From an optimization exercise on the open Yosys and OpenROAD flow, aimed at small area, a short achievable clock period and few clock cycles per item; shortcuts taken in it are not production practice. Where RTL was checked, it was by simulation tests only, not by an equivalence proof against the original. The series may have gaps, and a smaller design here may also do less where the tests do not look. Function not checked in runs 2 to 9: the RTL went through the layout flow alone.

==> design/flow/design.v <==
module alu (
    input h,
    input [15:0] a,
    input [15:0] b,
    output overflow,
    output [15:0] result
);
    assign {overflow, result} = h ? a * b : a + b;
endmodule
module mux 
(
    input [1:0] select,
    input [15:0] a,
    input [15:0] b,
    input [15:0] c,
    input [15:0] d,
    output [15:0] out
);
    assign out = select == 2'b00 ? a : select == 2'b01 ? b : select == 2'b10 ? c : d;
endmodule
module register
(
    input clk,
    input rst,
    input l,
    input [15:0] in,
    output reg [15:0] out
);
    always @(posedge clk)
    begin
        if (l) out <= in;
    end
endmodule
module control (
    input clk,
    input rst,
    input start,
    output reg LX,
    output reg LS,
    output reg LH,
    output reg OP,
    output reg [1:0] M0,
    output reg [1:0] M1,
    output reg [1:0] M2,
    output reg completed
);
    parameter [3:0] A = 4'b0000, B = 4'b0001, C = 4'b0010, D = 4'b0011, E = 4'b0100, F = 4'b0101, G = 4'b0110, H = 4'b0111, I = 4'b1000;
    reg [3:0] state;
    always @(posedge clk or posedge rst) 
    begin
        if (rst) 
        begin
            state <= A;
            completed <= 1'b0;
        end
        else begin
            case (state)
                A : begin
                    LX <= 1'b0;
                    M0 <= 2'b00;
                    M1 <= 2'b00;
                    M2 <= 2'b00;
                    OP <= 1'b0;
                    LS <= 1'b0;
                    LH <= 1'b0;
                    completed <= 1'b0;
                    if (start == 1'b1) state <= B;
                end
                B : begin
                    LX <= 1'b1; 
                    M0 <= 2'b00; 
                    M1 <= 2'b01;
                    M2 <= 2'b00; 
                    OP <= 1'b1; 
                    LS <= 1'b0; 
                    LH <= 1'b0;
                    completed <= 1'b0;
                    state <= C;
                end
                C : begin
                    LX <= 1'b0;
                    M0 <= 2'b00; 
                    M1 <= 2'b01;
                    M2 <= 2'b00; 
                    OP <= 1'b1; 
                    LS <= 1'b1; 
                    LH <= 1'b0; 
                    completed <= 1'b0;
                    state <= D;
                end
                D : begin
                    LX <= 1'b0; 
                    M0 <= 2'b01; 
                    M1 <= 2'b00;
                    M2 <= 2'b10; 
                    OP <= 1'b1; 
                    LS <= 1'b0; 
                    LH <= 1'b1;
                    completed <= 1'b0;
                    state <= E;
                end
                E : begin
                    LX <= 1'b0;
                    M0 <= 2'b10;
                    M1 <= 2'b00;
                    M2 <= 2'b00; 
                    OP <= 1'b1;
                    LS <= 1'b1;
                    LH <= 1'b0;
                    completed <= 1'b0;
                    state <= F;
                end
                F : begin
                    LX <= 1'b0;
                    M0 <= 2'b10;
                    M1 <= 2'b11;
                    M2 <= 2'b10; 
                    OP <= 1'b0;
                    LS <= 1'b0;
                    LH <= 1'b1;
                    completed <= 1'b0;
                    state <= G;
                end
                G : begin
                    LX <= 1'b0;
                    M0 <= 2'b11;
                    M1 <= 2'b00;
                    M2 <= 2'b11; 
                    OP <= 1'b0;
                    LS <= 1'b1;
                    LH <= 1'b0;
                    completed <= 1'b0;
                    state <= H;
                end
                H : begin
                    LX <= 1'b0;
                    M0 <= 2'b00;
                    M1 <= 2'b00;
                    M2 <= 2'b00; 
                    OP <= 1'b0;
                    LS <= 1'b0;
                    LH <= 1'b0;
                    completed <= 1'b1;
                    state <= I;
                end
            endcase
        end
    end
endmodule
module operative 
(
    input clk,
    input [7:0] input_X,
    input [15:0] A,
    input [15:0] B,
    input [15:0] C,
    input LX,
    input LS,
    input LH,
    input H,
    input [1:0] M0,
    input [1:0] M1,
    input [1:0] M2,
    output zero,
    output overflow,
    output [15:0] result
);
    parameter z = 16'b0;
    wire [15:0] X, Reg_X, Reg_S, Reg_H, M0_out, M1_out, M2_out, ula_out;
    assign X = input_X;
    mux mux_0 (M0, z, A, B, C, M0_out);
    mux mux_1 (M1, M0_out, Reg_X, Reg_S, Reg_H, M1_out);
    mux mux_2 (M2, Reg_X, M0_out, Reg_S, Reg_H, M2_out);
    register reg_x (clk, rst, LX, X, Reg_X);
    register reg_s (clk, rst, LS, ula_out, Reg_S);
    register reg_h (clk, rst, LH, ula_out, Reg_H);
    alu alu_0 (H, M2_out, M1_out, overflow, ula_out);
    assign result = Reg_S;
    assign zero = result ? 1'b0 : 1'b1;
endmodule
module expression_solver
(
    input clk,
    input rst,
    input start,
    input [7:0] X,
    input [15:0] A,
    input [15:0] B,
    input [15:0] C,
    output [15:0] result,
    output zero,
    output overflow,
    output completed
);
    wire LX, LS, LH, H;
    wire [1:0] M0, M1, M2;
    control control_block (clk, rst, start, LX, LS, LH, H, M0, M1, M2, completed);
    operative operative_block (clk, X, A, B, C, LX, LS, LH, H, M0, M1, M2, zero, overflow, result);
endmodule
==> design/flow/run.sh <==
#!/bin/bash
# synth_recipe.tcl (not shown) runs the flow's synth.tcl, then flattens the netlist and writes it again
# the make line also repeats each setting of config.mk as NAME=value (left out here)
make -C /OpenROAD-flow-scripts/flow DESIGN_CONFIG=/design/flow/config.mk WORK_HOME=/design/flow/orfs CLKGATE_MAP_FILE= SYNTH_SCRIPT=/design/flow/synth_recipe.tcl finish
==> design/flow/config.mk <==
export PLATFORM = sky130hd
export DESIGN_NAME = expression_solver
export DESIGN_NICKNAME = expression_solver
export VERILOG_FILES = /design/flow/design.v
export SDC_FILE = /design/flow/constraint.sdc
export NUM_CORES = 4
export LEC_CHECK = 0
export CAP_MARGIN = 20
export CORE_MARGIN = 2
export CORE_UTILIZATION = 40
export SLEW_MARGIN = 20
==> design/flow/constraint.sdc <==
create_clock -name core_clock -period 11.0 [get_ports {clk}]
set_input_delay 2.2000 -clock core_clock [delete_from_list [all_inputs] [get_ports {clk}]]
set_output_delay 2.2000 -clock core_clock [all_outputs]
set_load 0.01 [all_outputs]
Run 1, placed standard cells:
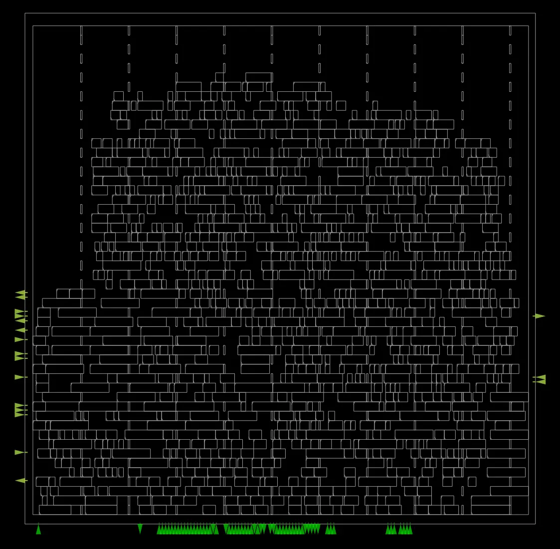
area of the placeable core: 0.0203 mm²
share of the final layout cell area in sequential cells: 16.2%
tap cells: 270

Run 1, cells by drive strength:
Drawn at 4 px/µm.
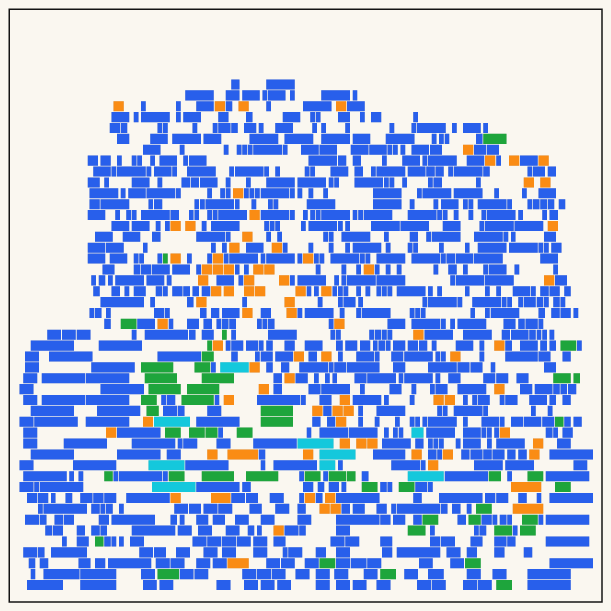
green -> x2  # cells 50, share 4.9%
cyan -> x6 and larger  # cells 9, share 0.88%
blue -> x1 and smaller  # cells 875, share 86%
orange -> x3 and x4  # cells 85, share 8.3%

Run 1, sequential cells colored by instance or generate block:
Drawn at 4 px/µm.
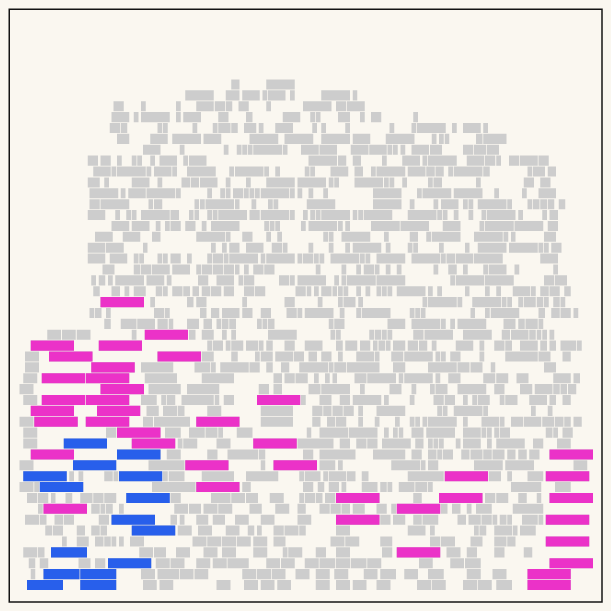
blue -> `control_block`  # flops 15, where bottom left
magenta -> `operative_block`  # flops 40

==> tab_implementation.tex, run 1 <==
\begin{tabular}{lr}
\hline
Metric & Value \\
\hline
\multicolumn{2}{l}{\textbf{Route}} \\
Post-route ant nets & 0 \\
Drt total wl & 22500 µm \\
Number of DRC violations after detailed routing & 0 \\
Via-to-Cell Ratio & 5.03 \\
\multicolumn{2}{l}{\textbf{Run status}} \\
Run status & no timing/DRC/antenna violations \\
\multicolumn{2}{l}{\textbf{Placed design}} \\
HPWL Detailed & 19000 µm \\
Global placer's final weighted congestion & 0.907 \\
\multicolumn{2}{l}{\textbf{STA}} \\
Maximum clock frequency & 0.0938 GHz \\
Transition time at the pin with the least slew margin & 0.900 ns \\
Hold violation total from the final report & 0 \\
Final min period & 10.66 ns \\
Number of pins with negative max-slew slack in the final report & 0 \\
\multicolumn{2}{l}{\textbf{Flow run}} \\
Number of max-cap violations & 0 \\
\multicolumn{2}{l}{\textbf{Setup path}} \\
Slowest library cell on the worst path & mux4\_2 \\
Longest individual stage delay on the worst path & 0.54 ns \\
R2R Path Start & control\_block.M0[1]\$\_DFFE\_PP\_ \\
\multicolumn{2}{l}{\textbf{Final layout}} \\
Net total in the final layout & 1238 \\
Top library cells by usage in the layout, fill and taps aside & inv\_1 (159), nand2\_1 (108), fa\_1 (95) \\
Fraction of final layout cells sized beyond drive strength 1 & 14.1\% \\
Antenna Diode Count & 0 \\
\multicolumn{2}{l}{\textbf{Die}} \\
Count of pins on the block boundary & 78 \\
Number of placement rows & 52 \\
Overall die area & 0.0219 mm² \\
\multicolumn{2}{l}{\textbf{CTS}} \\
Number of clock sinks & 55 \\
Number of buffers created by CTS & 5 \\
\multicolumn{2}{l}{\textbf{GRT}} \\
Total gr overflow & 0 \\
\multicolumn{2}{l}{\textbf{Synthesis}} \\
Cell count after synthesis & 890 \\
Xor and xnor area share after synthesis & 5.79\% \\
\hline
\end{tabular}
Testbench counts for the RTL of run 1, summed over its fixed seeds: cycles 10,800, items 1,200.
[run 1: final cells by class]
type                            count  area (µm²)  area share, %
Clock inverter                      3        50.0          0.500
Clock buffer                        5         125           1.25
Multi-Input combinational cell    636        5880           58.7
Inverter                          162         608           6.07
Sequential cell                    55        1630           16.2
Timing Repair Buffer              158        1390           13.8
Tap cell                          270         338           3.37
[run 1: repair_timing]
item | 4_1_cts | 5_1_grt
gates resized for setup | 1 | 5
setup endpoints to repair | 1 | 1
pin swaps | 0 | 2
endpoints found under the hold margin | 0 | 0
[run 1: synthesized netlist by cell type, drive strengths merged (2+ instances only)]
| master | instances |
|---|---|
| or2 | 3 |
| a221oi | 5 |
| a31oi | 2 |
| clkbuf | 19 |
| nor4 | 6 |
| xnor2 | 31 |
| mux4 | 10 |
| o21ai | 32 |
| fa | 95 |
| nor3b | 2 |
| ha | 66 |
| buf | 18 |
| edfxtp | 50 |
| a22oi | 9 |
| nor3 | 7 |
| o2bb2ai | 6 |
| dfrtp | 5 |
| mux2i | 13 |
| a211oi | 2 |
| o21a | 5 |
| a21o | 13 |
| o31ai | 7 |
| and2 | 21 |
| o41ai | 2 |
| a211o | 2 |
| or3 | 4 |
| nand2b | 8 |
| nor2b | 17 |
| nor2 | 73 |
| a221o | 2 |
| o21bai | 3 |
| xor2 | 16 |
| a21oi | 29 |
| inv | 162 |
| nand2 | 108 |
| mux2 | 24 |
| xnor3 | 3 |
[run 1: routing by layer]
layer  vias up  wire [µm]  GRT usage, %
met5         -          0             0
met4         0        420          4.24
met3        24       1060          3.27
met2       154      10500          35.3
met1      3171      10500          30.1
li1       3139          -             -
[run 1: sequential cells by signal, indices dropped and copies added (netlist names)]
| name | count |
|---|---|
| control_block.LS | 1 |
| control_block.LH | 1 |
| control_block.M2 | 2 |
| control_block.M1 | 2 |
| control_block.OP | 1 |
| control_block.state | 4 |
| control_block.M0 | 2 |
| control_block.completed | 1 |
| control_block.LX | 1 |
| operative_block.reg_x.out | 8 |
| operative_block.reg_h.out | 16 |
| operative_block.reg_s.out | 16 |
[run 1: worst max-delay path: cells and delay by family]
| family | cells | cell delay [ns] |
|---|---|---|
| xor gates and xnor gates | 8 | 1.33 |
| adders and majority gates | 6 | 2.82 |
| muxes | 2 | 0.82 |
| and+or+nand+nor | 1 | 0.18 |
| AOI/OAI and AO/OA | 2 | 0.40 |
| buffers and inverters | 5 | 0.70 |
Run 1, clock wires, drivers and flops:
Drawn at 3 px/µm.
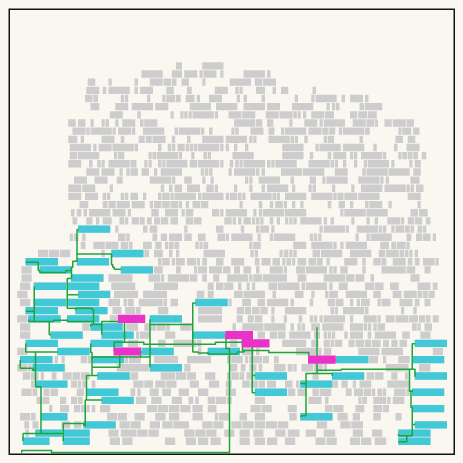

## Run 2: what changed since run 1
==> design/flow/design.v (replaced) <==
module alu (
    input [7:0] x,
    input [15:0] a,
    input [15:0] b,
    input [15:0] c,
    output [15:0] result
);
    wire [15:0] x16 = {8'd0, x};
    wire [15:0] t = a * x16 + b;
    assign result = t * x16 + c;
endmodule
module mux
(
    input select,
    input [15:0] a,
    input [15:0] b,
    output [15:0] out
);
    assign out = select ? b : a;
endmodule
module register
(
    input clk,
    input hold,
    input [15:0] in,
    output reg [15:0] out
);
    always @(posedge clk)
    begin
        if (!hold) out <= in;
    end
endmodule
module control (
    input clk,
    input rst,
    input start,
    output reg done
);
    always @(posedge clk or posedge rst)
    begin
        if (rst) done <= 1'b0;
        else if (start) done <= 1'b1;
    end
endmodule
module expression_solver
(
    input clk,
    input rst,
    input start,
    input [7:0] X,
    input [15:0] A,
    input [15:0] B,
    input [15:0] C,
    output [15:0] result,
    output zero,
    output overflow,
    output completed
);
    wire done;
    wire [15:0] value;
    wire [15:0] held;
    control control_block (clk, rst, start, done);
    alu alu_0 (X, A, B, C, value);
    register reg_s (clk, done, value, held);
    assign completed = done | (start & ~rst);
    mux mux_0 (done, value, held, result);
    assign zero = ~|result;
    assign overflow = 1'b0;
endmodule
Run 2, clock wires, drivers and flops:
Drawn at 4 px/µm.
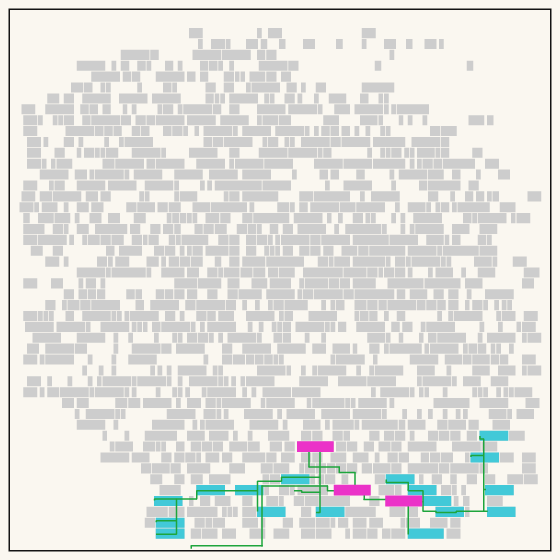
cyan -> flip-flops  # count 17
magenta -> clock-net drivers  # count 3
green -> clock wires  # length 248 µm
routed clock nets = 4

==> tab_implementation.tex, run 2 <==
\begin{tabular}{lr}
\hline
Metric & Value \\
\hline
\multicolumn{2}{l}{\textbf{Final layout}} \\
Max reg flops & 16 \\
Top library cells by usage in the layout, fill and taps aside & inv\_1 (172), buf\_4 (149), fa\_1 (138) \\
Top reg by flops & reg\_s.out \\
Fraction of final layout cells sized beyond drive strength 1 & 30.1\% \\
Net total in the final layout & 1270 \\
Largest registers & reg\_s.out (16), control\_block.done (1) \\
\multicolumn{2}{l}{\textbf{Placed design}} \\
HPWL Detailed & 13900 µm \\
Global placer's final weighted congestion & 0.884 \\
\multicolumn{2}{l}{\textbf{Die}} \\
Overall die area & 0.0182 mm² \\
Number of placement rows & 47 \\
Area of the placeable core & 0.0167 mm² \\
\multicolumn{2}{l}{\textbf{GRT}} \\
Vias in the first global route & 6067 \\
Total gr overflow & 0 \\
GR Layer Usage met3 & 1.16\% \\
Met2 track demand over resource in global routing & 34.2\% \\
Most congested layer reported by global routing & met2 \\
\multicolumn{2}{l}{\textbf{Flow run}} \\
Number of max-cap violations & 0 \\
\multicolumn{2}{l}{\textbf{Route}} \\
Post-route ant nets & 0 \\
Via-to-Cell Ratio & 4.63 \\
Drt total wl & 17100 µm \\
Number of DRC violations after detailed routing & 0 \\
\multicolumn{2}{l}{\textbf{CTS}} \\
Number of clock sinks & 17 \\
\multicolumn{2}{l}{\textbf{STA}} \\
Share of the cycle needed by the critical path after routing & 114\% \\
Number of pins with negative max-slew slack in the final report & 0 \\
Worst Setup Slack, final & -1.53 ns \\
Number of setup violations in the final report & 11 \\
Maximum clock frequency & 0.0798 GHz \\
Hold violation total from the final report & 0 \\
Final min period & 12.53 ns \\
\multicolumn{2}{l}{\textbf{Synthesis}} \\
Synthesized area divided by synthesized cell count & 8.71 µm² \\
Cell count after synthesis & 788 \\
Top cell types by occurrence after synthesis & inv\_1 (192), fa\_1 (148), nand2\_1 (138) \\
\multicolumn{2}{l}{\textbf{Setup path}} \\
Critical path destination & zero \\
Longest individual stage delay on the worst path & 0.52 ns \\
R2R Path Start & control\_block.done\$\_DFFE\_PP0P\_ \\
\multicolumn{2}{l}{\textbf{Run status}} \\
Run status & finished with violations \\
Layout check fault list & setup timing \\
\hline
\end{tabular}
Run 2, cells by drive strength:
Drawn at 6 px/µm.
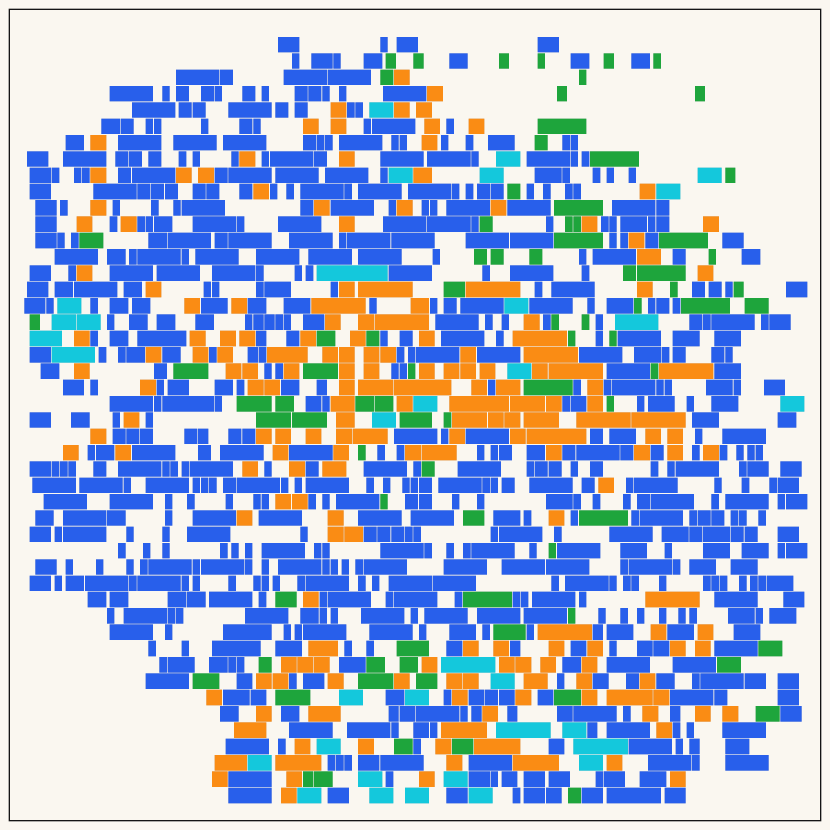
green -> x2  # cells 82, share 8.1%
cyan -> x6 and larger  # cells 34, share 3.4%
blue -> x1 and smaller  # cells 707, share 70%
orange -> x3 and x4  # cells 189, share 19%

## run 2: worst min path at each step
stage                               start                    end  cells past startpoint
global placement     reg_s.out[0]$_DFF_P_   reg_s.out[0]$_DFF_P_                      1
finish               reg_s.out[2]$_DFF_P_   reg_s.out[2]$_DFF_P_                      1
global route         reg_s.out[2]$_DFF_P_   reg_s.out[2]$_DFF_P_                      1
detailed placement   reg_s.out[2]$_DFF_P_   reg_s.out[2]$_DFF_P_                      1
CTS                  reg_s.out[2]$_DFF_P_   reg_s.out[2]$_DFF_P_                      1
floorplan           reg_s.out[11]$_DFF_P_  reg_s.out[11]$_DFF_P_                      2
## run 2: routing by layer
metal  vias up  routed length [µm]  share of wire, %
met2       101                8660                51
met5         -                   0                 0
met4         0                  96              0.56
met3         8                 579               3.4
li1       2766                   -                 -
met1      2827                7770                45
## run 2: logic make-up after synthesis
group / synth area share [%]
adders and majority gates: 52.3
xor gates and xnor gates: 6.31
DFF: 5.03
buffers and inverters: 12.1
other: 0.0546
and+or+nand+nor: 17.6
AOI/OAI and AO/OA: 5.32
muxes: 1.35
## run 2: metrics by stage
stage               hold slack (ns)  instance area, µm²  utilization [%]
finish                        0.489                9780             58.6
CTS                           0.490                9630             57.7
detailed placement            0.479                8870             53.1
global route                  0.507                9780             58.6
floorplan                     0.467                7080                -
global placement              0.475                8870             53.1
## run 2: final cells by class
cell class / instances / area, µm²
clock buffer: 4 / 78.8
tap: 220 / 275
sequential: 17 / 345
fill: 1513 / 6920
multi-input combinational: 553 / 6240
timing repair buffer: 246 / 2120
inverter: 192 / 721
## run 2: critical path, delay by kind of cell
family / cells / cell delay [ns]
xor+xnor: 3 / 0.57
simple gates: 6 / 1.47
compound gates: 3 / 0.66
buf+inv: 10 / 0.80
mux: 1 / 0.30
fa+ha+maj: 10 / 4.34
## run 2: timing repair
action | CTS | global route
endpoints found under the setup margin | 13 | 12
endpoints found under the hold margin | 0 | 0
gates cloned | 1 | 0
setup buffers | 35 | 10
pin swaps | 83 | 37
gates resized for setup | 202 | 22
Run 2, placed standard cells:
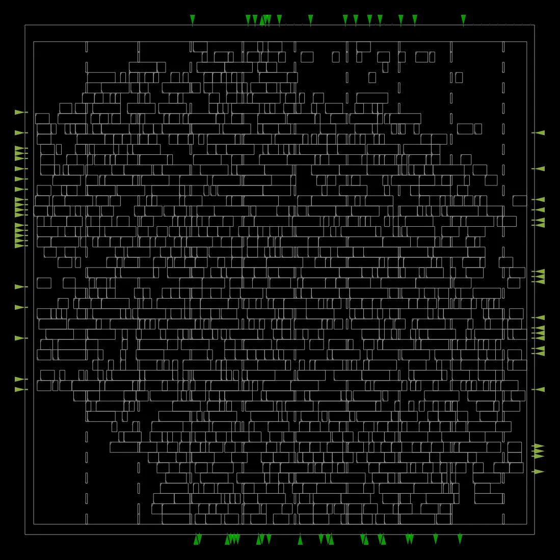

## Run 3: what changed since run 2
==> design/flow/design.v (replaced) <==
module alu (
    input [15:0] m,
    input [7:0] x,
    input [15:0] k,
    output [15:0] y
);
    assign y = m * {8'd0, x} + k;
endmodule
module mux
(
    input select,
    input [15:0] a,
    input [15:0] b,
    output [15:0] out
);
    assign out = select ? b : a;
endmodule
module register
(
    input clk,
    input hold,
    input [15:0] in,
    output reg [15:0] out
);
    always @(posedge clk)
    begin
        if (!hold) out <= in;
    end
endmodule
module control (
    input clk,
    input rst,
    input start,
    output reg busy,
    output reg done
);
    always @(posedge clk or posedge rst)
    begin
        if (rst) begin
            busy <= 1'b0;
            done <= 1'b0;
        end else begin
            if (start) busy <= 1'b1;
            done <= busy;
        end
    end
endmodule
module operative
(
    input clk,
    input busy,
    input done,
    input [7:0] X,
    input [15:0] A,
    input [15:0] B,
    input [15:0] C,
    output [15:0] T,
    output [15:0] mac_out
);
    wire [15:0] m, k;
    mux mux_m (busy, A, T, m);
    mux mux_k (busy, B, C, k);
    alu alu_0 (m, X, k, mac_out);
    register reg_t (clk, done, mac_out, T);
endmodule
module expression_solver
(
    input clk,
    input rst,
    input start,
    input [7:0] X,
    input [15:0] A,
    input [15:0] B,
    input [15:0] C,
    output [15:0] result,
    output zero,
    output overflow,
    output completed
);
    wire busy, done;
    wire [15:0] T, mac_out;
    control control_block (clk, rst, start, busy, done);
    operative operative_block (clk, busy, done, X, A, B, C, T, mac_out);
    assign completed = busy;
    mux mux_r (done, mac_out, T, result);
    assign zero = ~|result;
    assign overflow = 1'b0;
endmodule
Run 3, placed standard cells:
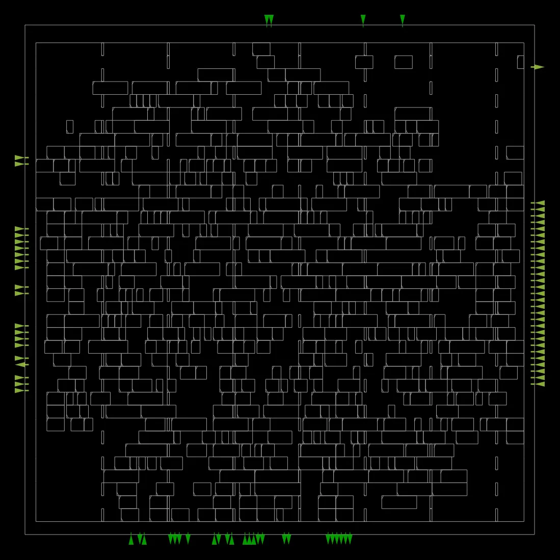
number of placement rows: 37
share of the final layout cell area in sequential cells: 7.16%

Run 3, cells by drive strength:
Drawn at 8 px/µm.
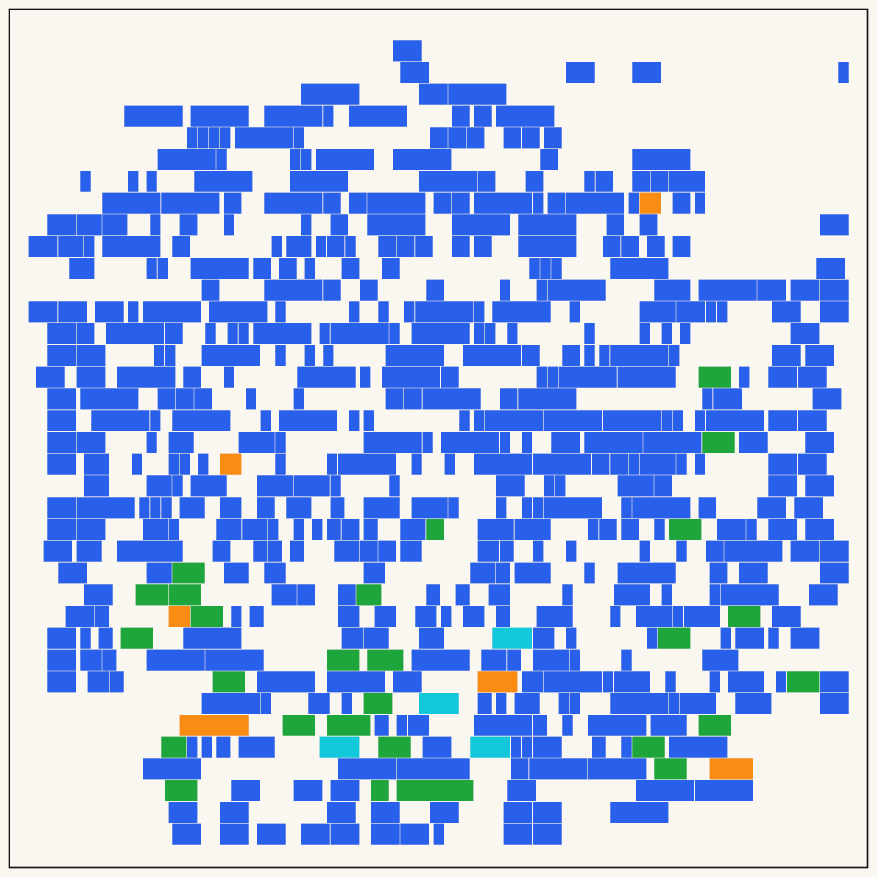
area of all placed cells without fillers: 0.00519 mm²
area delta synth->final: 22.0%
Worst Setup Slack, final: 0.631 ns
Buffers excl. clock: 79

==> tab_implementation.tex, run 3 <==
\begin{tabular}{lr}
\hline
Metric & Value \\
\hline
\multicolumn{2}{l}{\textbf{Run status}} \\
Run status & no timing/DRC/antenna violations \\
\multicolumn{2}{l}{\textbf{Synthesis}} \\
Cell count after synthesis & 466 \\
Top cell types by occurrence after synthesis & inv\_1 (99), fa\_1 (74), nand2\_1 (46) \\
Synthesized area divided by synthesized cell count & 9.12 µm² \\
\multicolumn{2}{l}{\textbf{Final layout}} \\
Fraction of final layout cells sized beyond drive strength 1 & 6.92\% \\
Antenna Diode Count & 0 \\
Number of inserted filler cells in the final layout & 1005 \\
Net total in the final layout & 694 \\
Top reg by flops & operative\_block.reg\_t.out \\
Top library cells by usage in the layout, fill and taps aside & inv\_1 (99), clkdlybuf4s50\_1 (76), fa\_1 (74) \\
Final cell utilization of the core & 50.2\% \\
Max reg flops & 16 \\
Flip-flop and latch area & 372 µm² \\
\multicolumn{2}{l}{\textbf{STA}} \\
Final min period & 10.37 ns \\
Transition time at the pin with the least slew margin & 0.983 ns \\
Worst hold slack across all endpoints & 0.513 ns \\
Hold violation total from the final report & 0 \\
Maximum clock frequency & 0.0964 GHz \\
Share of the cycle needed by the critical path after routing & 94.3\% \\
\multicolumn{2}{l}{\textbf{Placed design}} \\
Global placer's final weighted congestion & 0.832 \\
Placed instance area & 0.00513 mm² \\
\multicolumn{2}{l}{\textbf{Setup path}} \\
Longest individual stage delay on the worst path & 0.57 ns \\
\multicolumn{2}{l}{\textbf{Die}} \\
Count of pins on the block boundary & 78 \\
Area of the placeable core & 0.0103 mm² \\
Overall die area & 0.0115 mm² \\
\multicolumn{2}{l}{\textbf{Route}} \\
Via-to-Cell Ratio & 4.86 \\
Number of DRC violations after detailed routing & 0 \\
Drt total wl & 10100 µm \\
Post-route ant nets & 0 \\
\multicolumn{2}{l}{\textbf{GRT}} \\
GR Layer Usage met3 & 2.07\% \\
Met1 track utilization from global routing & 24.2\% \\
\multicolumn{2}{l}{\textbf{CTS}} \\
Number of setup buffers added after CTS & 0 \\
Number of buffers created by CTS & 3 \\
\hline
\end{tabular}
## run 3: cell types whose count changed after synthesis, moves of 17 or more
cell,previous run,this run
ha_1,50,25
fa_1,148,74
inv_1,192,99
nand2_1,138,46
clkbuf_1,24,7
xnor2_1,30,11
and2_1,75,40
## run 3: path summary, 6_finish.rpt
path / start / cells after the start / endpoint / slack (ns)
setup / recovery: A[6] / 20 / zero / 0.63
hold / removal: operative_block.reg_t.out[15]$_DFF_P_ / 2 / operative_block.reg_t.out[15]$_DFF_P_ / 0.51
setup reg to reg: control_block.busy$_DFFE_PP0P_ / 16 / operative_block.reg_t.out[14]$_DFF_P_ / 5.14
hold reg to reg: operative_block.reg_t.out[15]$_DFF_P_ / 2 / operative_block.reg_t.out[15]$_DFF_P_ / 0.51
max in group asynchronous: rst / 2 / control_block.busy$_DFFE_PP0P_ / 8.80
min in group asynchronous: rst / 2 / control_block.busy$_DFFE_PP0P_ / 2.09
## run 3: cell families after synthesis
kind of cell,Yosys count,synth area share [%]
simple gates,139,18.2
buf+inv,113,10.5
fa+ha+maj,99,42.2
compound gates,37,6.03
mux,37,9.39
xor+xnor,22,4.86
flops,18,8.71
other cells,1,0.0882
## run 3: routing by layer
metal  share of wire [%]  wire (µm)
met1                  42       4250
met2                  52       5210
met3                 4.0        407
met4                 2.1        215
met5                   0          0
## run 3: worst register-to-register path, cell delays in order (launching register included)
cell     delay, ns
dfrtp_2       1.01
mux2i_1       0.70
nor2b_1       0.15
fa_1          0.53
fa_1          0.52
fa_1          0.50
inv_1         0.05
fa_1          0.47
inv_1         0.04
ha_1          0.32
or2_2         0.32
o31a_1        0.12
nand3_1       0.09
nand3_1       0.08
o41ai_1       0.37
xnor2_1       0.13
mux2_2        0.32
## run 3: final cells by class
type,instances,share of cell area (%)
Sequential cell,18,7.16
Timing Repair Buffer,79,15.1
Tap cell,136,3.28
Multi-Input combinational cell,335,66.2
Inverter,99,7.16
Clock buffer,4,1.06
--- run 4 (changed files replaced; the others as in run 3) ---
==> design/flow/design.v <==
module alu (
    input [15:0] m,
    input [7:0] x,
    input [15:0] k,
    output [15:0] y
);
    wire pp_0_0 = x[0] & m[0];
    wire pp_0_1 = x[0] & m[1];
    wire pp_0_2 = x[0] & m[2];
    wire pp_0_3 = x[0] & m[3];
    wire pp_0_4 = x[0] & m[4];
    wire pp_0_5 = x[0] & m[5];
    wire pp_0_6 = x[0] & m[6];
    wire pp_0_7 = x[0] & m[7];
    wire pp_0_8 = x[0] & m[8];
    wire pp_0_9 = x[0] & m[9];
    wire pp_0_10 = x[0] & m[10];
    wire pp_0_11 = x[0] & m[11];
    wire pp_0_12 = x[0] & m[12];
    wire pp_0_13 = x[0] & m[13];
    wire pp_0_14 = x[0] & m[14];
    wire pp_0_15 = x[0] & m[15];
    wire pp_1_0 = x[1] & m[0];
    wire pp_1_1 = x[1] & m[1];
    wire pp_1_2 = x[1] & m[2];
    wire pp_1_3 = x[1] & m[3];
    wire pp_1_4 = x[1] & m[4];
    wire pp_1_5 = x[1] & m[5];
    wire pp_1_6 = x[1] & m[6];
    wire pp_1_7 = x[1] & m[7];
    wire pp_1_8 = x[1] & m[8];
    wire pp_1_9 = x[1] & m[9];
    wire pp_1_10 = x[1] & m[10];
    wire pp_1_11 = x[1] & m[11];
    wire pp_1_12 = x[1] & m[12];
    wire pp_1_13 = x[1] & m[13];
    wire pp_1_14 = x[1] & m[14];
    wire pp_2_0 = x[2] & m[0];
    wire pp_2_1 = x[2] & m[1];
    wire pp_2_2 = x[2] & m[2];
    wire pp_2_3 = x[2] & m[3];
    wire pp_2_4 = x[2] & m[4];
    wire pp_2_5 = x[2] & m[5];
    wire pp_2_6 = x[2] & m[6];
    wire pp_2_7 = x[2] & m[7];
    wire pp_2_8 = x[2] & m[8];
    wire pp_2_9 = x[2] & m[9];
    wire pp_2_10 = x[2] & m[10];
    wire pp_2_11 = x[2] & m[11];
    wire pp_2_12 = x[2] & m[12];
    wire pp_2_13 = x[2] & m[13];
    wire pp_3_0 = x[3] & m[0];
    wire pp_3_1 = x[3] & m[1];
    wire pp_3_2 = x[3] & m[2];
    wire pp_3_3 = x[3] & m[3];
    wire pp_3_4 = x[3] & m[4];
    wire pp_3_5 = x[3] & m[5];
    wire pp_3_6 = x[3] & m[6];
    wire pp_3_7 = x[3] & m[7];
    wire pp_3_8 = x[3] & m[8];
    wire pp_3_9 = x[3] & m[9];
    wire pp_3_10 = x[3] & m[10];
    wire pp_3_11 = x[3] & m[11];
    wire pp_3_12 = x[3] & m[12];
    wire pp_4_0 = x[4] & m[0];
    wire pp_4_1 = x[4] & m[1];
    wire pp_4_2 = x[4] & m[2];
    wire pp_4_3 = x[4] & m[3];
    wire pp_4_4 = x[4] & m[4];
    wire pp_4_5 = x[4] & m[5];
    wire pp_4_6 = x[4] & m[6];
    wire pp_4_7 = x[4] & m[7];
    wire pp_4_8 = x[4] & m[8];
    wire pp_4_9 = x[4] & m[9];
    wire pp_4_10 = x[4] & m[10];
    wire pp_4_11 = x[4] & m[11];
    wire pp_5_0 = x[5] & m[0];
    wire pp_5_1 = x[5] & m[1];
    wire pp_5_2 = x[5] & m[2];
    wire pp_5_3 = x[5] & m[3];
    wire pp_5_4 = x[5] & m[4];
    wire pp_5_5 = x[5] & m[5];
    wire pp_5_6 = x[5] & m[6];
    wire pp_5_7 = x[5] & m[7];
    wire pp_5_8 = x[5] & m[8];
    wire pp_5_9 = x[5] & m[9];
    wire pp_5_10 = x[5] & m[10];
    wire pp_6_0 = x[6] & m[0];
    wire pp_6_1 = x[6] & m[1];
    wire pp_6_2 = x[6] & m[2];
    wire pp_6_3 = x[6] & m[3];
    wire pp_6_4 = x[6] & m[4];
    wire pp_6_5 = x[6] & m[5];
    wire pp_6_6 = x[6] & m[6];
    wire pp_6_7 = x[6] & m[7];
    wire pp_6_8 = x[6] & m[8];
    wire pp_6_9 = x[6] & m[9];
    wire pp_7_0 = x[7] & m[0];
    wire pp_7_1 = x[7] & m[1];
    wire pp_7_2 = x[7] & m[2];
    wire pp_7_3 = x[7] & m[3];
    wire pp_7_4 = x[7] & m[4];
    wire pp_7_5 = x[7] & m[5];
    wire pp_7_6 = x[7] & m[6];
    wire pp_7_7 = x[7] & m[7];
    wire pp_7_8 = x[7] & m[8];
    wire s1, c2;
    assign s1 = pp_0_5 ^ pp_1_4;
    assign c2 = pp_0_5 & pp_1_4;
    wire s3, c4;
    assign s3 = pp_0_6 ^ pp_1_5 ^ pp_2_4;
    assign c4 = (pp_0_6 & pp_1_5) | (pp_0_6 & pp_2_4) | (pp_1_5 & pp_2_4);
    wire s5, c6;
    assign s5 = pp_3_3 ^ pp_4_2;
    assign c6 = pp_3_3 & pp_4_2;
    wire s7, c8;
    assign s7 = pp_0_7 ^ pp_1_6 ^ pp_2_5;
    assign c8 = (pp_0_7 & pp_1_6) | (pp_0_7 & pp_2_5) | (pp_1_6 & pp_2_5);
    wire s9, c10;
    assign s9 = pp_3_4 ^ pp_4_3 ^ pp_5_2;
    assign c10 = (pp_3_4 & pp_4_3) | (pp_3_4 & pp_5_2) | (pp_4_3 & pp_5_2);
    wire s11, c12;
    assign s11 = pp_6_1 ^ pp_7_0;
    assign c12 = pp_6_1 & pp_7_0;
    wire s13, c14;
    assign s13 = pp_0_8 ^ pp_1_7 ^ pp_2_6;
    assign c14 = (pp_0_8 & pp_1_7) | (pp_0_8 & pp_2_6) | (pp_1_7 & pp_2_6);
    wire s15, c16;
    assign s15 = pp_3_5 ^ pp_4_4 ^ pp_5_3;
    assign c16 = (pp_3_5 & pp_4_4) | (pp_3_5 & pp_5_3) | (pp_4_4 & pp_5_3);
    wire s17, c18;
    assign s17 = pp_6_2 ^ pp_7_1 ^ k[8];
    assign c18 = (pp_6_2 & pp_7_1) | (pp_6_2 & k[8]) | (pp_7_1 & k[8]);
    wire s19, c20;
    assign s19 = pp_0_9 ^ pp_1_8 ^ pp_2_7;
    assign c20 = (pp_0_9 & pp_1_8) | (pp_0_9 & pp_2_7) | (pp_1_8 & pp_2_7);
    wire s21, c22;
    assign s21 = pp_3_6 ^ pp_4_5 ^ pp_5_4;
    assign c22 = (pp_3_6 & pp_4_5) | (pp_3_6 & pp_5_4) | (pp_4_5 & pp_5_4);
    wire s23, c24;
    assign s23 = pp_6_3 ^ pp_7_2 ^ k[9];
    assign c24 = (pp_6_3 & pp_7_2) | (pp_6_3 & k[9]) | (pp_7_2 & k[9]);
    wire s25, c26;
    assign s25 = pp_0_10 ^ pp_1_9 ^ pp_2_8;
    assign c26 = (pp_0_10 & pp_1_9) | (pp_0_10 & pp_2_8) | (pp_1_9 & pp_2_8);
    wire s27, c28;
    assign s27 = pp_3_7 ^ pp_4_6 ^ pp_5_5;
    assign c28 = (pp_3_7 & pp_4_6) | (pp_3_7 & pp_5_5) | (pp_4_6 & pp_5_5);
    wire s29, c30;
    assign s29 = pp_6_4 ^ pp_7_3 ^ k[10];
    assign c30 = (pp_6_4 & pp_7_3) | (pp_6_4 & k[10]) | (pp_7_3 & k[10]);
    wire s31, c32;
    assign s31 = pp_0_11 ^ pp_1_10 ^ pp_2_9;
    assign c32 = (pp_0_11 & pp_1_10) | (pp_0_11 & pp_2_9) | (pp_1_10 & pp_2_9);
    wire s33, c34;
    assign s33 = pp_3_8 ^ pp_4_7 ^ pp_5_6;
    assign c34 = (pp_3_8 & pp_4_7) | (pp_3_8 & pp_5_6) | (pp_4_7 & pp_5_6);
    wire s35, c36;
    assign s35 = pp_6_5 ^ pp_7_4 ^ k[11];
    assign c36 = (pp_6_5 & pp_7_4) | (pp_6_5 & k[11]) | (pp_7_4 & k[11]);
    wire s37, c38;
    assign s37 = pp_0_12 ^ pp_1_11 ^ pp_2_10;
    assign c38 = (pp_0_12 & pp_1_11) | (pp_0_12 & pp_2_10) | (pp_1_11 & pp_2_10);
    wire s39, c40;
    assign s39 = pp_3_9 ^ pp_4_8 ^ pp_5_7;
    assign c40 = (pp_3_9 & pp_4_8) | (pp_3_9 & pp_5_7) | (pp_4_8 & pp_5_7);
    wire s41, c42;
    assign s41 = pp_6_6 ^ pp_7_5 ^ k[12];
    assign c42 = (pp_6_6 & pp_7_5) | (pp_6_6 & k[12]) | (pp_7_5 & k[12]);
    wire s43, c44;
    assign s43 = pp_0_13 ^ pp_1_12 ^ pp_2_11;
    assign c44 = (pp_0_13 & pp_1_12) | (pp_0_13 & pp_2_11) | (pp_1_12 & pp_2_11);
    wire s45, c46;
    assign s45 = pp_3_10 ^ pp_4_9 ^ pp_5_8;
    assign c46 = (pp_3_10 & pp_4_9) | (pp_3_10 & pp_5_8) | (pp_4_9 & pp_5_8);
    wire s47, c48;
    assign s47 = pp_6_7 ^ pp_7_6 ^ k[13];
    assign c48 = (pp_6_7 & pp_7_6) | (pp_6_7 & k[13]) | (pp_7_6 & k[13]);
    wire s49, c50;
    assign s49 = pp_0_14 ^ pp_1_13 ^ pp_2_12;
    assign c50 = (pp_0_14 & pp_1_13) | (pp_0_14 & pp_2_12) | (pp_1_13 & pp_2_12);
    wire s51, c52;
    assign s51 = pp_3_11 ^ pp_4_10 ^ pp_5_9;
    assign c52 = (pp_3_11 & pp_4_10) | (pp_3_11 & pp_5_9) | (pp_4_10 & pp_5_9);
    wire s53, c54;
    assign s53 = pp_6_8 ^ pp_7_7 ^ k[14];
    assign c54 = (pp_6_8 & pp_7_7) | (pp_6_8 & k[14]) | (pp_7_7 & k[14]);
    wire s55, c56;
    assign s55 = pp_0_15 ^ pp_1_14 ^ pp_2_13;
    assign c56 = (pp_0_15 & pp_1_14) | (pp_0_15 & pp_2_13) | (pp_1_14 & pp_2_13);
    wire s57, c58;
    assign s57 = pp_3_12 ^ pp_4_11 ^ pp_5_10;
    assign c58 = (pp_3_12 & pp_4_11) | (pp_3_12 & pp_5_10) | (pp_4_11 & pp_5_10);
    wire s59, c60;
    assign s59 = pp_6_9 ^ pp_7_8 ^ k[15];
    assign c60 = (pp_6_9 & pp_7_8) | (pp_6_9 & k[15]) | (pp_7_8 & k[15]);
    wire s61, c62;
    assign s61 = pp_0_3 ^ pp_1_2;
    assign c62 = pp_0_3 & pp_1_2;
    wire s63, c64;
    assign s63 = pp_0_4 ^ pp_1_3 ^ pp_2_2;
    assign c64 = (pp_0_4 & pp_1_3) | (pp_0_4 & pp_2_2) | (pp_1_3 & pp_2_2);
    wire s65, c66;
    assign s65 = pp_3_1 ^ pp_4_0;
    assign c66 = pp_3_1 & pp_4_0;
    wire s67, c68;
    assign s67 = pp_2_3 ^ pp_3_2 ^ pp_4_1;
    assign c68 = (pp_2_3 & pp_3_2) | (pp_2_3 & pp_4_1) | (pp_3_2 & pp_4_1);
    wire s69, c70;
    assign s69 = pp_5_0 ^ k[5] ^ s1;
    assign c70 = (pp_5_0 & k[5]) | (pp_5_0 & s1) | (k[5] & s1);
    wire s71, c72;
    assign s71 = pp_5_1 ^ pp_6_0 ^ k[6];
    assign c72 = (pp_5_1 & pp_6_0) | (pp_5_1 & k[6]) | (pp_6_0 & k[6]);
    wire s73, c74;
    assign s73 = s3 ^ s5 ^ c2;
    assign c74 = (s3 & s5) | (s3 & c2) | (s5 & c2);
    wire s75, c76;
    assign s75 = k[7] ^ s7 ^ s9;
    assign c76 = (k[7] & s7) | (k[7] & s9) | (s7 & s9);
    wire s77, c78;
    assign s77 = s11 ^ c4 ^ c6;
    assign c78 = (s11 & c4) | (s11 & c6) | (c4 & c6);
    wire s79, c80;
    assign s79 = s13 ^ s15 ^ s17;
    assign c80 = (s13 & s15) | (s13 & s17) | (s15 & s17);
    wire s81, c82;
    assign s81 = c8 ^ c10 ^ c12;
    assign c82 = (c8 & c10) | (c8 & c12) | (c10 & c12);
    wire s83, c84;
    assign s83 = s19 ^ s21 ^ s23;
    assign c84 = (s19 & s21) | (s19 & s23) | (s21 & s23);
    wire s85, c86;
    assign s85 = c14 ^ c16 ^ c18;
    assign c86 = (c14 & c16) | (c14 & c18) | (c16 & c18);
    wire s87, c88;
    assign s87 = s25 ^ s27 ^ s29;
    assign c88 = (s25 & s27) | (s25 & s29) | (s27 & s29);
    wire s89, c90;
    assign s89 = c20 ^ c22 ^ c24;
    assign c90 = (c20 & c22) | (c20 & c24) | (c22 & c24);
    wire s91, c92;
    assign s91 = s31 ^ s33 ^ s35;
    assign c92 = (s31 & s33) | (s31 & s35) | (s33 & s35);
    wire s93, c94;
    assign s93 = c26 ^ c28 ^ c30;
    assign c94 = (c26 & c28) | (c26 & c30) | (c28 & c30);
    wire s95, c96;
    assign s95 = s37 ^ s39 ^ s41;
    assign c96 = (s37 & s39) | (s37 & s41) | (s39 & s41);
    wire s97, c98;
    assign s97 = c32 ^ c34 ^ c36;
    assign c98 = (c32 & c34) | (c32 & c36) | (c34 & c36);
    wire s99, c100;
    assign s99 = s43 ^ s45 ^ s47;
    assign c100 = (s43 & s45) | (s43 & s47) | (s45 & s47);
    wire s101, c102;
    assign s101 = c38 ^ c40 ^ c42;
    assign c102 = (c38 & c40) | (c38 & c42) | (c40 & c42);
    wire s103, c104;
    assign s103 = s49 ^ s51 ^ s53;
    assign c104 = (s49 & s51) | (s49 & s53) | (s51 & s53);
    wire s105, c106;
    assign s105 = c44 ^ c46 ^ c48;
    assign c106 = (c44 & c46) | (c44 & c48) | (c46 & c48);
    wire s107, c108;
    assign s107 = s55 ^ s57 ^ s59;
    assign c108 = (s55 & s57) | (s55 & s59) | (s57 & s59);
    wire s109, c110;
    assign s109 = c50 ^ c52 ^ c54;
    assign c110 = (c50 & c52) | (c50 & c54) | (c52 & c54);
    wire s111, c112;
    assign s111 = pp_0_2 ^ pp_1_1;
    assign c112 = pp_0_2 & pp_1_1;
    wire s113, c114;
    assign s113 = pp_2_1 ^ pp_3_0 ^ k[3];
    assign c114 = (pp_2_1 & pp_3_0) | (pp_2_1 & k[3]) | (pp_3_0 & k[3]);
    wire s115, c116;
    assign s115 = k[4] ^ s63 ^ s65;
    assign c116 = (k[4] & s63) | (k[4] & s65) | (s63 & s65);
    wire s117, c118;
    assign s117 = s67 ^ s69 ^ c64;
    assign c118 = (s67 & s69) | (s67 & c64) | (s69 & c64);
    wire s119, c120;
    assign s119 = s71 ^ s73 ^ c68;
    assign c120 = (s71 & s73) | (s71 & c68) | (s73 & c68);
    wire s121, c122;
    assign s121 = s75 ^ s77 ^ c72;
    assign c122 = (s75 & s77) | (s75 & c72) | (s77 & c72);
    wire s123, c124;
    assign s123 = s79 ^ s81 ^ c76;
    assign c124 = (s79 & s81) | (s79 & c76) | (s81 & c76);
    wire s125, c126;
    assign s125 = s83 ^ s85 ^ c80;
    assign c126 = (s83 & s85) | (s83 & c80) | (s85 & c80);
    wire s127, c128;
    assign s127 = s87 ^ s89 ^ c84;
    assign c128 = (s87 & s89) | (s87 & c84) | (s89 & c84);
    wire s129, c130;
    assign s129 = s91 ^ s93 ^ c88;
    assign c130 = (s91 & s93) | (s91 & c88) | (s93 & c88);
    wire s131, c132;
    assign s131 = s95 ^ s97 ^ c92;
    assign c132 = (s95 & s97) | (s95 & c92) | (s97 & c92);
    wire s133, c134;
    assign s133 = s99 ^ s101 ^ c96;
    assign c134 = (s99 & s101) | (s99 & c96) | (s101 & c96);
    wire s135, c136;
    assign s135 = s103 ^ s105 ^ c100;
    assign c136 = (s103 & s105) | (s103 & c100) | (s105 & c100);
    wire s137, c138;
    assign s137 = s107 ^ s109 ^ c104;
    assign c138 = (s107 & s109) | (s107 & c104) | (s109 & c104);
    wire s139, c140;
    assign s139 = pp_0_1 ^ pp_1_0;
    assign c140 = pp_0_1 & pp_1_0;
    wire s141, c142;
    assign s141 = pp_2_0 ^ k[2] ^ s111;
    assign c142 = (pp_2_0 & k[2]) | (pp_2_0 & s111) | (k[2] & s111);
    wire s143, c144;
    assign s143 = s61 ^ s113 ^ c112;
    assign c144 = (s61 & s113) | (s61 & c112) | (s113 & c112);
    wire s145, c146;
    assign s145 = c62 ^ s115 ^ c114;
    assign c146 = (c62 & s115) | (c62 & c114) | (s115 & c114);
    wire s147, c148;
    assign s147 = c66 ^ s117 ^ c116;
    assign c148 = (c66 & s117) | (c66 & c116) | (s117 & c116);
    wire s149, c150;
    assign s149 = c70 ^ s119 ^ c118;
    assign c150 = (c70 & s119) | (c70 & c118) | (s119 & c118);
    wire s151, c152;
    assign s151 = c74 ^ s121 ^ c120;
    assign c152 = (c74 & s121) | (c74 & c120) | (s121 & c120);
    wire s153, c154;
    assign s153 = c78 ^ s123 ^ c122;
    assign c154 = (c78 & s123) | (c78 & c122) | (s123 & c122);
    wire s155, c156;
    assign s155 = c82 ^ s125 ^ c124;
    assign c156 = (c82 & s125) | (c82 & c124) | (s125 & c124);
    wire s157, c158;
    assign s157 = c86 ^ s127 ^ c126;
    assign c158 = (c86 & s127) | (c86 & c126) | (s127 & c126);
    wire s159, c160;
    assign s159 = c90 ^ s129 ^ c128;
    assign c160 = (c90 & s129) | (c90 & c128) | (s129 & c128);
    wire s161, c162;
    assign s161 = c94 ^ s131 ^ c130;
    assign c162 = (c94 & s131) | (c94 & c130) | (s131 & c130);
    wire s163, c164;
    assign s163 = c98 ^ s133 ^ c132;
    assign c164 = (c98 & s133) | (c98 & c132) | (s133 & c132);
    wire s165, c166;
    assign s165 = c102 ^ s135 ^ c134;
    assign c166 = (c102 & s135) | (c102 & c134) | (s135 & c134);
    wire s167, c168;
    assign s167 = c106 ^ s137 ^ c136;
    assign c168 = (c106 & s137) | (c106 & c136) | (s137 & c136);
    wire [15:0] r0 = {s167, s165, s163, s161, s159, s157, s155, s153, s151, s149, s147, s145, s143, s141, k[1], pp_0_0};
    wire [15:0] r1 = {c166, c164, c162, c160, c158, c156, c154, c152, c150, c148, c146, c144, c142, c140, s139, k[0]};
    assign y = r0 + r1;
endmodule
module mux
(
    input select,
    input [15:0] a,
    input [15:0] b,
    output [15:0] out
);
    assign out = select ? b : a;
endmodule
module register
(
    input clk,
    input hold,
    input [15:0] in,
    output reg [15:0] out
);
    always @(posedge clk)
    begin
        if (!hold) out <= in;
    end
endmodule
module control (
    input clk,
    input rst,
    input start,
    output reg busy,
    output reg done
);
    always @(posedge clk or posedge rst)
    begin
        if (rst) begin
            busy <= 1'b0;
            done <= 1'b0;
        end else begin
            if (start) busy <= 1'b1;
            done <= busy;
        end
    end
endmodule
module operative
(
    input clk,
    input busy,
    input done,
    input [7:0] X,
    input [15:0] A,
    input [15:0] B,
    input [15:0] C,
    output [15:0] T,
    output [15:0] mac_out
);
    wire [15:0] m, k;
    mux mux_m (busy, A, T, m);
    mux mux_k (busy, B, C, k);
    alu alu_0 (m, X, k, mac_out);
    register reg_t (clk, done, mac_out, T);
endmodule
module expression_solver
(
    input clk,
    input rst,
    input start,
    input [7:0] X,
    input [15:0] A,
    input [15:0] B,
    input [15:0] C,
    output [15:0] result,
    output zero,
    output overflow,
    output completed
);
    wire busy, done;
    wire [15:0] T, mac_out;
    control control_block (clk, rst, start, busy, done);
    operative operative_block (clk, busy, done, X, A, B, C, T, mac_out);
    assign completed = busy;
    mux mux_r (done, mac_out, T, result);
    assign zero = ~|result;
    assign overflow = 1'b0;
endmodule
==> tab_implementation.tex, run 4 <==
\begin{tabular}{lr}
\hline
Metric & Value \\
\hline
\multicolumn{2}{l}{\textbf{Run status}} \\
Run status & no timing/DRC/antenna violations \\
\multicolumn{2}{l}{\textbf{Synthesis}} \\
Mux cell area share after synthesis & 9.16\% \\
Most frequently used cell type in the post-synthesis netlist & inv\_1 \\
Synthesized area divided by synthesized cell count & 8.93 µm² \\
Largest family of logic cells by synthesized area & adder cells \\
Cell count after synthesis & 456 \\
Post-synthesis compound-gate area fraction & 7.90\% \\
Xor and xnor area share after synthesis & 5.93\% \\
\multicolumn{2}{l}{\textbf{Final layout}} \\
Net total in the final layout & 683 \\
Final cell utilization of the core & 51.4\% \\
Antenna Diode Count & 0 \\
Top reg by flops & operative\_block.reg\_t.out \\
Max reg flops & 16 \\
Fraction of final layout cells sized beyond drive strength 1 & 8.11\% \\
\multicolumn{2}{l}{\textbf{CTS}} \\
Number of buffers created by CTS & 3 \\
Number of clock sinks & 18 \\
\# resized after CTS & 0 \\
Number of setup buffers added after CTS & 0 \\
\multicolumn{2}{l}{\textbf{Die}} \\
Count of pins on the block boundary & 78 \\
Number of placement rows & 36 \\
Area of the placeable core & 0.00982 mm² \\
\multicolumn{2}{l}{\textbf{STA}} \\
Hold violation total from the final report & 0 \\
Worst hold slack across all endpoints & 0.493 ns \\
Number of setup violations in the final report & 0 \\
Transition time at the pin with the least slew margin & 0.944 ns \\
Worst Setup Slack, final & 0.429 ns \\
Number of pins with negative max-slew slack in the final report & 0 \\
Share of the cycle needed by the critical path after routing & 96.1\% \\
\multicolumn{2}{l}{\textbf{Setup path}} \\
Crit Reg-Reg Endpoint & operative\_block.reg\_t.out[15]\$\_DFF\_P\_ \\
Longest individual stage delay on the worst path & 0.58 ns \\
Depth of the worst register-to-register path & 17 \\
Flop-to-flop setup slack & 5.04 ns \\
\multicolumn{2}{l}{\textbf{Route}} \\
Drt total wl & 10800 µm \\
Post-route ant nets & 0 \\
\multicolumn{2}{l}{\textbf{Min path}} \\
Worst hold path cell count & 2 \\
Beginning of the worst hold path & operative\_block.reg\_t.out[8]\$\_DFF\_P\_ \\
Worst Hold Path EP & operative\_block.reg\_t.out[8]\$\_DFF\_P\_ \\
\multicolumn{2}{l}{\textbf{GRT}} \\
Met2 track demand over resource in global routing & 37.4\% \\
GR Layer Usage met3 & 2.37\% \\
Total gr overflow & 0 \\
Most congested layer reported by global routing & met2 \\
\multicolumn{2}{l}{\textbf{Flow run}} \\
Number of max-cap violations & 0 \\
\hline
\end{tabular}
[run 4: cell types whose count changed after synthesis, sizes merged, moves of 4 or more]
cell / change
nand2: +21
mux2: +6
a21oi: +4
nor2b: -7
nand2b: -4
o21ai: +4
inv: -22
nand3: -4
and2: -7
mux2i: -9
[run 4: worst max-delay path by stage]
stage                     start  slack, ns  depth (start not counted)    to
final                      A[7]       0.43                         19  zero
after global routing       A[7]       0.16                         19  zero
after CTS                  A[7]       0.41                         19  zero
after detailed placement   A[7]       0.47                         19  zero
after global placement     A[7]       0.54                         19  zero
after floorplan            A[7]       1.67                         17  zero
[run 4: logic make-up after synthesis]
logic type,after synthesis
AOI/OAI and AO/OA,51
xor gates and xnor gates,26
adders and majority gates,93
buffers and inverters,92
DFF,18
muxes,34
other,1
and+or+nand+nor,141
[run 4: per-layer routing]
| layer | wire [µm] | vias up |
|---|---|---|
| met5 | 0 | - |
| met4 | 207 | 0 |
| met3 | 413 | 16 |
| met2 | 5550 | 76 |
| met1 | 4610 | 1635 |
| li1 | - | 1569 |
[run 4: through the flow]
| stage | std cells | instance area (µm²) |
|---|---|---|
| 6_report | 663 | 5050 |
| 5_1_grt | 663 | 5050 |
| 4_1_cts | 663 | 5050 |
| 2_1_floorplan | 456 | 4070 |
| 3_3_place_gp | 659 | 4990 |
| 3_5_place_dp | 659 | 4990 |
[run 4: final cells by class]
cell class	instances	area [µm²]
Multi-Input combinational cell	346	3340
Sequential cell	18	372
Clock buffer	4	55.1
Inverter	77	289
Tap cell	133	166
Fill cell	1002	4770
Timing Repair Buffer	85	828
[run 4: worst min-delay path, delay by kind of cell (launching register included)]
family           cells  cell delay (ns)
flip-flops           1             0.31
AO/OA/AOI/OAI        1             0.08
AND/OR/NAND/NOR      1             0.05
Run 4, the metal 4 layer:
Drawn at 8 px/µm. Supply wires on this layer in gray.
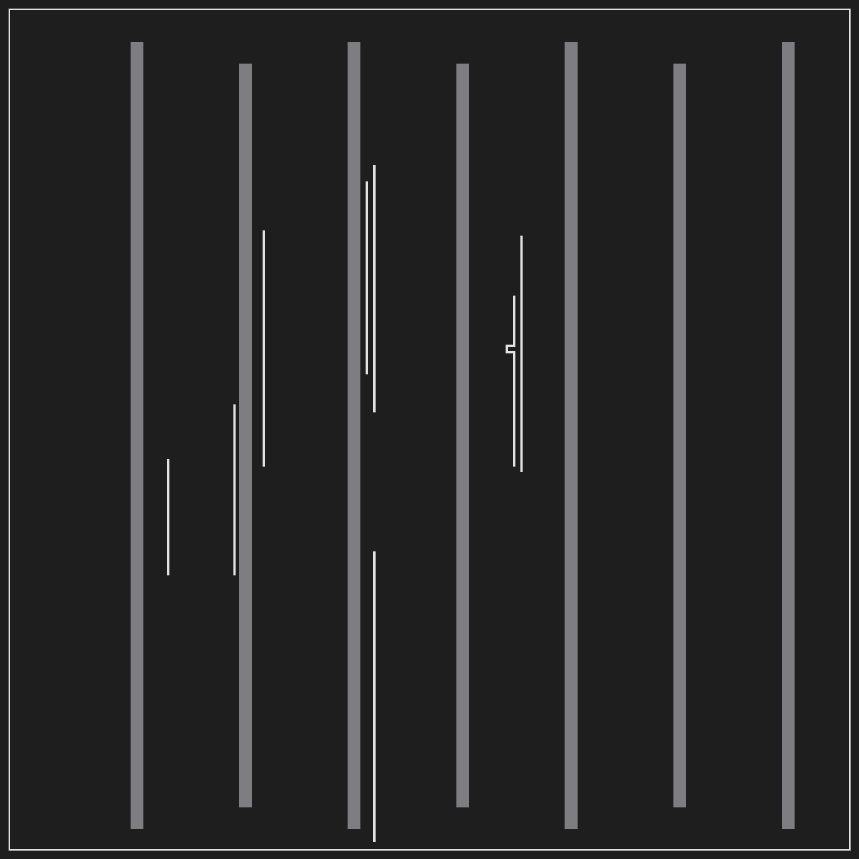
longest straight run = 36.0 µm
share of all routed wire = 1.9%
main direction = vertical

Run 4, cells by drive strength:
Drawn at 8 px/µm.
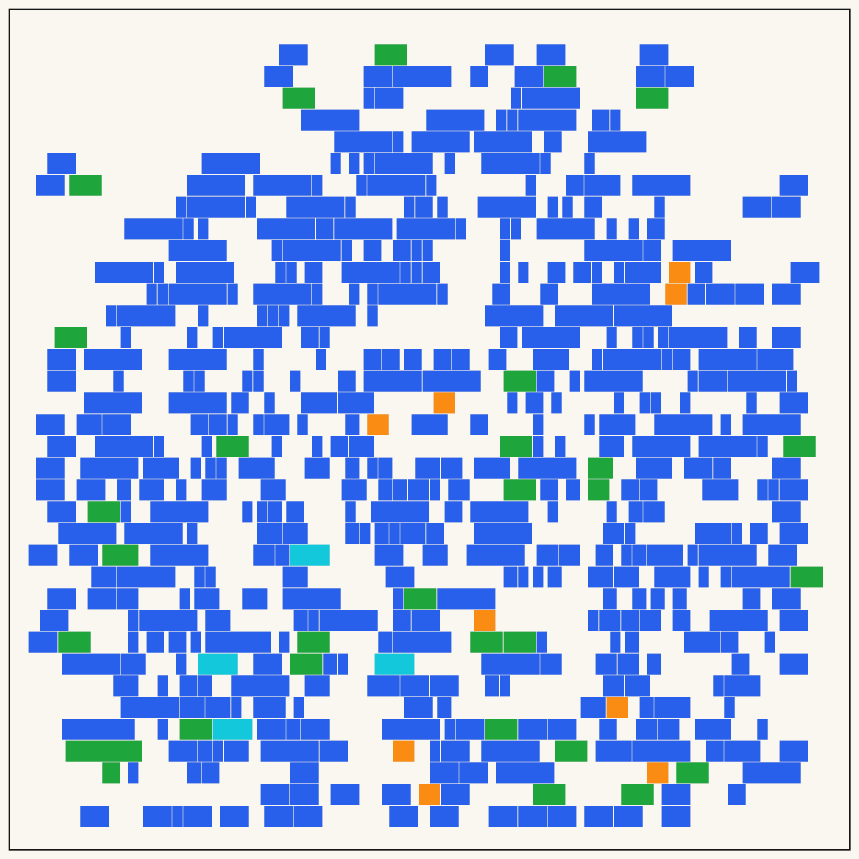
cyan -> x6 and larger  # cells 4, share 0.75%
green -> x2  # cells 30, share 5.7%
orange -> x3 and x4  # cells 9, share 1.7%
blue -> x1 and smaller  # cells 487, share 92%

Run 4, sequential cells colored by instance or generate block:
Drawn at 6 px/µm.
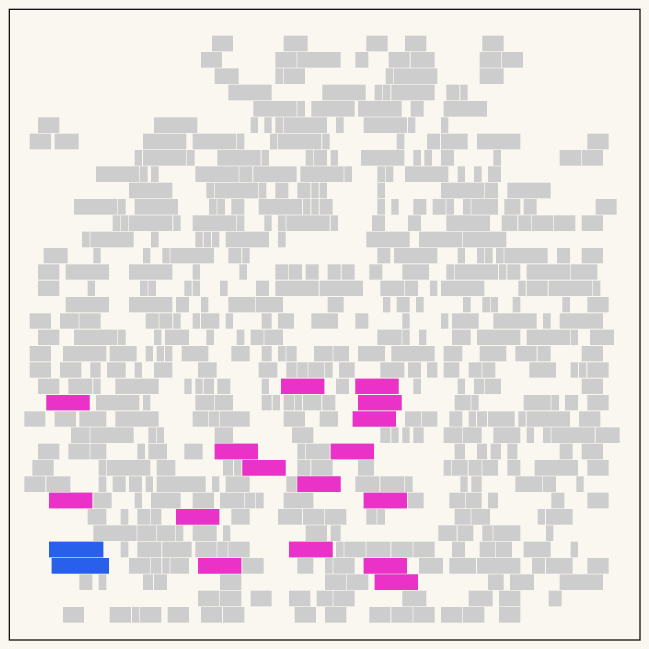

## Run 5: what changed since run 4
==> design/flow/flow/run.sh (new file) <==
#!/bin/bash
# The standard layout, with the port buffers made from the smallest buffer
# (buf_1) instead of the delay buffer buffer_ports picks by default; the
# resizer still upsizes them where timing, slew or load ask for it.
set -euo pipefail
export BUFFER_PORTS_ARGS="-buffer_cell sky130_fd_sc_hd__buf_1"
bash standard.sh > standard_finish.log 2>&1
==> design/flow/standard.sh (new file) <==
#!/bin/bash
# synth_recipe.tcl (not shown) runs the flow's synth.tcl, then flattens the netlist and writes it again
# the make line also repeats each setting of config.mk as NAME=value (left out here)
make -C /OpenROAD-flow-scripts/flow DESIGN_CONFIG=/design/flow/config.mk WORK_HOME=/design/flow/orfs CLKGATE_MAP_FILE= SYNTH_SCRIPT=/design/flow/synth_recipe.tcl "${@:-finish}"
removed: design/flow/run.sh
Run 5, sequential cells colored by instance or generate block:
Drawn at 6 px/µm.
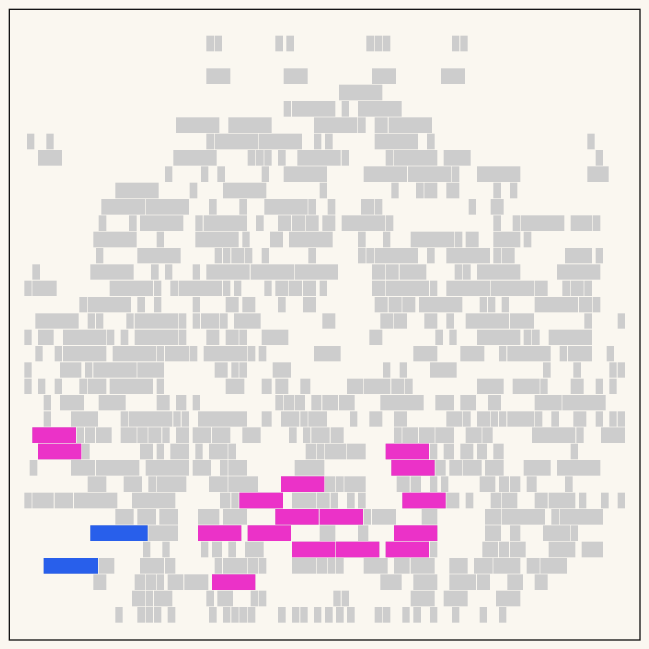
final cell utilization of the core: 46.4%
overall die area: 0.0110 mm²
Final Instance Count excl. Fillers: 660

Run 5, cells by drive strength:
Drawn at 8 px/µm.
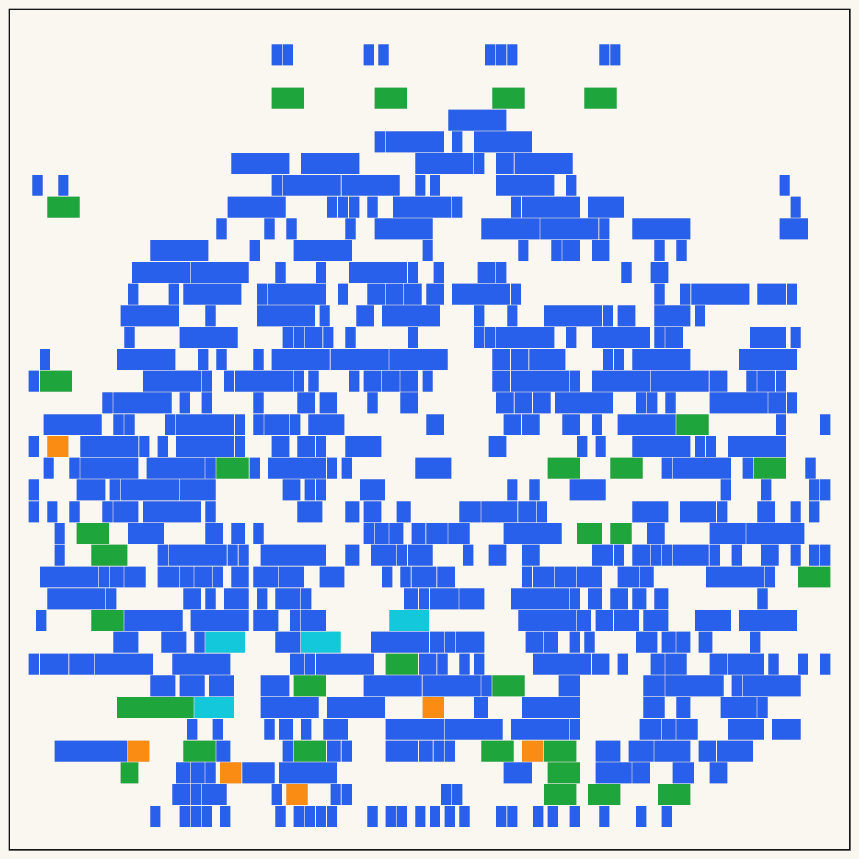
orange -> x3 and x4  # cells 6, share 1.1%
blue -> x1 and smaller  # cells 487, share 92%
cyan -> x6 and larger  # cells 4, share 0.76%
green -> x2  # cells 30, share 5.7%

==> tab_implementation.tex, run 5 <==
\begin{tabular}{lr}
\hline
Metric & Value \\
\hline
\multicolumn{2}{l}{\textbf{Run status}} \\
Run status & no timing/DRC/antenna violations \\
\multicolumn{2}{l}{\textbf{Final layout}} \\
Top library cells by usage in the layout, fill and taps aside & inv\_1 (77), buf\_1 (76), fa\_1 (71) \\
Antenna Diode Count & 0 \\
Max reg flops & 16 \\
Fraction of final layout cells sized beyond drive strength 1 & 7.59\% \\
Top reg by flops & operative\_block.reg\_t.out \\
Net total in the final layout & 680 \\
Area delta synth->final & 11.8\% \\
Largest registers & operative\_block.reg\_t.out (16), control\_block.busy (1), control\_block.done (1) \\
\multicolumn{2}{l}{\textbf{STA}} \\
Transition time at the pin with the least slew margin & 0.663 ns \\
Maximum clock frequency & 0.101 GHz \\
Hold violation total from the final report & 0 \\
Worst Setup Slack, final & 1.12 ns \\
Share of the cycle needed by the critical path after routing & 89.8\% \\
Number of setup violations in the final report & 0 \\
Number of pins with negative max-slew slack in the final report & 0 \\
\multicolumn{2}{l}{\textbf{Placed design}} \\
Port buffer count & 76 \\
HPWL Detailed & 9010 µm \\
\multicolumn{2}{l}{\textbf{Route}} \\
Via-to-Cell Ratio & 5.04 \\
Drt total wl & 10600 µm \\
Number of DRC violations after detailed routing & 0 \\
Post-route ant nets & 0 \\
\multicolumn{2}{l}{\textbf{Synthesis}} \\
Simple-gate share of the synthesized area & 17.3\% \\
Post-synthesis compound-gate area fraction & 7.90\% \\
Largest family of logic cells by synthesized area & adder cells \\
Top cell types by occurrence after synthesis & inv\_1 (77), fa\_1 (71), nand2\_1 (67) \\
Synthesized area divided by synthesized cell count & 8.93 µm² \\
Cell count after synthesis & 456 \\
Adder-cell share of the synthesized area & 41.7\% \\
Mux cell area share after synthesis & 9.16\% \\
\multicolumn{2}{l}{\textbf{Setup path}} \\
Top delay family on crit path & adder cells \\
Longest individual stage delay on the worst path & 0.61 ns \\
Class of the most critical setup path & in2out \\
Sequence of cells on the critical path & buf\_1, mux2i\_1, nor2b\_1, fa\_1, fa\_1, fa\_1, inv\_1, fa\_1, inv\_1, ha\_1, a21o\_1, or3\_1, o21a\_1, a31oi\_1, xor2\_1, o21ai\_1, or4b\_1, nor4\_2, buf\_1 \\
Slowest library cell on the worst path & or4b\_1 \\
\multicolumn{2}{l}{\textbf{CTS}} \\
\# resized after CTS & 0 \\
Number of buffers created by CTS & 3 \\
Number of clock sinks & 18 \\
Number of setup buffers added after CTS & 0 \\
Count of hold buffers inserted by post-cts repair & 0 \\
\multicolumn{2}{l}{\textbf{GRT}} \\
Vias in the first global route & 3550 \\
\multicolumn{2}{l}{\textbf{Die}} \\
Count of pins on the block boundary & 78 \\
Number of placement rows & 36 \\
Area of the placeable core & 0.00982 mm² \\
\multicolumn{2}{l}{\textbf{Flow run}} \\
Number of max-cap violations & 0 \\
\hline
\end{tabular}
## run 5: cell counts after synthesis
No cell type changed its count.
## run 5: final cells by class
class / count / area (µm²)
fill: 1016 / 5270
clock buffer: 4 / 55.1
sequential: 18 / 372
inverter: 77 / 289
timing repair buffer: 82 / 330
multi-input combinational: 346 / 3340
tap: 133 / 166
## run 5: tightest hold or removal path, stage by stage, from the launching register on
cell,delay [ns]
dfxtp_1,0.31
nand2_1,0.05
o21ai_1,0.08
## run 5: cells by family (layout without fill, tap and decap cells)
group                      count (synthesis)  in the layout
AOI/OAI and AO/OA                         51             51
and+or+nand+nor                          141            141
adders and majority gates                 93             93
muxes                                     34             34
buffers and inverters                     92            163
xor gates and xnor gates                  26             26
DFF                                       18             18
other                                      1              1
## run 5: routing by layer
| metal | vias to the layer above | track usage [%] | wire, µm |
|---|---|---|---|
| met4 | 0 | 3.43 | 134 |
| met3 | 10 | 1.50 | 567 |
| met1 | 1640 | 27.5 | 4560 |
| met5 | - | 0 | 0 |
| li1 | 1569 | - | - |
| met2 | 109 | 35.5 | 5300 |
## run 5: final timing paths
path	slack [ns]	cells past startpoint	startpoint	to
setup reg to reg	5.24	16	control_block.busy$_DFFE_PP0P_	operative_block.reg_t.out[15]$_DFF_P_
hold / removal	0.49	2	operative_block.reg_t.out[8]$_DFF_P_	operative_block.reg_t.out[8]$_DFF_P_
min in group asynchronous	1.78	2	rst	control_block.done$_DFF_PP0_
hold reg to reg	0.49	2	operative_block.reg_t.out[8]$_DFF_P_	operative_block.reg_t.out[8]$_DFF_P_
max in group asynchronous	9.09	2	rst	control_block.busy$_DFFE_PP0P_
setup / recovery	1.12	19	A[2]	zero
## run 5: metrics by stage
stage	std cells	util [%]	cell area, µm²	hold slack, ns
global placement	656	45.8	4500	0.482
floorplan	456	-	4070	0.430
detailed placement	656	45.8	4500	0.482
CTS	660	46.4	4550	0.492
finish	660	46.4	4550	0.492
global route	660	46.4	4550	0.523
==> run 6: a larger rewrite; changed files in full <==
removed: design/flow/flow/run.sh
removed: design/flow/standard.sh
==> design/flow/design.v <==
module alu (
    input [15:0] m,
    input [7:0] x,
    input [15:0] k,
    output [15:0] y,
    output z
);
    wire pp_0_0 = x[0] & m[0];
    wire pp_0_1 = x[0] & m[1];
    wire pp_0_2 = x[0] & m[2];
    wire pp_0_3 = x[0] & m[3];
    wire pp_0_4 = x[0] & m[4];
    wire pp_0_5 = x[0] & m[5];
    wire pp_0_6 = x[0] & m[6];
    wire pp_0_7 = x[0] & m[7];
    wire pp_0_8 = x[0] & m[8];
    wire pp_0_9 = x[0] & m[9];
    wire pp_0_10 = x[0] & m[10];
    wire pp_0_11 = x[0] & m[11];
    wire pp_0_12 = x[0] & m[12];
    wire pp_0_13 = x[0] & m[13];
    wire pp_0_14 = x[0] & m[14];
    wire pp_0_15 = x[0] & m[15];
    wire pp_1_0 = x[1] & m[0];
    wire pp_1_1 = x[1] & m[1];
    wire pp_1_2 = x[1] & m[2];
    wire pp_1_3 = x[1] & m[3];
    wire pp_1_4 = x[1] & m[4];
    wire pp_1_5 = x[1] & m[5];
    wire pp_1_6 = x[1] & m[6];
    wire pp_1_7 = x[1] & m[7];
    wire pp_1_8 = x[1] & m[8];
    wire pp_1_9 = x[1] & m[9];
    wire pp_1_10 = x[1] & m[10];
    wire pp_1_11 = x[1] & m[11];
    wire pp_1_12 = x[1] & m[12];
    wire pp_1_13 = x[1] & m[13];
    wire pp_1_14 = x[1] & m[14];
    wire pp_2_0 = x[2] & m[0];
    wire pp_2_1 = x[2] & m[1];
    wire pp_2_2 = x[2] & m[2];
    wire pp_2_3 = x[2] & m[3];
    wire pp_2_4 = x[2] & m[4];
    wire pp_2_5 = x[2] & m[5];
    wire pp_2_6 = x[2] & m[6];
    wire pp_2_7 = x[2] & m[7];
    wire pp_2_8 = x[2] & m[8];
    wire pp_2_9 = x[2] & m[9];
    wire pp_2_10 = x[2] & m[10];
    wire pp_2_11 = x[2] & m[11];
    wire pp_2_12 = x[2] & m[12];
    wire pp_2_13 = x[2] & m[13];
    wire pp_3_0 = x[3] & m[0];
    wire pp_3_1 = x[3] & m[1];
    wire pp_3_2 = x[3] & m[2];
    wire pp_3_3 = x[3] & m[3];
    wire pp_3_4 = x[3] & m[4];
    wire pp_3_5 = x[3] & m[5];
    wire pp_3_6 = x[3] & m[6];
    wire pp_3_7 = x[3] & m[7];
    wire pp_3_8 = x[3] & m[8];
    wire pp_3_9 = x[3] & m[9];
    wire pp_3_10 = x[3] & m[10];
    wire pp_3_11 = x[3] & m[11];
    wire pp_3_12 = x[3] & m[12];
    wire pp_4_0 = x[4] & m[0];
    wire pp_4_1 = x[4] & m[1];
    wire pp_4_2 = x[4] & m[2];
    wire pp_4_3 = x[4] & m[3];
    wire pp_4_4 = x[4] & m[4];
    wire pp_4_5 = x[4] & m[5];
    wire pp_4_6 = x[4] & m[6];
    wire pp_4_7 = x[4] & m[7];
    wire pp_4_8 = x[4] & m[8];
    wire pp_4_9 = x[4] & m[9];
    wire pp_4_10 = x[4] & m[10];
    wire pp_4_11 = x[4] & m[11];
    wire pp_5_0 = x[5] & m[0];
    wire pp_5_1 = x[5] & m[1];
    wire pp_5_2 = x[5] & m[2];
    wire pp_5_3 = x[5] & m[3];
    wire pp_5_4 = x[5] & m[4];
    wire pp_5_5 = x[5] & m[5];
    wire pp_5_6 = x[5] & m[6];
    wire pp_5_7 = x[5] & m[7];
    wire pp_5_8 = x[5] & m[8];
    wire pp_5_9 = x[5] & m[9];
    wire pp_5_10 = x[5] & m[10];
    wire pp_6_0 = x[6] & m[0];
    wire pp_6_1 = x[6] & m[1];
    wire pp_6_2 = x[6] & m[2];
    wire pp_6_3 = x[6] & m[3];
    wire pp_6_4 = x[6] & m[4];
    wire pp_6_5 = x[6] & m[5];
    wire pp_6_6 = x[6] & m[6];
    wire pp_6_7 = x[6] & m[7];
    wire pp_6_8 = x[6] & m[8];
    wire pp_6_9 = x[6] & m[9];
    wire pp_7_0 = x[7] & m[0];
    wire pp_7_1 = x[7] & m[1];
    wire pp_7_2 = x[7] & m[2];
    wire pp_7_3 = x[7] & m[3];
    wire pp_7_4 = x[7] & m[4];
    wire pp_7_5 = x[7] & m[5];
    wire pp_7_6 = x[7] & m[6];
    wire pp_7_7 = x[7] & m[7];
    wire pp_7_8 = x[7] & m[8];
    wire s1, c2;
    ha ha_s1 (pp_0_5, pp_1_4, s1, c2);
    wire s3, c4;
    fa fa_s3 (pp_0_6, pp_1_5, pp_2_4, s3, c4);
    wire s5, c6;
    ha ha_s5 (pp_3_3, pp_4_2, s5, c6);
    wire s7, c8;
    fa fa_s7 (pp_0_7, pp_1_6, pp_2_5, s7, c8);
    wire s9, c10;
    fa fa_s9 (pp_3_4, pp_4_3, pp_5_2, s9, c10);
    wire s11, c12;
    ha ha_s11 (pp_6_1, pp_7_0, s11, c12);
    wire s13, c14;
    fa fa_s13 (pp_0_8, pp_1_7, pp_2_6, s13, c14);
    wire s15, c16;
    fa fa_s15 (pp_3_5, pp_4_4, pp_5_3, s15, c16);
    wire s17, c18;
    fa fa_s17 (pp_6_2, pp_7_1, k[8], s17, c18);
    wire s19, c20;
    fa fa_s19 (pp_0_9, pp_1_8, pp_2_7, s19, c20);
    wire s21, c22;
    fa fa_s21 (pp_3_6, pp_4_5, pp_5_4, s21, c22);
    wire s23, c24;
    fa fa_s23 (pp_6_3, pp_7_2, k[9], s23, c24);
    wire s25, c26;
    fa fa_s25 (pp_0_10, pp_1_9, pp_2_8, s25, c26);
    wire s27, c28;
    fa fa_s27 (pp_3_7, pp_4_6, pp_5_5, s27, c28);
    wire s29, c30;
    fa fa_s29 (pp_6_4, pp_7_3, k[10], s29, c30);
    wire s31, c32;
    fa fa_s31 (pp_0_11, pp_1_10, pp_2_9, s31, c32);
    wire s33, c34;
    fa fa_s33 (pp_3_8, pp_4_7, pp_5_6, s33, c34);
    wire s35, c36;
    fa fa_s35 (pp_6_5, pp_7_4, k[11], s35, c36);
    wire s37, c38;
    fa fa_s37 (pp_0_12, pp_1_11, pp_2_10, s37, c38);
    wire s39, c40;
    fa fa_s39 (pp_3_9, pp_4_8, pp_5_7, s39, c40);
    wire s41, c42;
    fa fa_s41 (pp_6_6, pp_7_5, k[12], s41, c42);
    wire s43, c44;
    fa fa_s43 (pp_0_13, pp_1_12, pp_2_11, s43, c44);
    wire s45, c46;
    fa fa_s45 (pp_3_10, pp_4_9, pp_5_8, s45, c46);
    wire s47, c48;
    fa fa_s47 (pp_6_7, pp_7_6, k[13], s47, c48);
    wire s49, c50;
    fa fa_s49 (pp_0_14, pp_1_13, pp_2_12, s49, c50);
    wire s51, c52;
    fa fa_s51 (pp_3_11, pp_4_10, pp_5_9, s51, c52);
    wire s53, c54;
    fa fa_s53 (pp_6_8, pp_7_7, k[14], s53, c54);
    wire s55, c56;
    fa fa_s55 (pp_0_15, pp_1_14, pp_2_13, s55, c56);
    wire s57, c58;
    fa fa_s57 (pp_3_12, pp_4_11, pp_5_10, s57, c58);
    wire s59, c60;
    fa fa_s59 (pp_6_9, pp_7_8, k[15], s59, c60);
    wire s61, c62;
    ha ha_s61 (pp_0_3, pp_1_2, s61, c62);
    wire s63, c64;
    fa fa_s63 (pp_0_4, pp_1_3, pp_2_2, s63, c64);
    wire s65, c66;
    ha ha_s65 (pp_3_1, pp_4_0, s65, c66);
    wire s67, c68;
    fa fa_s67 (pp_2_3, pp_3_2, pp_4_1, s67, c68);
    wire s69, c70;
    fa fa_s69 (pp_5_0, k[5], s1, s69, c70);
    wire s71, c72;
    fa fa_s71 (pp_5_1, pp_6_0, k[6], s71, c72);
    wire s73, c74;
    fa fa_s73 (s3, s5, c2, s73, c74);
    wire s75, c76;
    fa fa_s75 (k[7], s7, s9, s75, c76);
    wire s77, c78;
    fa fa_s77 (s11, c4, c6, s77, c78);
    wire s79, c80;
    fa fa_s79 (s13, s15, s17, s79, c80);
    wire s81, c82;
    fa fa_s81 (c8, c10, c12, s81, c82);
    wire s83, c84;
    fa fa_s83 (s19, s21, s23, s83, c84);
    wire s85, c86;
    fa fa_s85 (c14, c16, c18, s85, c86);
    wire s87, c88;
    fa fa_s87 (s25, s27, s29, s87, c88);
    wire s89, c90;
    fa fa_s89 (c20, c22, c24, s89, c90);
    wire s91, c92;
    fa fa_s91 (s31, s33, s35, s91, c92);
    wire s93, c94;
    fa fa_s93 (c26, c28, c30, s93, c94);
    wire s95, c96;
    fa fa_s95 (s37, s39, s41, s95, c96);
    wire s97, c98;
    fa fa_s97 (c32, c34, c36, s97, c98);
    wire s99, c100;
    fa fa_s99 (s43, s45, s47, s99, c100);
    wire s101, c102;
    fa fa_s101 (c38, c40, c42, s101, c102);
    wire s103, c104;
    fa fa_s103 (s49, s51, s53, s103, c104);
    wire s105, c106;
    fa fa_s105 (c44, c46, c48, s105, c106);
    wire s107, c108;
    fa fa_s107 (s55, s57, s59, s107, c108);
    wire s109, c110;
    fa fa_s109 (c50, c52, c54, s109, c110);
    wire s111, c112;
    ha ha_s111 (pp_0_2, pp_1_1, s111, c112);
    wire s113, c114;
    fa fa_s113 (pp_2_1, pp_3_0, k[3], s113, c114);
    wire s115, c116;
    fa fa_s115 (k[4], s63, s65, s115, c116);
    wire s117, c118;
    fa fa_s117 (s67, s69, c64, s117, c118);
    wire s119, c120;
    fa fa_s119 (s71, s73, c68, s119, c120);
    wire s121, c122;
    fa fa_s121 (s75, s77, c72, s121, c122);
    wire s123, c124;
    fa fa_s123 (s79, s81, c76, s123, c124);
    wire s125, c126;
    fa fa_s125 (s83, s85, c80, s125, c126);
    wire s127, c128;
    fa fa_s127 (s87, s89, c84, s127, c128);
    wire s129, c130;
    fa fa_s129 (s91, s93, c88, s129, c130);
    wire s131, c132;
    fa fa_s131 (s95, s97, c92, s131, c132);
    wire s133, c134;
    fa fa_s133 (s99, s101, c96, s133, c134);
    wire s135, c136;
    fa fa_s135 (s103, s105, c100, s135, c136);
    wire s137, c138;
    fa fa_s137 (s107, s109, c104, s137, c138);
    wire s139, c140;
    ha ha_s139 (pp_0_1, pp_1_0, s139, c140);
    wire s141, c142;
    fa fa_s141 (pp_2_0, k[2], s111, s141, c142);
    wire s143, c144;
    fa fa_s143 (s61, s113, c112, s143, c144);
    wire s145, c146;
    fa fa_s145 (c62, s115, c114, s145, c146);
    wire s147, c148;
    fa fa_s147 (c66, s117, c116, s147, c148);
    wire s149, c150;
    fa fa_s149 (c70, s119, c118, s149, c150);
    wire s151, c152;
    fa fa_s151 (c74, s121, c120, s151, c152);
    wire s153, c154;
    fa fa_s153 (c78, s123, c122, s153, c154);
    wire s155, c156;
    fa fa_s155 (c82, s125, c124, s155, c156);
    wire s157, c158;
    fa fa_s157 (c86, s127, c126, s157, c158);
    wire s159, c160;
    fa fa_s159 (c90, s129, c128, s159, c160);
    wire s161, c162;
    fa fa_s161 (c94, s131, c130, s161, c162);
    wire s163, c164;
    fa fa_s163 (c98, s133, c132, s163, c164);
    wire s165, c166;
    fa fa_s165 (c102, s135, c134, s165, c166);
    wire s167, c168;
    fa fa_s167 (c106, s137, c136, s167, c168);
    wire [15:0] r0 = {s167, s165, s163, s161, s159, s157, s155, s153, s151, s149, s147, s145, s143, s141, k[1], pp_0_0};
    wire [15:0] r1 = {c166, c164, c162, c160, c158, c156, c154, c152, c150, c148, c146, c144, c142, c140, s139, k[0]};
    assign y = r0 + r1;
    wire [15:0] p = r0 ^ r1;
    wire [15:0] o = r0 | r1;
    assign z = ~|(p ^ {o[14:0], 1'b0});
endmodule
module fa (input a, input b, input c, output s, output co);
    assign s = a ^ b ^ c;
    assign co = (a & b) | (a & c) | (b & c);
endmodule
module ha (input a, input b, output s, output co);
    assign s = a ^ b;
    assign co = a & b;
endmodule
module expression_solver
(
    input clk,
    input rst,
    input start,
    input [7:0] X,
    input [15:0] A,
    input [15:0] B,
    input [15:0] C,
    output [15:0] result,
    output zero,
    output overflow,
    output completed
);
    reg busy;        
    reg done;        
    reg [15:0] T;
    reg Z;           
    wire [15:0] mac_out;
    wire mac_zero;
    always @(posedge clk or posedge rst)
    begin
        if (rst) begin
            busy <= 1'b0;
            done <= 1'b0;
        end else begin
            if (start) busy <= 1'b1;
            done <= busy;
        end
    end
    alu alu_0 (busy ? T : A, X, busy ? C : B, mac_out, mac_zero);
    assign result = done ? T : mac_out;
    assign zero = done ? Z : mac_zero;
    always @(posedge clk)
    begin
        T <= result;
        Z <= zero;
    end
    assign completed = busy;
    assign overflow = 1'b0;
endmodule
==> design/flow/run.sh <==
#!/bin/bash
# synth_recipe.tcl (not shown) runs the flow's synth.tcl, then flattens the netlist and writes it again
# the make line also repeats each setting of config.mk as NAME=value (left out here)
make -C /OpenROAD-flow-scripts/flow DESIGN_CONFIG=/design/flow/config.mk WORK_HOME=/design/flow/orfs CLKGATE_MAP_FILE= SYNTH_SCRIPT=/design/flow/synth_recipe.tcl finish
==> design/flow/config.mk <==
export PLATFORM = sky130hd
export DESIGN_NAME = expression_solver
export DESIGN_NICKNAME = expression_solver
export VERILOG_FILES = /design/flow/design.v
export SDC_FILE = /design/flow/constraint.sdc
export NUM_CORES = 4
export LEC_CHECK = 0
export CAP_MARGIN = 20
export CORE_MARGIN = 2
export CORE_UTILIZATION = 40
export SLEW_MARGIN = 20
export SYNTH_HIERARCHICAL = 1
export SYNTH_MINIMUM_KEEP_SIZE = 0
==> tab_implementation.tex, run 6 <==
\begin{tabular}{lr}
\hline
Metric & Value \\
\hline
\multicolumn{2}{l}{\textbf{Run status}} \\
Run status & no timing/DRC/antenna violations \\
\multicolumn{2}{l}{\textbf{Setup path}} \\
Slowest library cell on the worst path & clkdlybuf4s50\_1 \\
Flop-to-flop setup slack & 5.49 ns \\
Critical path buffer and inverter count & 3 \\
Crit Reg-Reg Endpoint & T[14]\$\_DFF\_P\_ \\
Critical path destination & result[14] \\
Top delay family on crit path & adder cells \\
Class of the most critical setup path & in2out \\
Startpoint of the worst setup timing path & X[0] \\
\multicolumn{2}{l}{\textbf{Placed design}} \\
Global placer's final weighted congestion & 0.941 \\
\multicolumn{2}{l}{\textbf{STA}} \\
Transition time at the pin with the least slew margin & 0.906 ns \\
Maximum clock frequency & 0.101 GHz \\
Final min period & 9.87 ns \\
Number of pins with negative max-slew slack in the final report & 0 \\
Share of the cycle needed by the critical path after routing & 89.8\% \\
Number of setup violations in the final report & 0 \\
Worst hold slack across all endpoints & 0.422 ns \\
\multicolumn{2}{l}{\textbf{Final layout}} \\
Multi-input gate area & 0.00397 mm² \\
Area delta synth->final & 19.2\% \\
Number of inserted filler cells in the final layout & 1064 \\
\multicolumn{2}{l}{\textbf{Synthesis}} \\
Synthesized area divided by synthesized cell count & 11.1 µm² \\
Most frequently used cell type in the post-synthesis netlist & and2\_1 \\
\multicolumn{2}{l}{\textbf{CTS}} \\
Number of setup buffers added after CTS & 0 \\
Count of hold buffers inserted by post-cts repair & 0 \\
\# resized after CTS & 0 \\
Number of buffers created by CTS & 3 \\
\multicolumn{2}{l}{\textbf{Flow run}} \\
Number of max-cap violations & 0 \\
\multicolumn{2}{l}{\textbf{GRT}} \\
Most congested layer reported by global routing & met2 \\
Vias in the first global route & 3586 \\
Total gr overflow & 0 \\
Met1 track utilization from global routing & 26.4\% \\
\multicolumn{2}{l}{\textbf{Die}} \\
Number of placement rows & 39 \\
Count of pins on the block boundary & 78 \\
\multicolumn{2}{l}{\textbf{Route}} \\
Met2 layer wire length in the routed design & 5010 µm \\
Drt total wl & 10800 µm \\
Via-to-Cell Ratio & 4.97 \\
Post-route ant nets & 0 \\
\hline
\end{tabular}
## run 6: cell types whose count changed in the layout (fill, tap and decap cells not counted), moves of 39 or more
cell	previous run	this run
and2_1	33	101
buf_1	76	0
clkdlybuf4s50_1	0	76
inv_1	77	34
mux2_4	0	39
nand2_1	67	5
## run 6: worst min-delay path by stage
| stage | slack, ns | start | cells after the start | to |
|---|---|---|---|---|
| 3_5_place_dp | 0.41 | busy$_DFFE_PP0P_ | 0 | done$_DFF_PP0_ |
| 3_3_place_gp | 0.40 | busy$_DFFE_PP0P_ | 0 | done$_DFF_PP0_ |
| 6_report | 0.42 | busy$_DFFE_PP0P_ | 0 | done$_DFF_PP0_ |
| 4_1_cts | 0.42 | busy$_DFFE_PP0P_ | 0 | done$_DFF_PP0_ |
| 5_1_grt | 0.44 | busy$_DFFE_PP0P_ | 0 | done$_DFF_PP0_ |
| 2_1_floorplan | 0.45 | busy$_DFFE_PP0P_ | 0 | done$_DFF_PP0_ |
## run 6: final cells by class
type                            instances  area share [%]
Timing Repair Buffer                   77            13.9
Sequential cell                        19            7.09
Multi-Input combinational cell        351            72.0
Tap cell                              143            3.24
Clock buffer                            3            1.36
Clock inverter                          1          0.0907
Inverter                               34            2.31
## run 6: metrics by stage
| stage | area, µm² | utilization, % | setup slack, ns | std cells |
|---|---|---|---|---|
| global route | 5520 | 48.6 | 0.922 | 628 |
| detailed placement | 5440 | 47.8 | 1.15 | 624 |
| floorplan | 4630 | - | 2.49 | 419 |
| CTS | 5520 | 48.6 | 1.12 | 628 |
| finish | 5520 | 48.6 | 1.13 | 628 |
| global placement | 5440 | 47.8 | 1.22 | 624 |
## run 6: kinds of logic after synthesis
group,Yosys count,share of synthesized area (%)
compound gates,35,5.40
fa+ha+maj,115,43.7
mux,49,15.1
xor+xnor,30,5.67
other cells,1,0.0810
flops,19,8.43
simple gates,121,15.9
buf+inv,49,5.78
## run 6: modules after synthesis, one instance, submodules excluded
module | cells inside | flops+latches | cell area (µm²)
fa | 1 | 0 | 20.0
alu | 257 | 0 | 1790
expression_solver | 78 | 19 | 1210
ha | 1 | 0 | 12.5
Run 6, cells by drive strength:
Drawn at 6 px/µm.
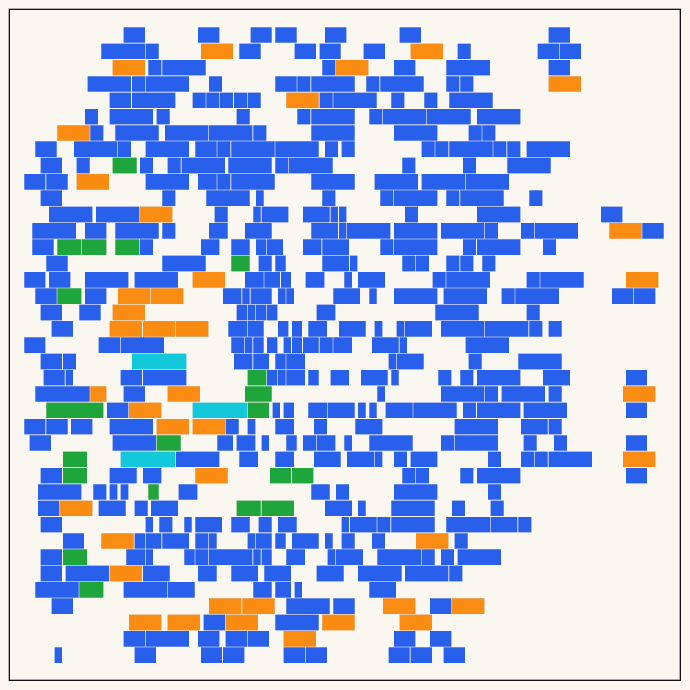
Buffers excl. clock: 77
area of all placed cells without fillers: 0.00552 mm²

Run 6, port wiring:
Drawn at 4 px/µm.
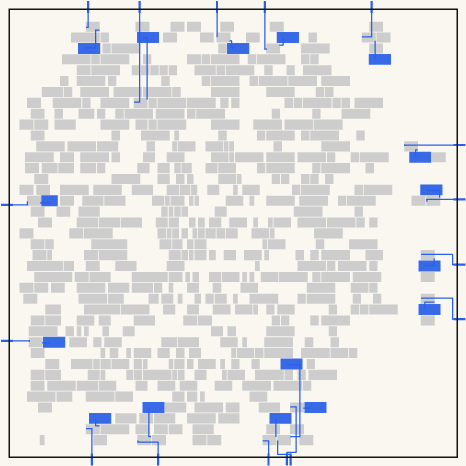
blue -> `B`  # bits 16, direction input, end cells 16, wire 243 µm

## Run 7: what changed since run 6
--- a/design/flow/config.mk
+++ b/design/flow/config.mk
@@ -9,5 +9,3 @@
 export CORE_MARGIN = 2
 export CORE_UTILIZATION = 40
 export SLEW_MARGIN = 20
-export SYNTH_HIERARCHICAL = 1
-export SYNTH_MINIMUM_KEEP_SIZE = 0
Run 7, met2 routing:
Drawn at 4 px/µm.
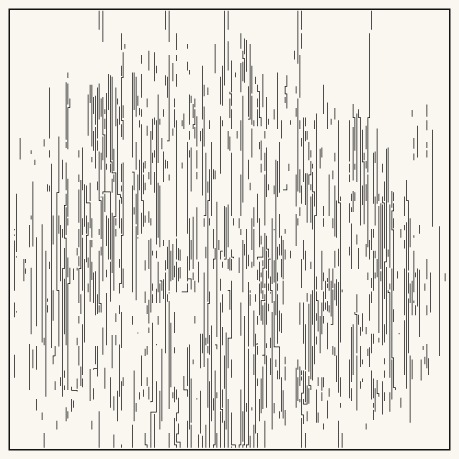
main direction = vertical
longest straight run = 45.9 µm
nets with wire on the layer = 634
share of all routed wire = 52%

==> tab_implementation.tex, run 7 <==
\begin{tabular}{lr}
\hline
Metric & Value \\
\hline
\multicolumn{2}{l}{\textbf{Final layout}} \\
Top library cells by usage in the layout, fill and taps aside & inv\_1 (88), clkdlybuf4s50\_1 (76), fa\_1 (71) \\
Max reg flops & 16 \\
Final Instance Count excl. Fillers & 700 \\
Net total in the final layout & 728 \\
Area of all placed cells without fillers & 0.00538 mm² \\
Antenna Diode Count & 0 \\
Top reg by flops & T \\
Fraction of final layout cells sized beyond drive strength 1 & 6.43\% \\
\multicolumn{2}{l}{\textbf{STA}} \\
Number of pins with negative max-slew slack in the final report & 0 \\
Transition time at the pin with the least slew margin & 0.939 ns \\
Worst hold slack across all endpoints & 0.477 ns \\
Final min period & 10.03 ns \\
Share of the cycle needed by the critical path after routing & 91.2\% \\
Maximum clock frequency & 0.0997 GHz \\
Number of setup violations in the final report & 0 \\
\multicolumn{2}{l}{\textbf{Setup path}} \\
Critical path buffer and inverter count & 3 \\
Flop-to-flop setup slack & 5.32 ns \\
Critical path destination & result[13] \\
Startpoint of the worst setup timing path & X[0] \\
Class of the most critical setup path & in2out \\
Slowest library cell on the worst path & clkdlybuf4s50\_1 \\
Longest individual stage delay on the worst path & 0.90 ns \\
R2R Path Start & busy\$\_DFFE\_PP0P\_ \\
Depth of the worst register-to-register path & 15 \\
Total stage count of the critical path & 16 \\
Sequence of cells on the critical path & clkdlybuf4s50\_1, nand2\_1, fa\_1, inv\_1, fa\_1, fa\_1, fa\_1, ha\_1, nor3\_1, o211ai\_1, a41oi\_1, nor2\_1, a31o\_2, xnor2\_1, o21ai\_0, clkdlybuf4s50\_1 \\
Top delay family on crit path & adder cells \\
\multicolumn{2}{l}{\textbf{Route}} \\
Highest metal used & met4 \\
Number of DRC violations after detailed routing & 0 \\
Routed wl met3 & 357 µm \\
Via-to-Cell Ratio & 4.94 \\
M1 wire length & 4950 µm \\
Met2 layer wire length in the routed design & 5820 µm \\
Drt total wl & 11200 µm \\
\multicolumn{2}{l}{\textbf{Synthesis}} \\
Top cell types by occurrence after synthesis & inv\_1 (88), fa\_1 (71), nand2\_1 (61) \\
Most frequently used cell type in the post-synthesis netlist & inv\_1 \\
Cell count after synthesis & 497 \\
\multicolumn{2}{l}{\textbf{Run status}} \\
Run status & no timing/DRC/antenna violations \\
\multicolumn{2}{l}{\textbf{CTS}} \\
\# resized after CTS & 0 \\
Number of buffers created by CTS & 3 \\
Number of setup buffers added after CTS & 0 \\
Count of hold buffers inserted by post-cts repair & 0 \\
\multicolumn{2}{l}{\textbf{Die}} \\
Overall die area & 0.0120 mm² \\
\multicolumn{2}{l}{\textbf{GRT}} \\
Vias in the first global route & 3714 \\
\multicolumn{2}{l}{\textbf{Flow run}} \\
Number of max-cap violations & 0 \\
\multicolumn{2}{l}{\textbf{Placed design}} \\
Port buffer count & 76 \\
Dpl cells & 696 \\
\hline
\end{tabular}
Run 7, port wiring:
Drawn at 4 px/µm.
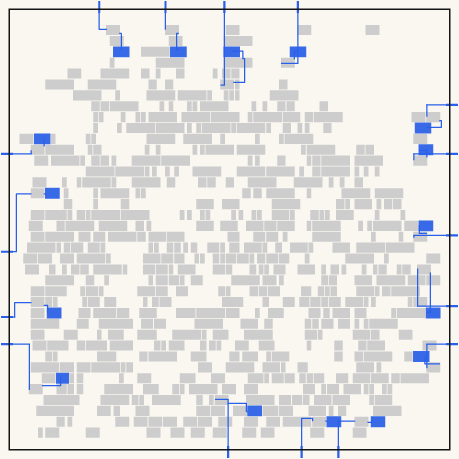
blue -> `B`  # bits 16, direction input, end cells 16, wire 263 µm

## run 7: cell count changes in the layout (fill, tap and decap cells not counted), moves of 8 or more
cell / before / now
inv_1: 34 / 88
mux2_4: 39 / 5
o21ai_0: 4 / 18
nor2b_1: 2 / 15
nand2_1: 5 / 61
xnor2_1: 20 / 28
and2_1: 101 / 35
mux2i_1: 0 / 12
## run 7: logic make-up after synthesis
family / synth area share, %
xor gates and xnor gates: 9.09
AOI/OAI and AO/OA: 6.35
and+or+nand+nor: 15.5
muxes: 8.65
adders and majority gates: 42.1
buffers and inverters: 9.43
other: 0.0839
DFF: 8.73
## run 7: worst min-delay path: stages, from the launching register on
cell and delay [ns]:
dfxtp_1 0.32, nand2_1 0.06, o31ai_2 0.07
## run 7: how the worst min path moves through the flow
stage	from	end	cells past startpoint
final	Z$_DFF_P_	Z$_DFF_P_	2
after global routing	T[15]$_DFF_P_	T[15]$_DFF_P_	2
after CTS	Z$_DFF_P_	Z$_DFF_P_	2
after detailed placement	Z$_DFF_P_	Z$_DFF_P_	2
after global placement	Z$_DFF_P_	Z$_DFF_P_	2
after floorplan	busy$_DFFE_PP0P_	done$_DFF_PP0_	0
## run 7: per-stage QoR
stage	setup slack, ns	util, %
finish	0.971	49.4
global route	0.668	49.4
CTS	0.987	49.4
detailed placement	1.01	49.0
global placement	1.14	49.0
floorplan	2.46	-
## run 7: final cells by class
| type | instances | area (µm²) |
|---|---|---|
| well taps | 140 | 175 |
| fillers | 1060 | 5510 |
| flip-flops and latches | 19 | 392 |
| clock buffers | 4 | 45.0 |
| repair buffers | 78 | 776 |
| inverters | 88 | 330 |
| multi-input cells | 371 | 3660 |
## run 7: metal layers
metal	track usage (%)	up-vias
met5	0	-
met4	1.81	0
met3	0.889	8
met2	37.1	73
met1	26.3	1731
li1	-	1646
Run 7, placed standard cells:
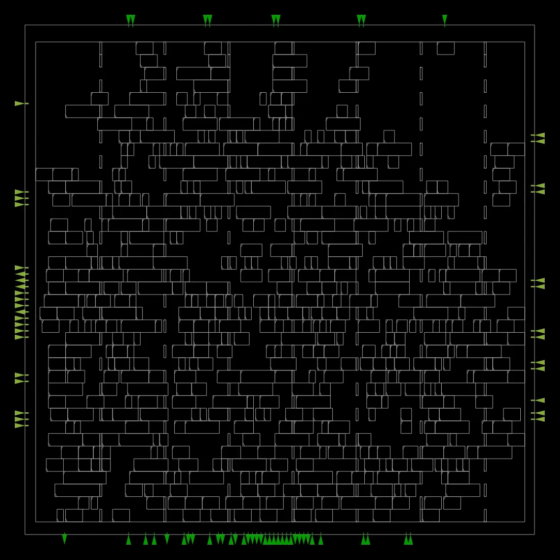

## Run 8: what changed since run 7
--- a/design/flow/config.mk
+++ b/design/flow/config.mk
@@ -8,4 +8,5 @@
 export CAP_MARGIN = 20
 export CORE_MARGIN = 2
 export CORE_UTILIZATION = 40
+export SETUP_SLACK_MARGIN = 1
 export SLEW_MARGIN = 20
Run 8, placed standard cells:
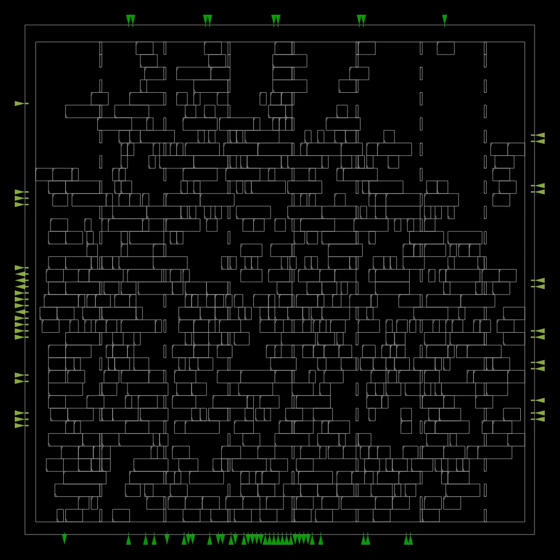
number of placement rows: 38
number of inserted filler cells in the final layout: 1057
Final Instance Count excl. Fillers: 700

==> tab_implementation.tex, run 8 <==
\begin{tabular}{lr}
\hline
Metric & Value \\
\hline
\multicolumn{2}{l}{\textbf{Synthesis}} \\
Synthesized area divided by synthesized cell count & 9.00 µm² \\
Top cell types by occurrence after synthesis & inv\_1 (88), fa\_1 (71), nand2\_1 (61) \\
Cell count after synthesis & 497 \\
\multicolumn{2}{l}{\textbf{Final layout}} \\
Net total in the final layout & 728 \\
Area delta synth->final & 20.5\% \\
Antenna Diode Count & 0 \\
Max reg flops & 16 \\
Top reg by flops & T \\
Area of all placed cells without fillers & 0.00539 mm² \\
Top library cells by usage in the layout, fill and taps aside & inv\_1 (88), clkdlybuf4s50\_1 (72), fa\_1 (71) \\
\multicolumn{2}{l}{\textbf{Placed design}} \\
Global placer's final weighted congestion & 0.908 \\
Placed instance area & 0.00533 mm² \\
Port buffer count & 76 \\
HPWL Detailed & 9300 µm \\
\multicolumn{2}{l}{\textbf{GRT}} \\
GR Layer Usage met3 & 0.889\% \\
Total gr overflow & 0 \\
Met2 track demand over resource in global routing & 37.1\% \\
Most congested layer reported by global routing & met2 \\
Met1 track utilization from global routing & 26.3\% \\
\multicolumn{2}{l}{\textbf{CTS}} \\
Number of buffers created by CTS & 3 \\
Number of setup buffers added after CTS & 0 \\
\multicolumn{2}{l}{\textbf{Die}} \\
Overall die area & 0.0120 mm² \\
Area of the placeable core & 0.0109 mm² \\
\multicolumn{2}{l}{\textbf{Flow run}} \\
Number of max-cap violations & 0 \\
\multicolumn{2}{l}{\textbf{Route}} \\
Number of DRC violations after detailed routing & 0 \\
Via-to-Cell Ratio & 4.92 \\
Met2 layer wire length in the routed design & 5920 µm \\
Routed wl met3 & 232 µm \\
Highest metal used & met4 \\
\multicolumn{2}{l}{\textbf{Setup path}} \\
Sequence of cells on the critical path & clkdlybuf4s50\_1, nand2\_1, fa\_1, inv\_1, fa\_1, fa\_1, fa\_1, ha\_1, nor3\_1, o211ai\_1, a41oi\_2, nor2\_1, a31o\_2, xnor2\_1, o21ai\_0, clkdlybuf4s50\_1 \\
Longest individual stage delay on the worst path & 0.85 ns \\
Class of the most critical setup path & in2out \\
Slowest library cell on the worst path & clkdlybuf4s50\_1 \\
\multicolumn{2}{l}{\textbf{Run status}} \\
Run status & no timing/DRC/antenna violations \\
\multicolumn{2}{l}{\textbf{STA}} \\
Transition time at the pin with the least slew margin & 0.942 ns \\
Maximum clock frequency & 0.102 GHz \\
Hold violation total from the final report & 0 \\
Share of the cycle needed by the critical path after routing & 88.8\% \\
\hline
\end{tabular}
Run 8, clock wires, drivers and flops:
Drawn at 4 px/µm.
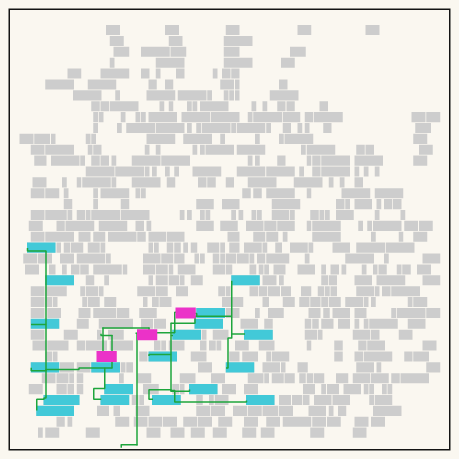
green -> clock wires  # length 267 µm
magenta -> clock-net drivers  # count 3
cyan -> flip-flops  # count 19
routed clock nets = 4

run 8: worst paths after layout:
check                            startpoint          endpoint  slack, ns  cells after the start
max in group asynchronous               rst  busy$_DFFE_PP0P_       8.78                      2
max reg2reg                busy$_DFFE_PP0P_     T[14]$_DFF_P_       5.38                     16
min in group asynchronous               rst  busy$_DFFE_PP0P_       2.10                      2
min                               Z$_DFF_P_         Z$_DFF_P_       0.48                      2
min reg2reg                       Z$_DFF_P_         Z$_DFF_P_       0.48                      2
max                                    X[2]        result[13]       1.23                     16
run 8: layout make-up:
| type | instances | area [µm²] | share of cell area [%] |
|---|---|---|---|
| clock buffers | 4 | 45.0 | 0.836 |
| repair buffers | 78 | 778 | 14.4 |
| flip-flops and latches | 19 | 392 | 7.27 |
| multi-input cells | 371 | 3670 | 68.1 |
| well taps | 140 | 175 | 3.25 |
| inverters | 88 | 330 | 6.13 |
run 8: kinds of logic after synthesis:
kind of cell	Yosys count	share of synthesized area, %
and+or+nand+nor	139	15.5
adders and majority gates	108	42.1
buffers and inverters	107	9.43
AOI/OAI and AO/OA	46	6.35
xor gates and xnor gates	43	9.09
muxes	34	8.65
DFF	19	8.73
other	1	0.0839
run 8: repair_timing:
action | 4_1_cts | 5_1_grt
resized for setup | 2 | 3
cloned | 0 | 0
setup endpoints to repair | 1 | 2
hold buffers | 0 | 0
run 8: metrics by stage:
step	setup slack [ns]	hold slack, ns	cells	util [%]
6_report	1.23	0.479	700	49.5
5_1_grt	0.993	0.518	700	49.5
4_1_cts	1.14	0.482	700	49.4
3_5_place_dp	1.01	0.466	696	49.0
3_3_place_gp	1.14	0.441	696	49.0
2_1_floorplan	2.46	0.454	497	-
run 8: critical path, delay by kind of cell:
| kind | cells | cell delay, ns |
|---|---|---|
| and+or+nand+nor | 3 | 0.48 |
| adders and majority gates | 5 | 2.30 |
| xor gates and xnor gates | 1 | 0.14 |
| AOI/OAI and AO/OA | 4 | 0.97 |
| buffers and inverters | 3 | 1.50 |
## Run 9: what changed since run 8
--- a/design/flow/config.mk
+++ b/design/flow/config.mk
@@ -8,5 +8,5 @@
 export CAP_MARGIN = 20
 export CORE_MARGIN = 2
 export CORE_UTILIZATION = 40
-export SETUP_SLACK_MARGIN = 1
+export SETUP_SLACK_MARGIN = 2
 export SLEW_MARGIN = 20
Run 9, met2 routing:
Drawn at 4 px/µm.
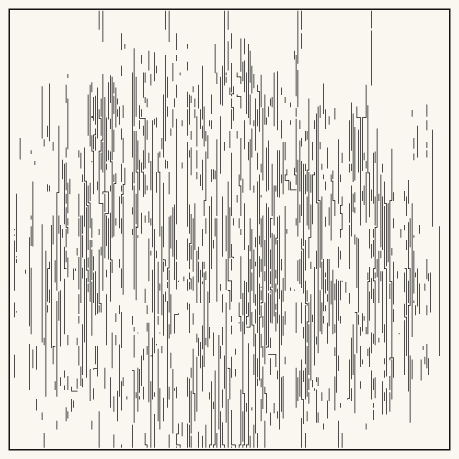
met2 track demand over resource in global routing: 38.0%
drt total wl: 12100 µm
routed vias: 3635

==> tab_implementation.tex, run 9 <==
\begin{tabular}{lr}
\hline
Metric & Value \\
\hline
\multicolumn{2}{l}{\textbf{Placed design}} \\
Global placer's final weighted congestion & 0.908 \\
HPWL Detailed & 9300 µm \\
Pre-CTS setup slack & 1.01 ns \\
\multicolumn{2}{l}{\textbf{GRT}} \\
Total gr overflow & 0 \\
Vias in the first global route & 3839 \\
\multicolumn{2}{l}{\textbf{CTS}} \\
Number of clock sinks & 19 \\
Number of setup buffers added after CTS & 10 \\
\multicolumn{2}{l}{\textbf{Synthesis}} \\
Top cell types by occurrence after synthesis & inv\_1 (88), fa\_1 (71), nand2\_1 (61) \\
Synthesized area divided by synthesized cell count & 9.00 µm² \\
\multicolumn{2}{l}{\textbf{Min path}} \\
Worst hold path cell count & 2 \\
Worst Hold Path EP & T[11]\$\_DFF\_P\_ \\
Beginning of the worst hold path & T[11]\$\_DFF\_P\_ \\
\multicolumn{2}{l}{\textbf{STA}} \\
Worst hold slack across all endpoints & 0.484 ns \\
Hold violation total from the final report & 0 \\
Number of setup violations in the final report & 0 \\
Worst Setup Slack, final & 2.08 ns \\
\multicolumn{2}{l}{\textbf{Final layout}} \\
Antenna Diode Count & 0 \\
Flip-flop and latch area & 392 µm² \\
Fraction of final layout cells sized beyond drive strength 1 & 21.1\% \\
Top reg by flops & T \\
Area delta synth->final & 31.8\% \\
Top library cells by usage in the layout, fill and taps aside & inv\_1 (85), fa\_1 (60), nand2\_1 (56) \\
Multi-input gate area & 0.00397 mm² \\
\multicolumn{2}{l}{\textbf{Die}} \\
Number of placement rows & 38 \\
Area of the placeable core & 0.0109 mm² \\
Count of pins on the block boundary & 78 \\
\multicolumn{2}{l}{\textbf{Setup path}} \\
Critical path buffer and inverter count & 2 \\
Sequence of cells on the critical path & clkdlybuf4s50\_1, mux2\_4, and2\_1, fa\_1, fa\_1, fa\_1, fa\_2, ha\_4, a21oi\_4, nand2\_1, a41oi\_2, nor2\_1, a31o\_2, xnor2\_2, o21ai\_1, clkbuf\_2 \\
Class of the most critical setup path & in2out \\
Top delay family on crit path & adder cells \\
R2R Path Start & busy\$\_DFFE\_PP0P\_ \\
Crit Reg-Reg Endpoint & T[15]\$\_DFF\_P\_ \\
Depth of the worst register-to-register path & 17 \\
Slowest library cell on the worst path & fa\_2 \\
\multicolumn{2}{l}{\textbf{Run status}} \\
Run status & no timing/DRC/antenna violations \\
\multicolumn{2}{l}{\textbf{Flow run}} \\
Number of max-cap violations & 0 \\
\multicolumn{2}{l}{\textbf{Route}} \\
Post-route ant nets & 0 \\
Number of DRC violations after detailed routing & 0 \\
\hline
\end{tabular}
Run 9, placed standard cells:
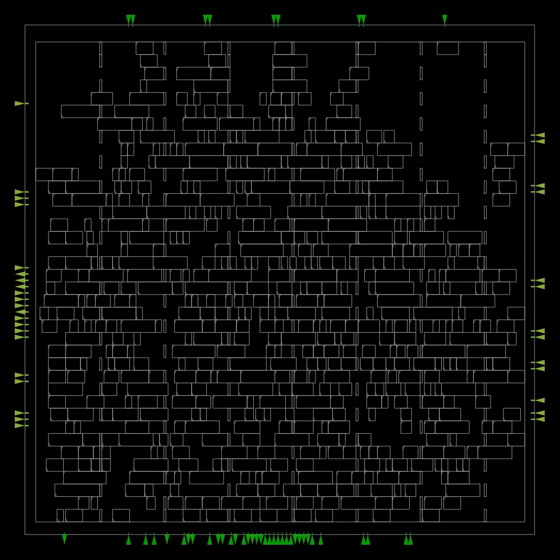
number of inserted filler cells in the final layout: 1014
number of flip-flops and latches: 19
Final Instance Count excl. Fillers: 728
tap cells: 140
final cell utilization of the core: 54.1%

==> run 9: cell count changes in the layout (fill, tap and decap cells not counted), moves of 5 or more <==
| cell | before | now |
|---|---|---|
| mux2_4 | 5 | 10 |
| and2_1 | 35 | 28 |
| ha_1 | 37 | 27 |
| a21oi_1 | 10 | 5 |
| and2_4 | 0 | 7 |
| ha_4 | 0 | 10 |
| fa_1 | 71 | 60 |
| o21ai_0 | 18 | 11 |
| o21ai_1 | 1 | 7 |
| clkdlybuf4s50_1 | 72 | 55 |
| fa_2 | 0 | 11 |
| mux2_2 | 17 | 12 |
| nand2_1 | 61 | 56 |
| buf_4 | 2 | 29 |
==> run 9: worst max path at each step <==
stage | slack (ns) | cells after the start | startpoint | end
finish | 2.08 | 16 | A[7] | result[13]
global route | 1.94 | 17 | X[2] | result[15]
global placement | 1.14 | 16 | X[1] | result[13]
floorplan | 2.46 | 15 | A[8] | result[13]
CTS | 1.92 | 17 | A[6] | result[13]
detailed placement | 1.01 | 16 | X[0] | result[13]
==> run 9: per-layer routing <==
metal,track usage (%),up-vias,part of all wire (%)
met5,0,-,0
li1,-,1708,-
met3,1.60,8,4.0
met1,26.6,1838,42
met2,38.0,81,53
met4,3.07,0,0.72
==> run 9: logic make-up (layout without fill, tap and decap cells) <==
kind of cell	count (synthesis)	count (layout)	share of synthesized area, %
other cells	1	1	0.0839
fa+ha+maj	108	108	42.1
mux	34	34	8.65
xor+xnor	43	43	9.09
simple gates	139	139	15.5
buf+inv	107	198	9.43
flops	19	19	8.73
compound gates	46	46	6.35
==> run 9: per-stage QoR <==
step	instance area, µm²	std cells
floorplan	4470	497
global placement	5330	696
detailed placement	5330	696
CTS	5590	710
global route	5890	728
finish	5890	728
==> run 9: cell type report <==
cell class	instances	area share [%]
multi-input combinational	371	67.4
timing repair buffer	106	16.6
inverter	88	5.61
tap	140	2.97
clock buffer	4	0.764
sequential	19	6.65

==> notes/layouts.md <==
Pictures saved along the way, in no particular order.

Port wiring.
Drawn at 4 px/µm.
(a)
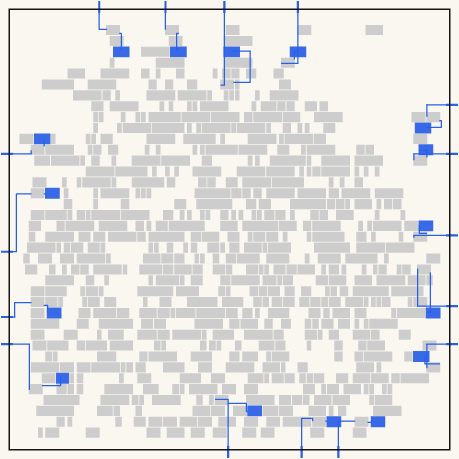
(b)
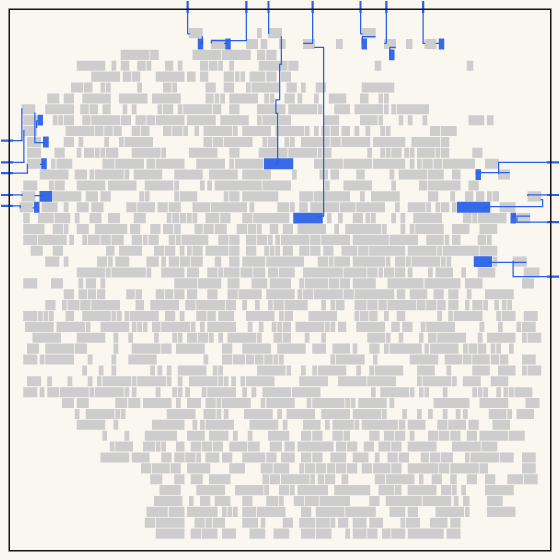
- largest die: (b)
- most cells: (b)
(a) is run 9.
(b) is run 2.


==> screenshots <==
Placed standard cells.
panel A
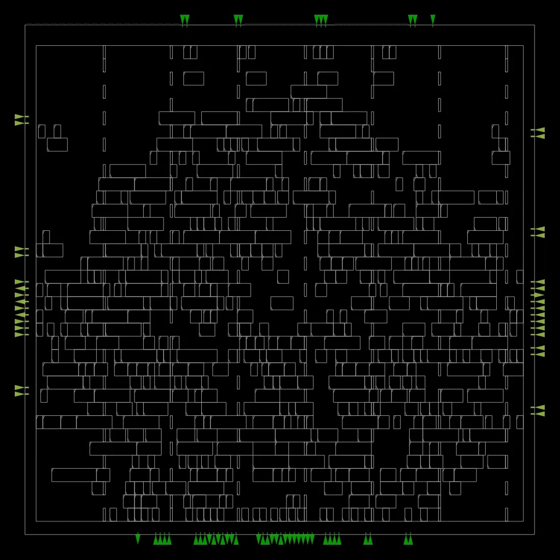
panel B
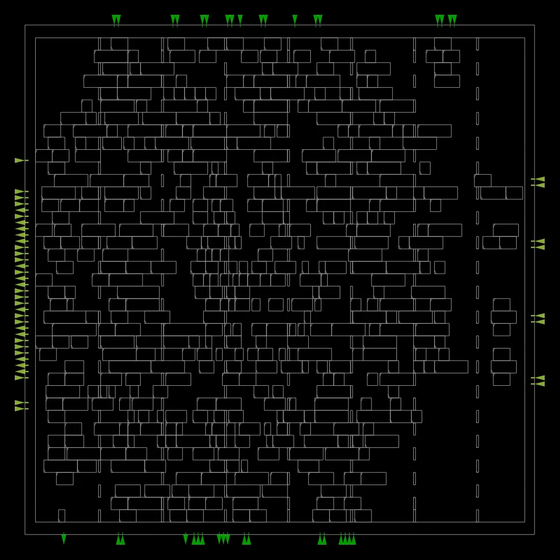
- run 6 = panel B
- run 5 = panel A

## what the ideal ports hide
In the flow no input, the clock included, has a driving cell. The finished layouts below were timed again as built, in two steps. Step 1 (the two cells are an assumption about what drives the block):
set clk [get_ports {clk}]
set_driving_cell -lib_cell sky130_fd_sc_hd__clkbuf_16 $clk
set_driving_cell -lib_cell sky130_fd_sc_hd__buf_2 [delete_from_list [all_inputs] $clk]
Step 2 times the ports against the registers' clock, not the clock port: input delays grow and output delays shrink by t, the midpoint of the rising clock arrivals with the driver on. a / b / c = ideal ports / drivers / drivers and shift; a / b = the first two.
run | t, ns | setup WS [ns] | hold slack, ns | slew at the worst register clock pin (ns)
run 1 | 0.334 | 0.342 / 0.319 / 0.319 | 0.501 / 0.501 / 0.501 | 0.08 / 0.08
run 2 | 0.276 | -1.533 / -1.571 / -1.571 | 0.489 / 0.489 / 0.489 | 0.05 / 0.05
run 3 | 0.277 | 0.631 / 0.604 / 0.604 | 0.513 / 0.513 / 0.513 | 0.07 / 0.07
run 4 | 0.284 | 0.429 / 0.401 / 0.401 | 0.493 / 0.493 / 0.493 | 0.07 / 0.07
run 5 | 0.274 | 1.119 / 1.099 / 1.099 | 0.492 / 0.492 / 0.492 | 0.07 / 0.07
run 6 | 0.277 | 1.125 / 1.102 / 1.102 | 0.422 / 0.422 / 0.422 | 0.06 / 0.06
run 7 | 0.276 | 0.971 / 0.947 / 0.947 | 0.477 / 0.477 / 0.477 | 0.07 / 0.07
run 8 | 0.275 | 1.232 / 1.204 / 1.204 | 0.479 / 0.479 / 0.479 | 0.07 / 0.07
run 9 | 0.275 | 2.084 / 2.059 / 2.059 | 0.484 / 0.484 / 0.484 | 0.07 / 0.07
The setup slack of run 2, which loses most, moves by -0.038 ns with the drivers and by -0.038 ns with both steps.
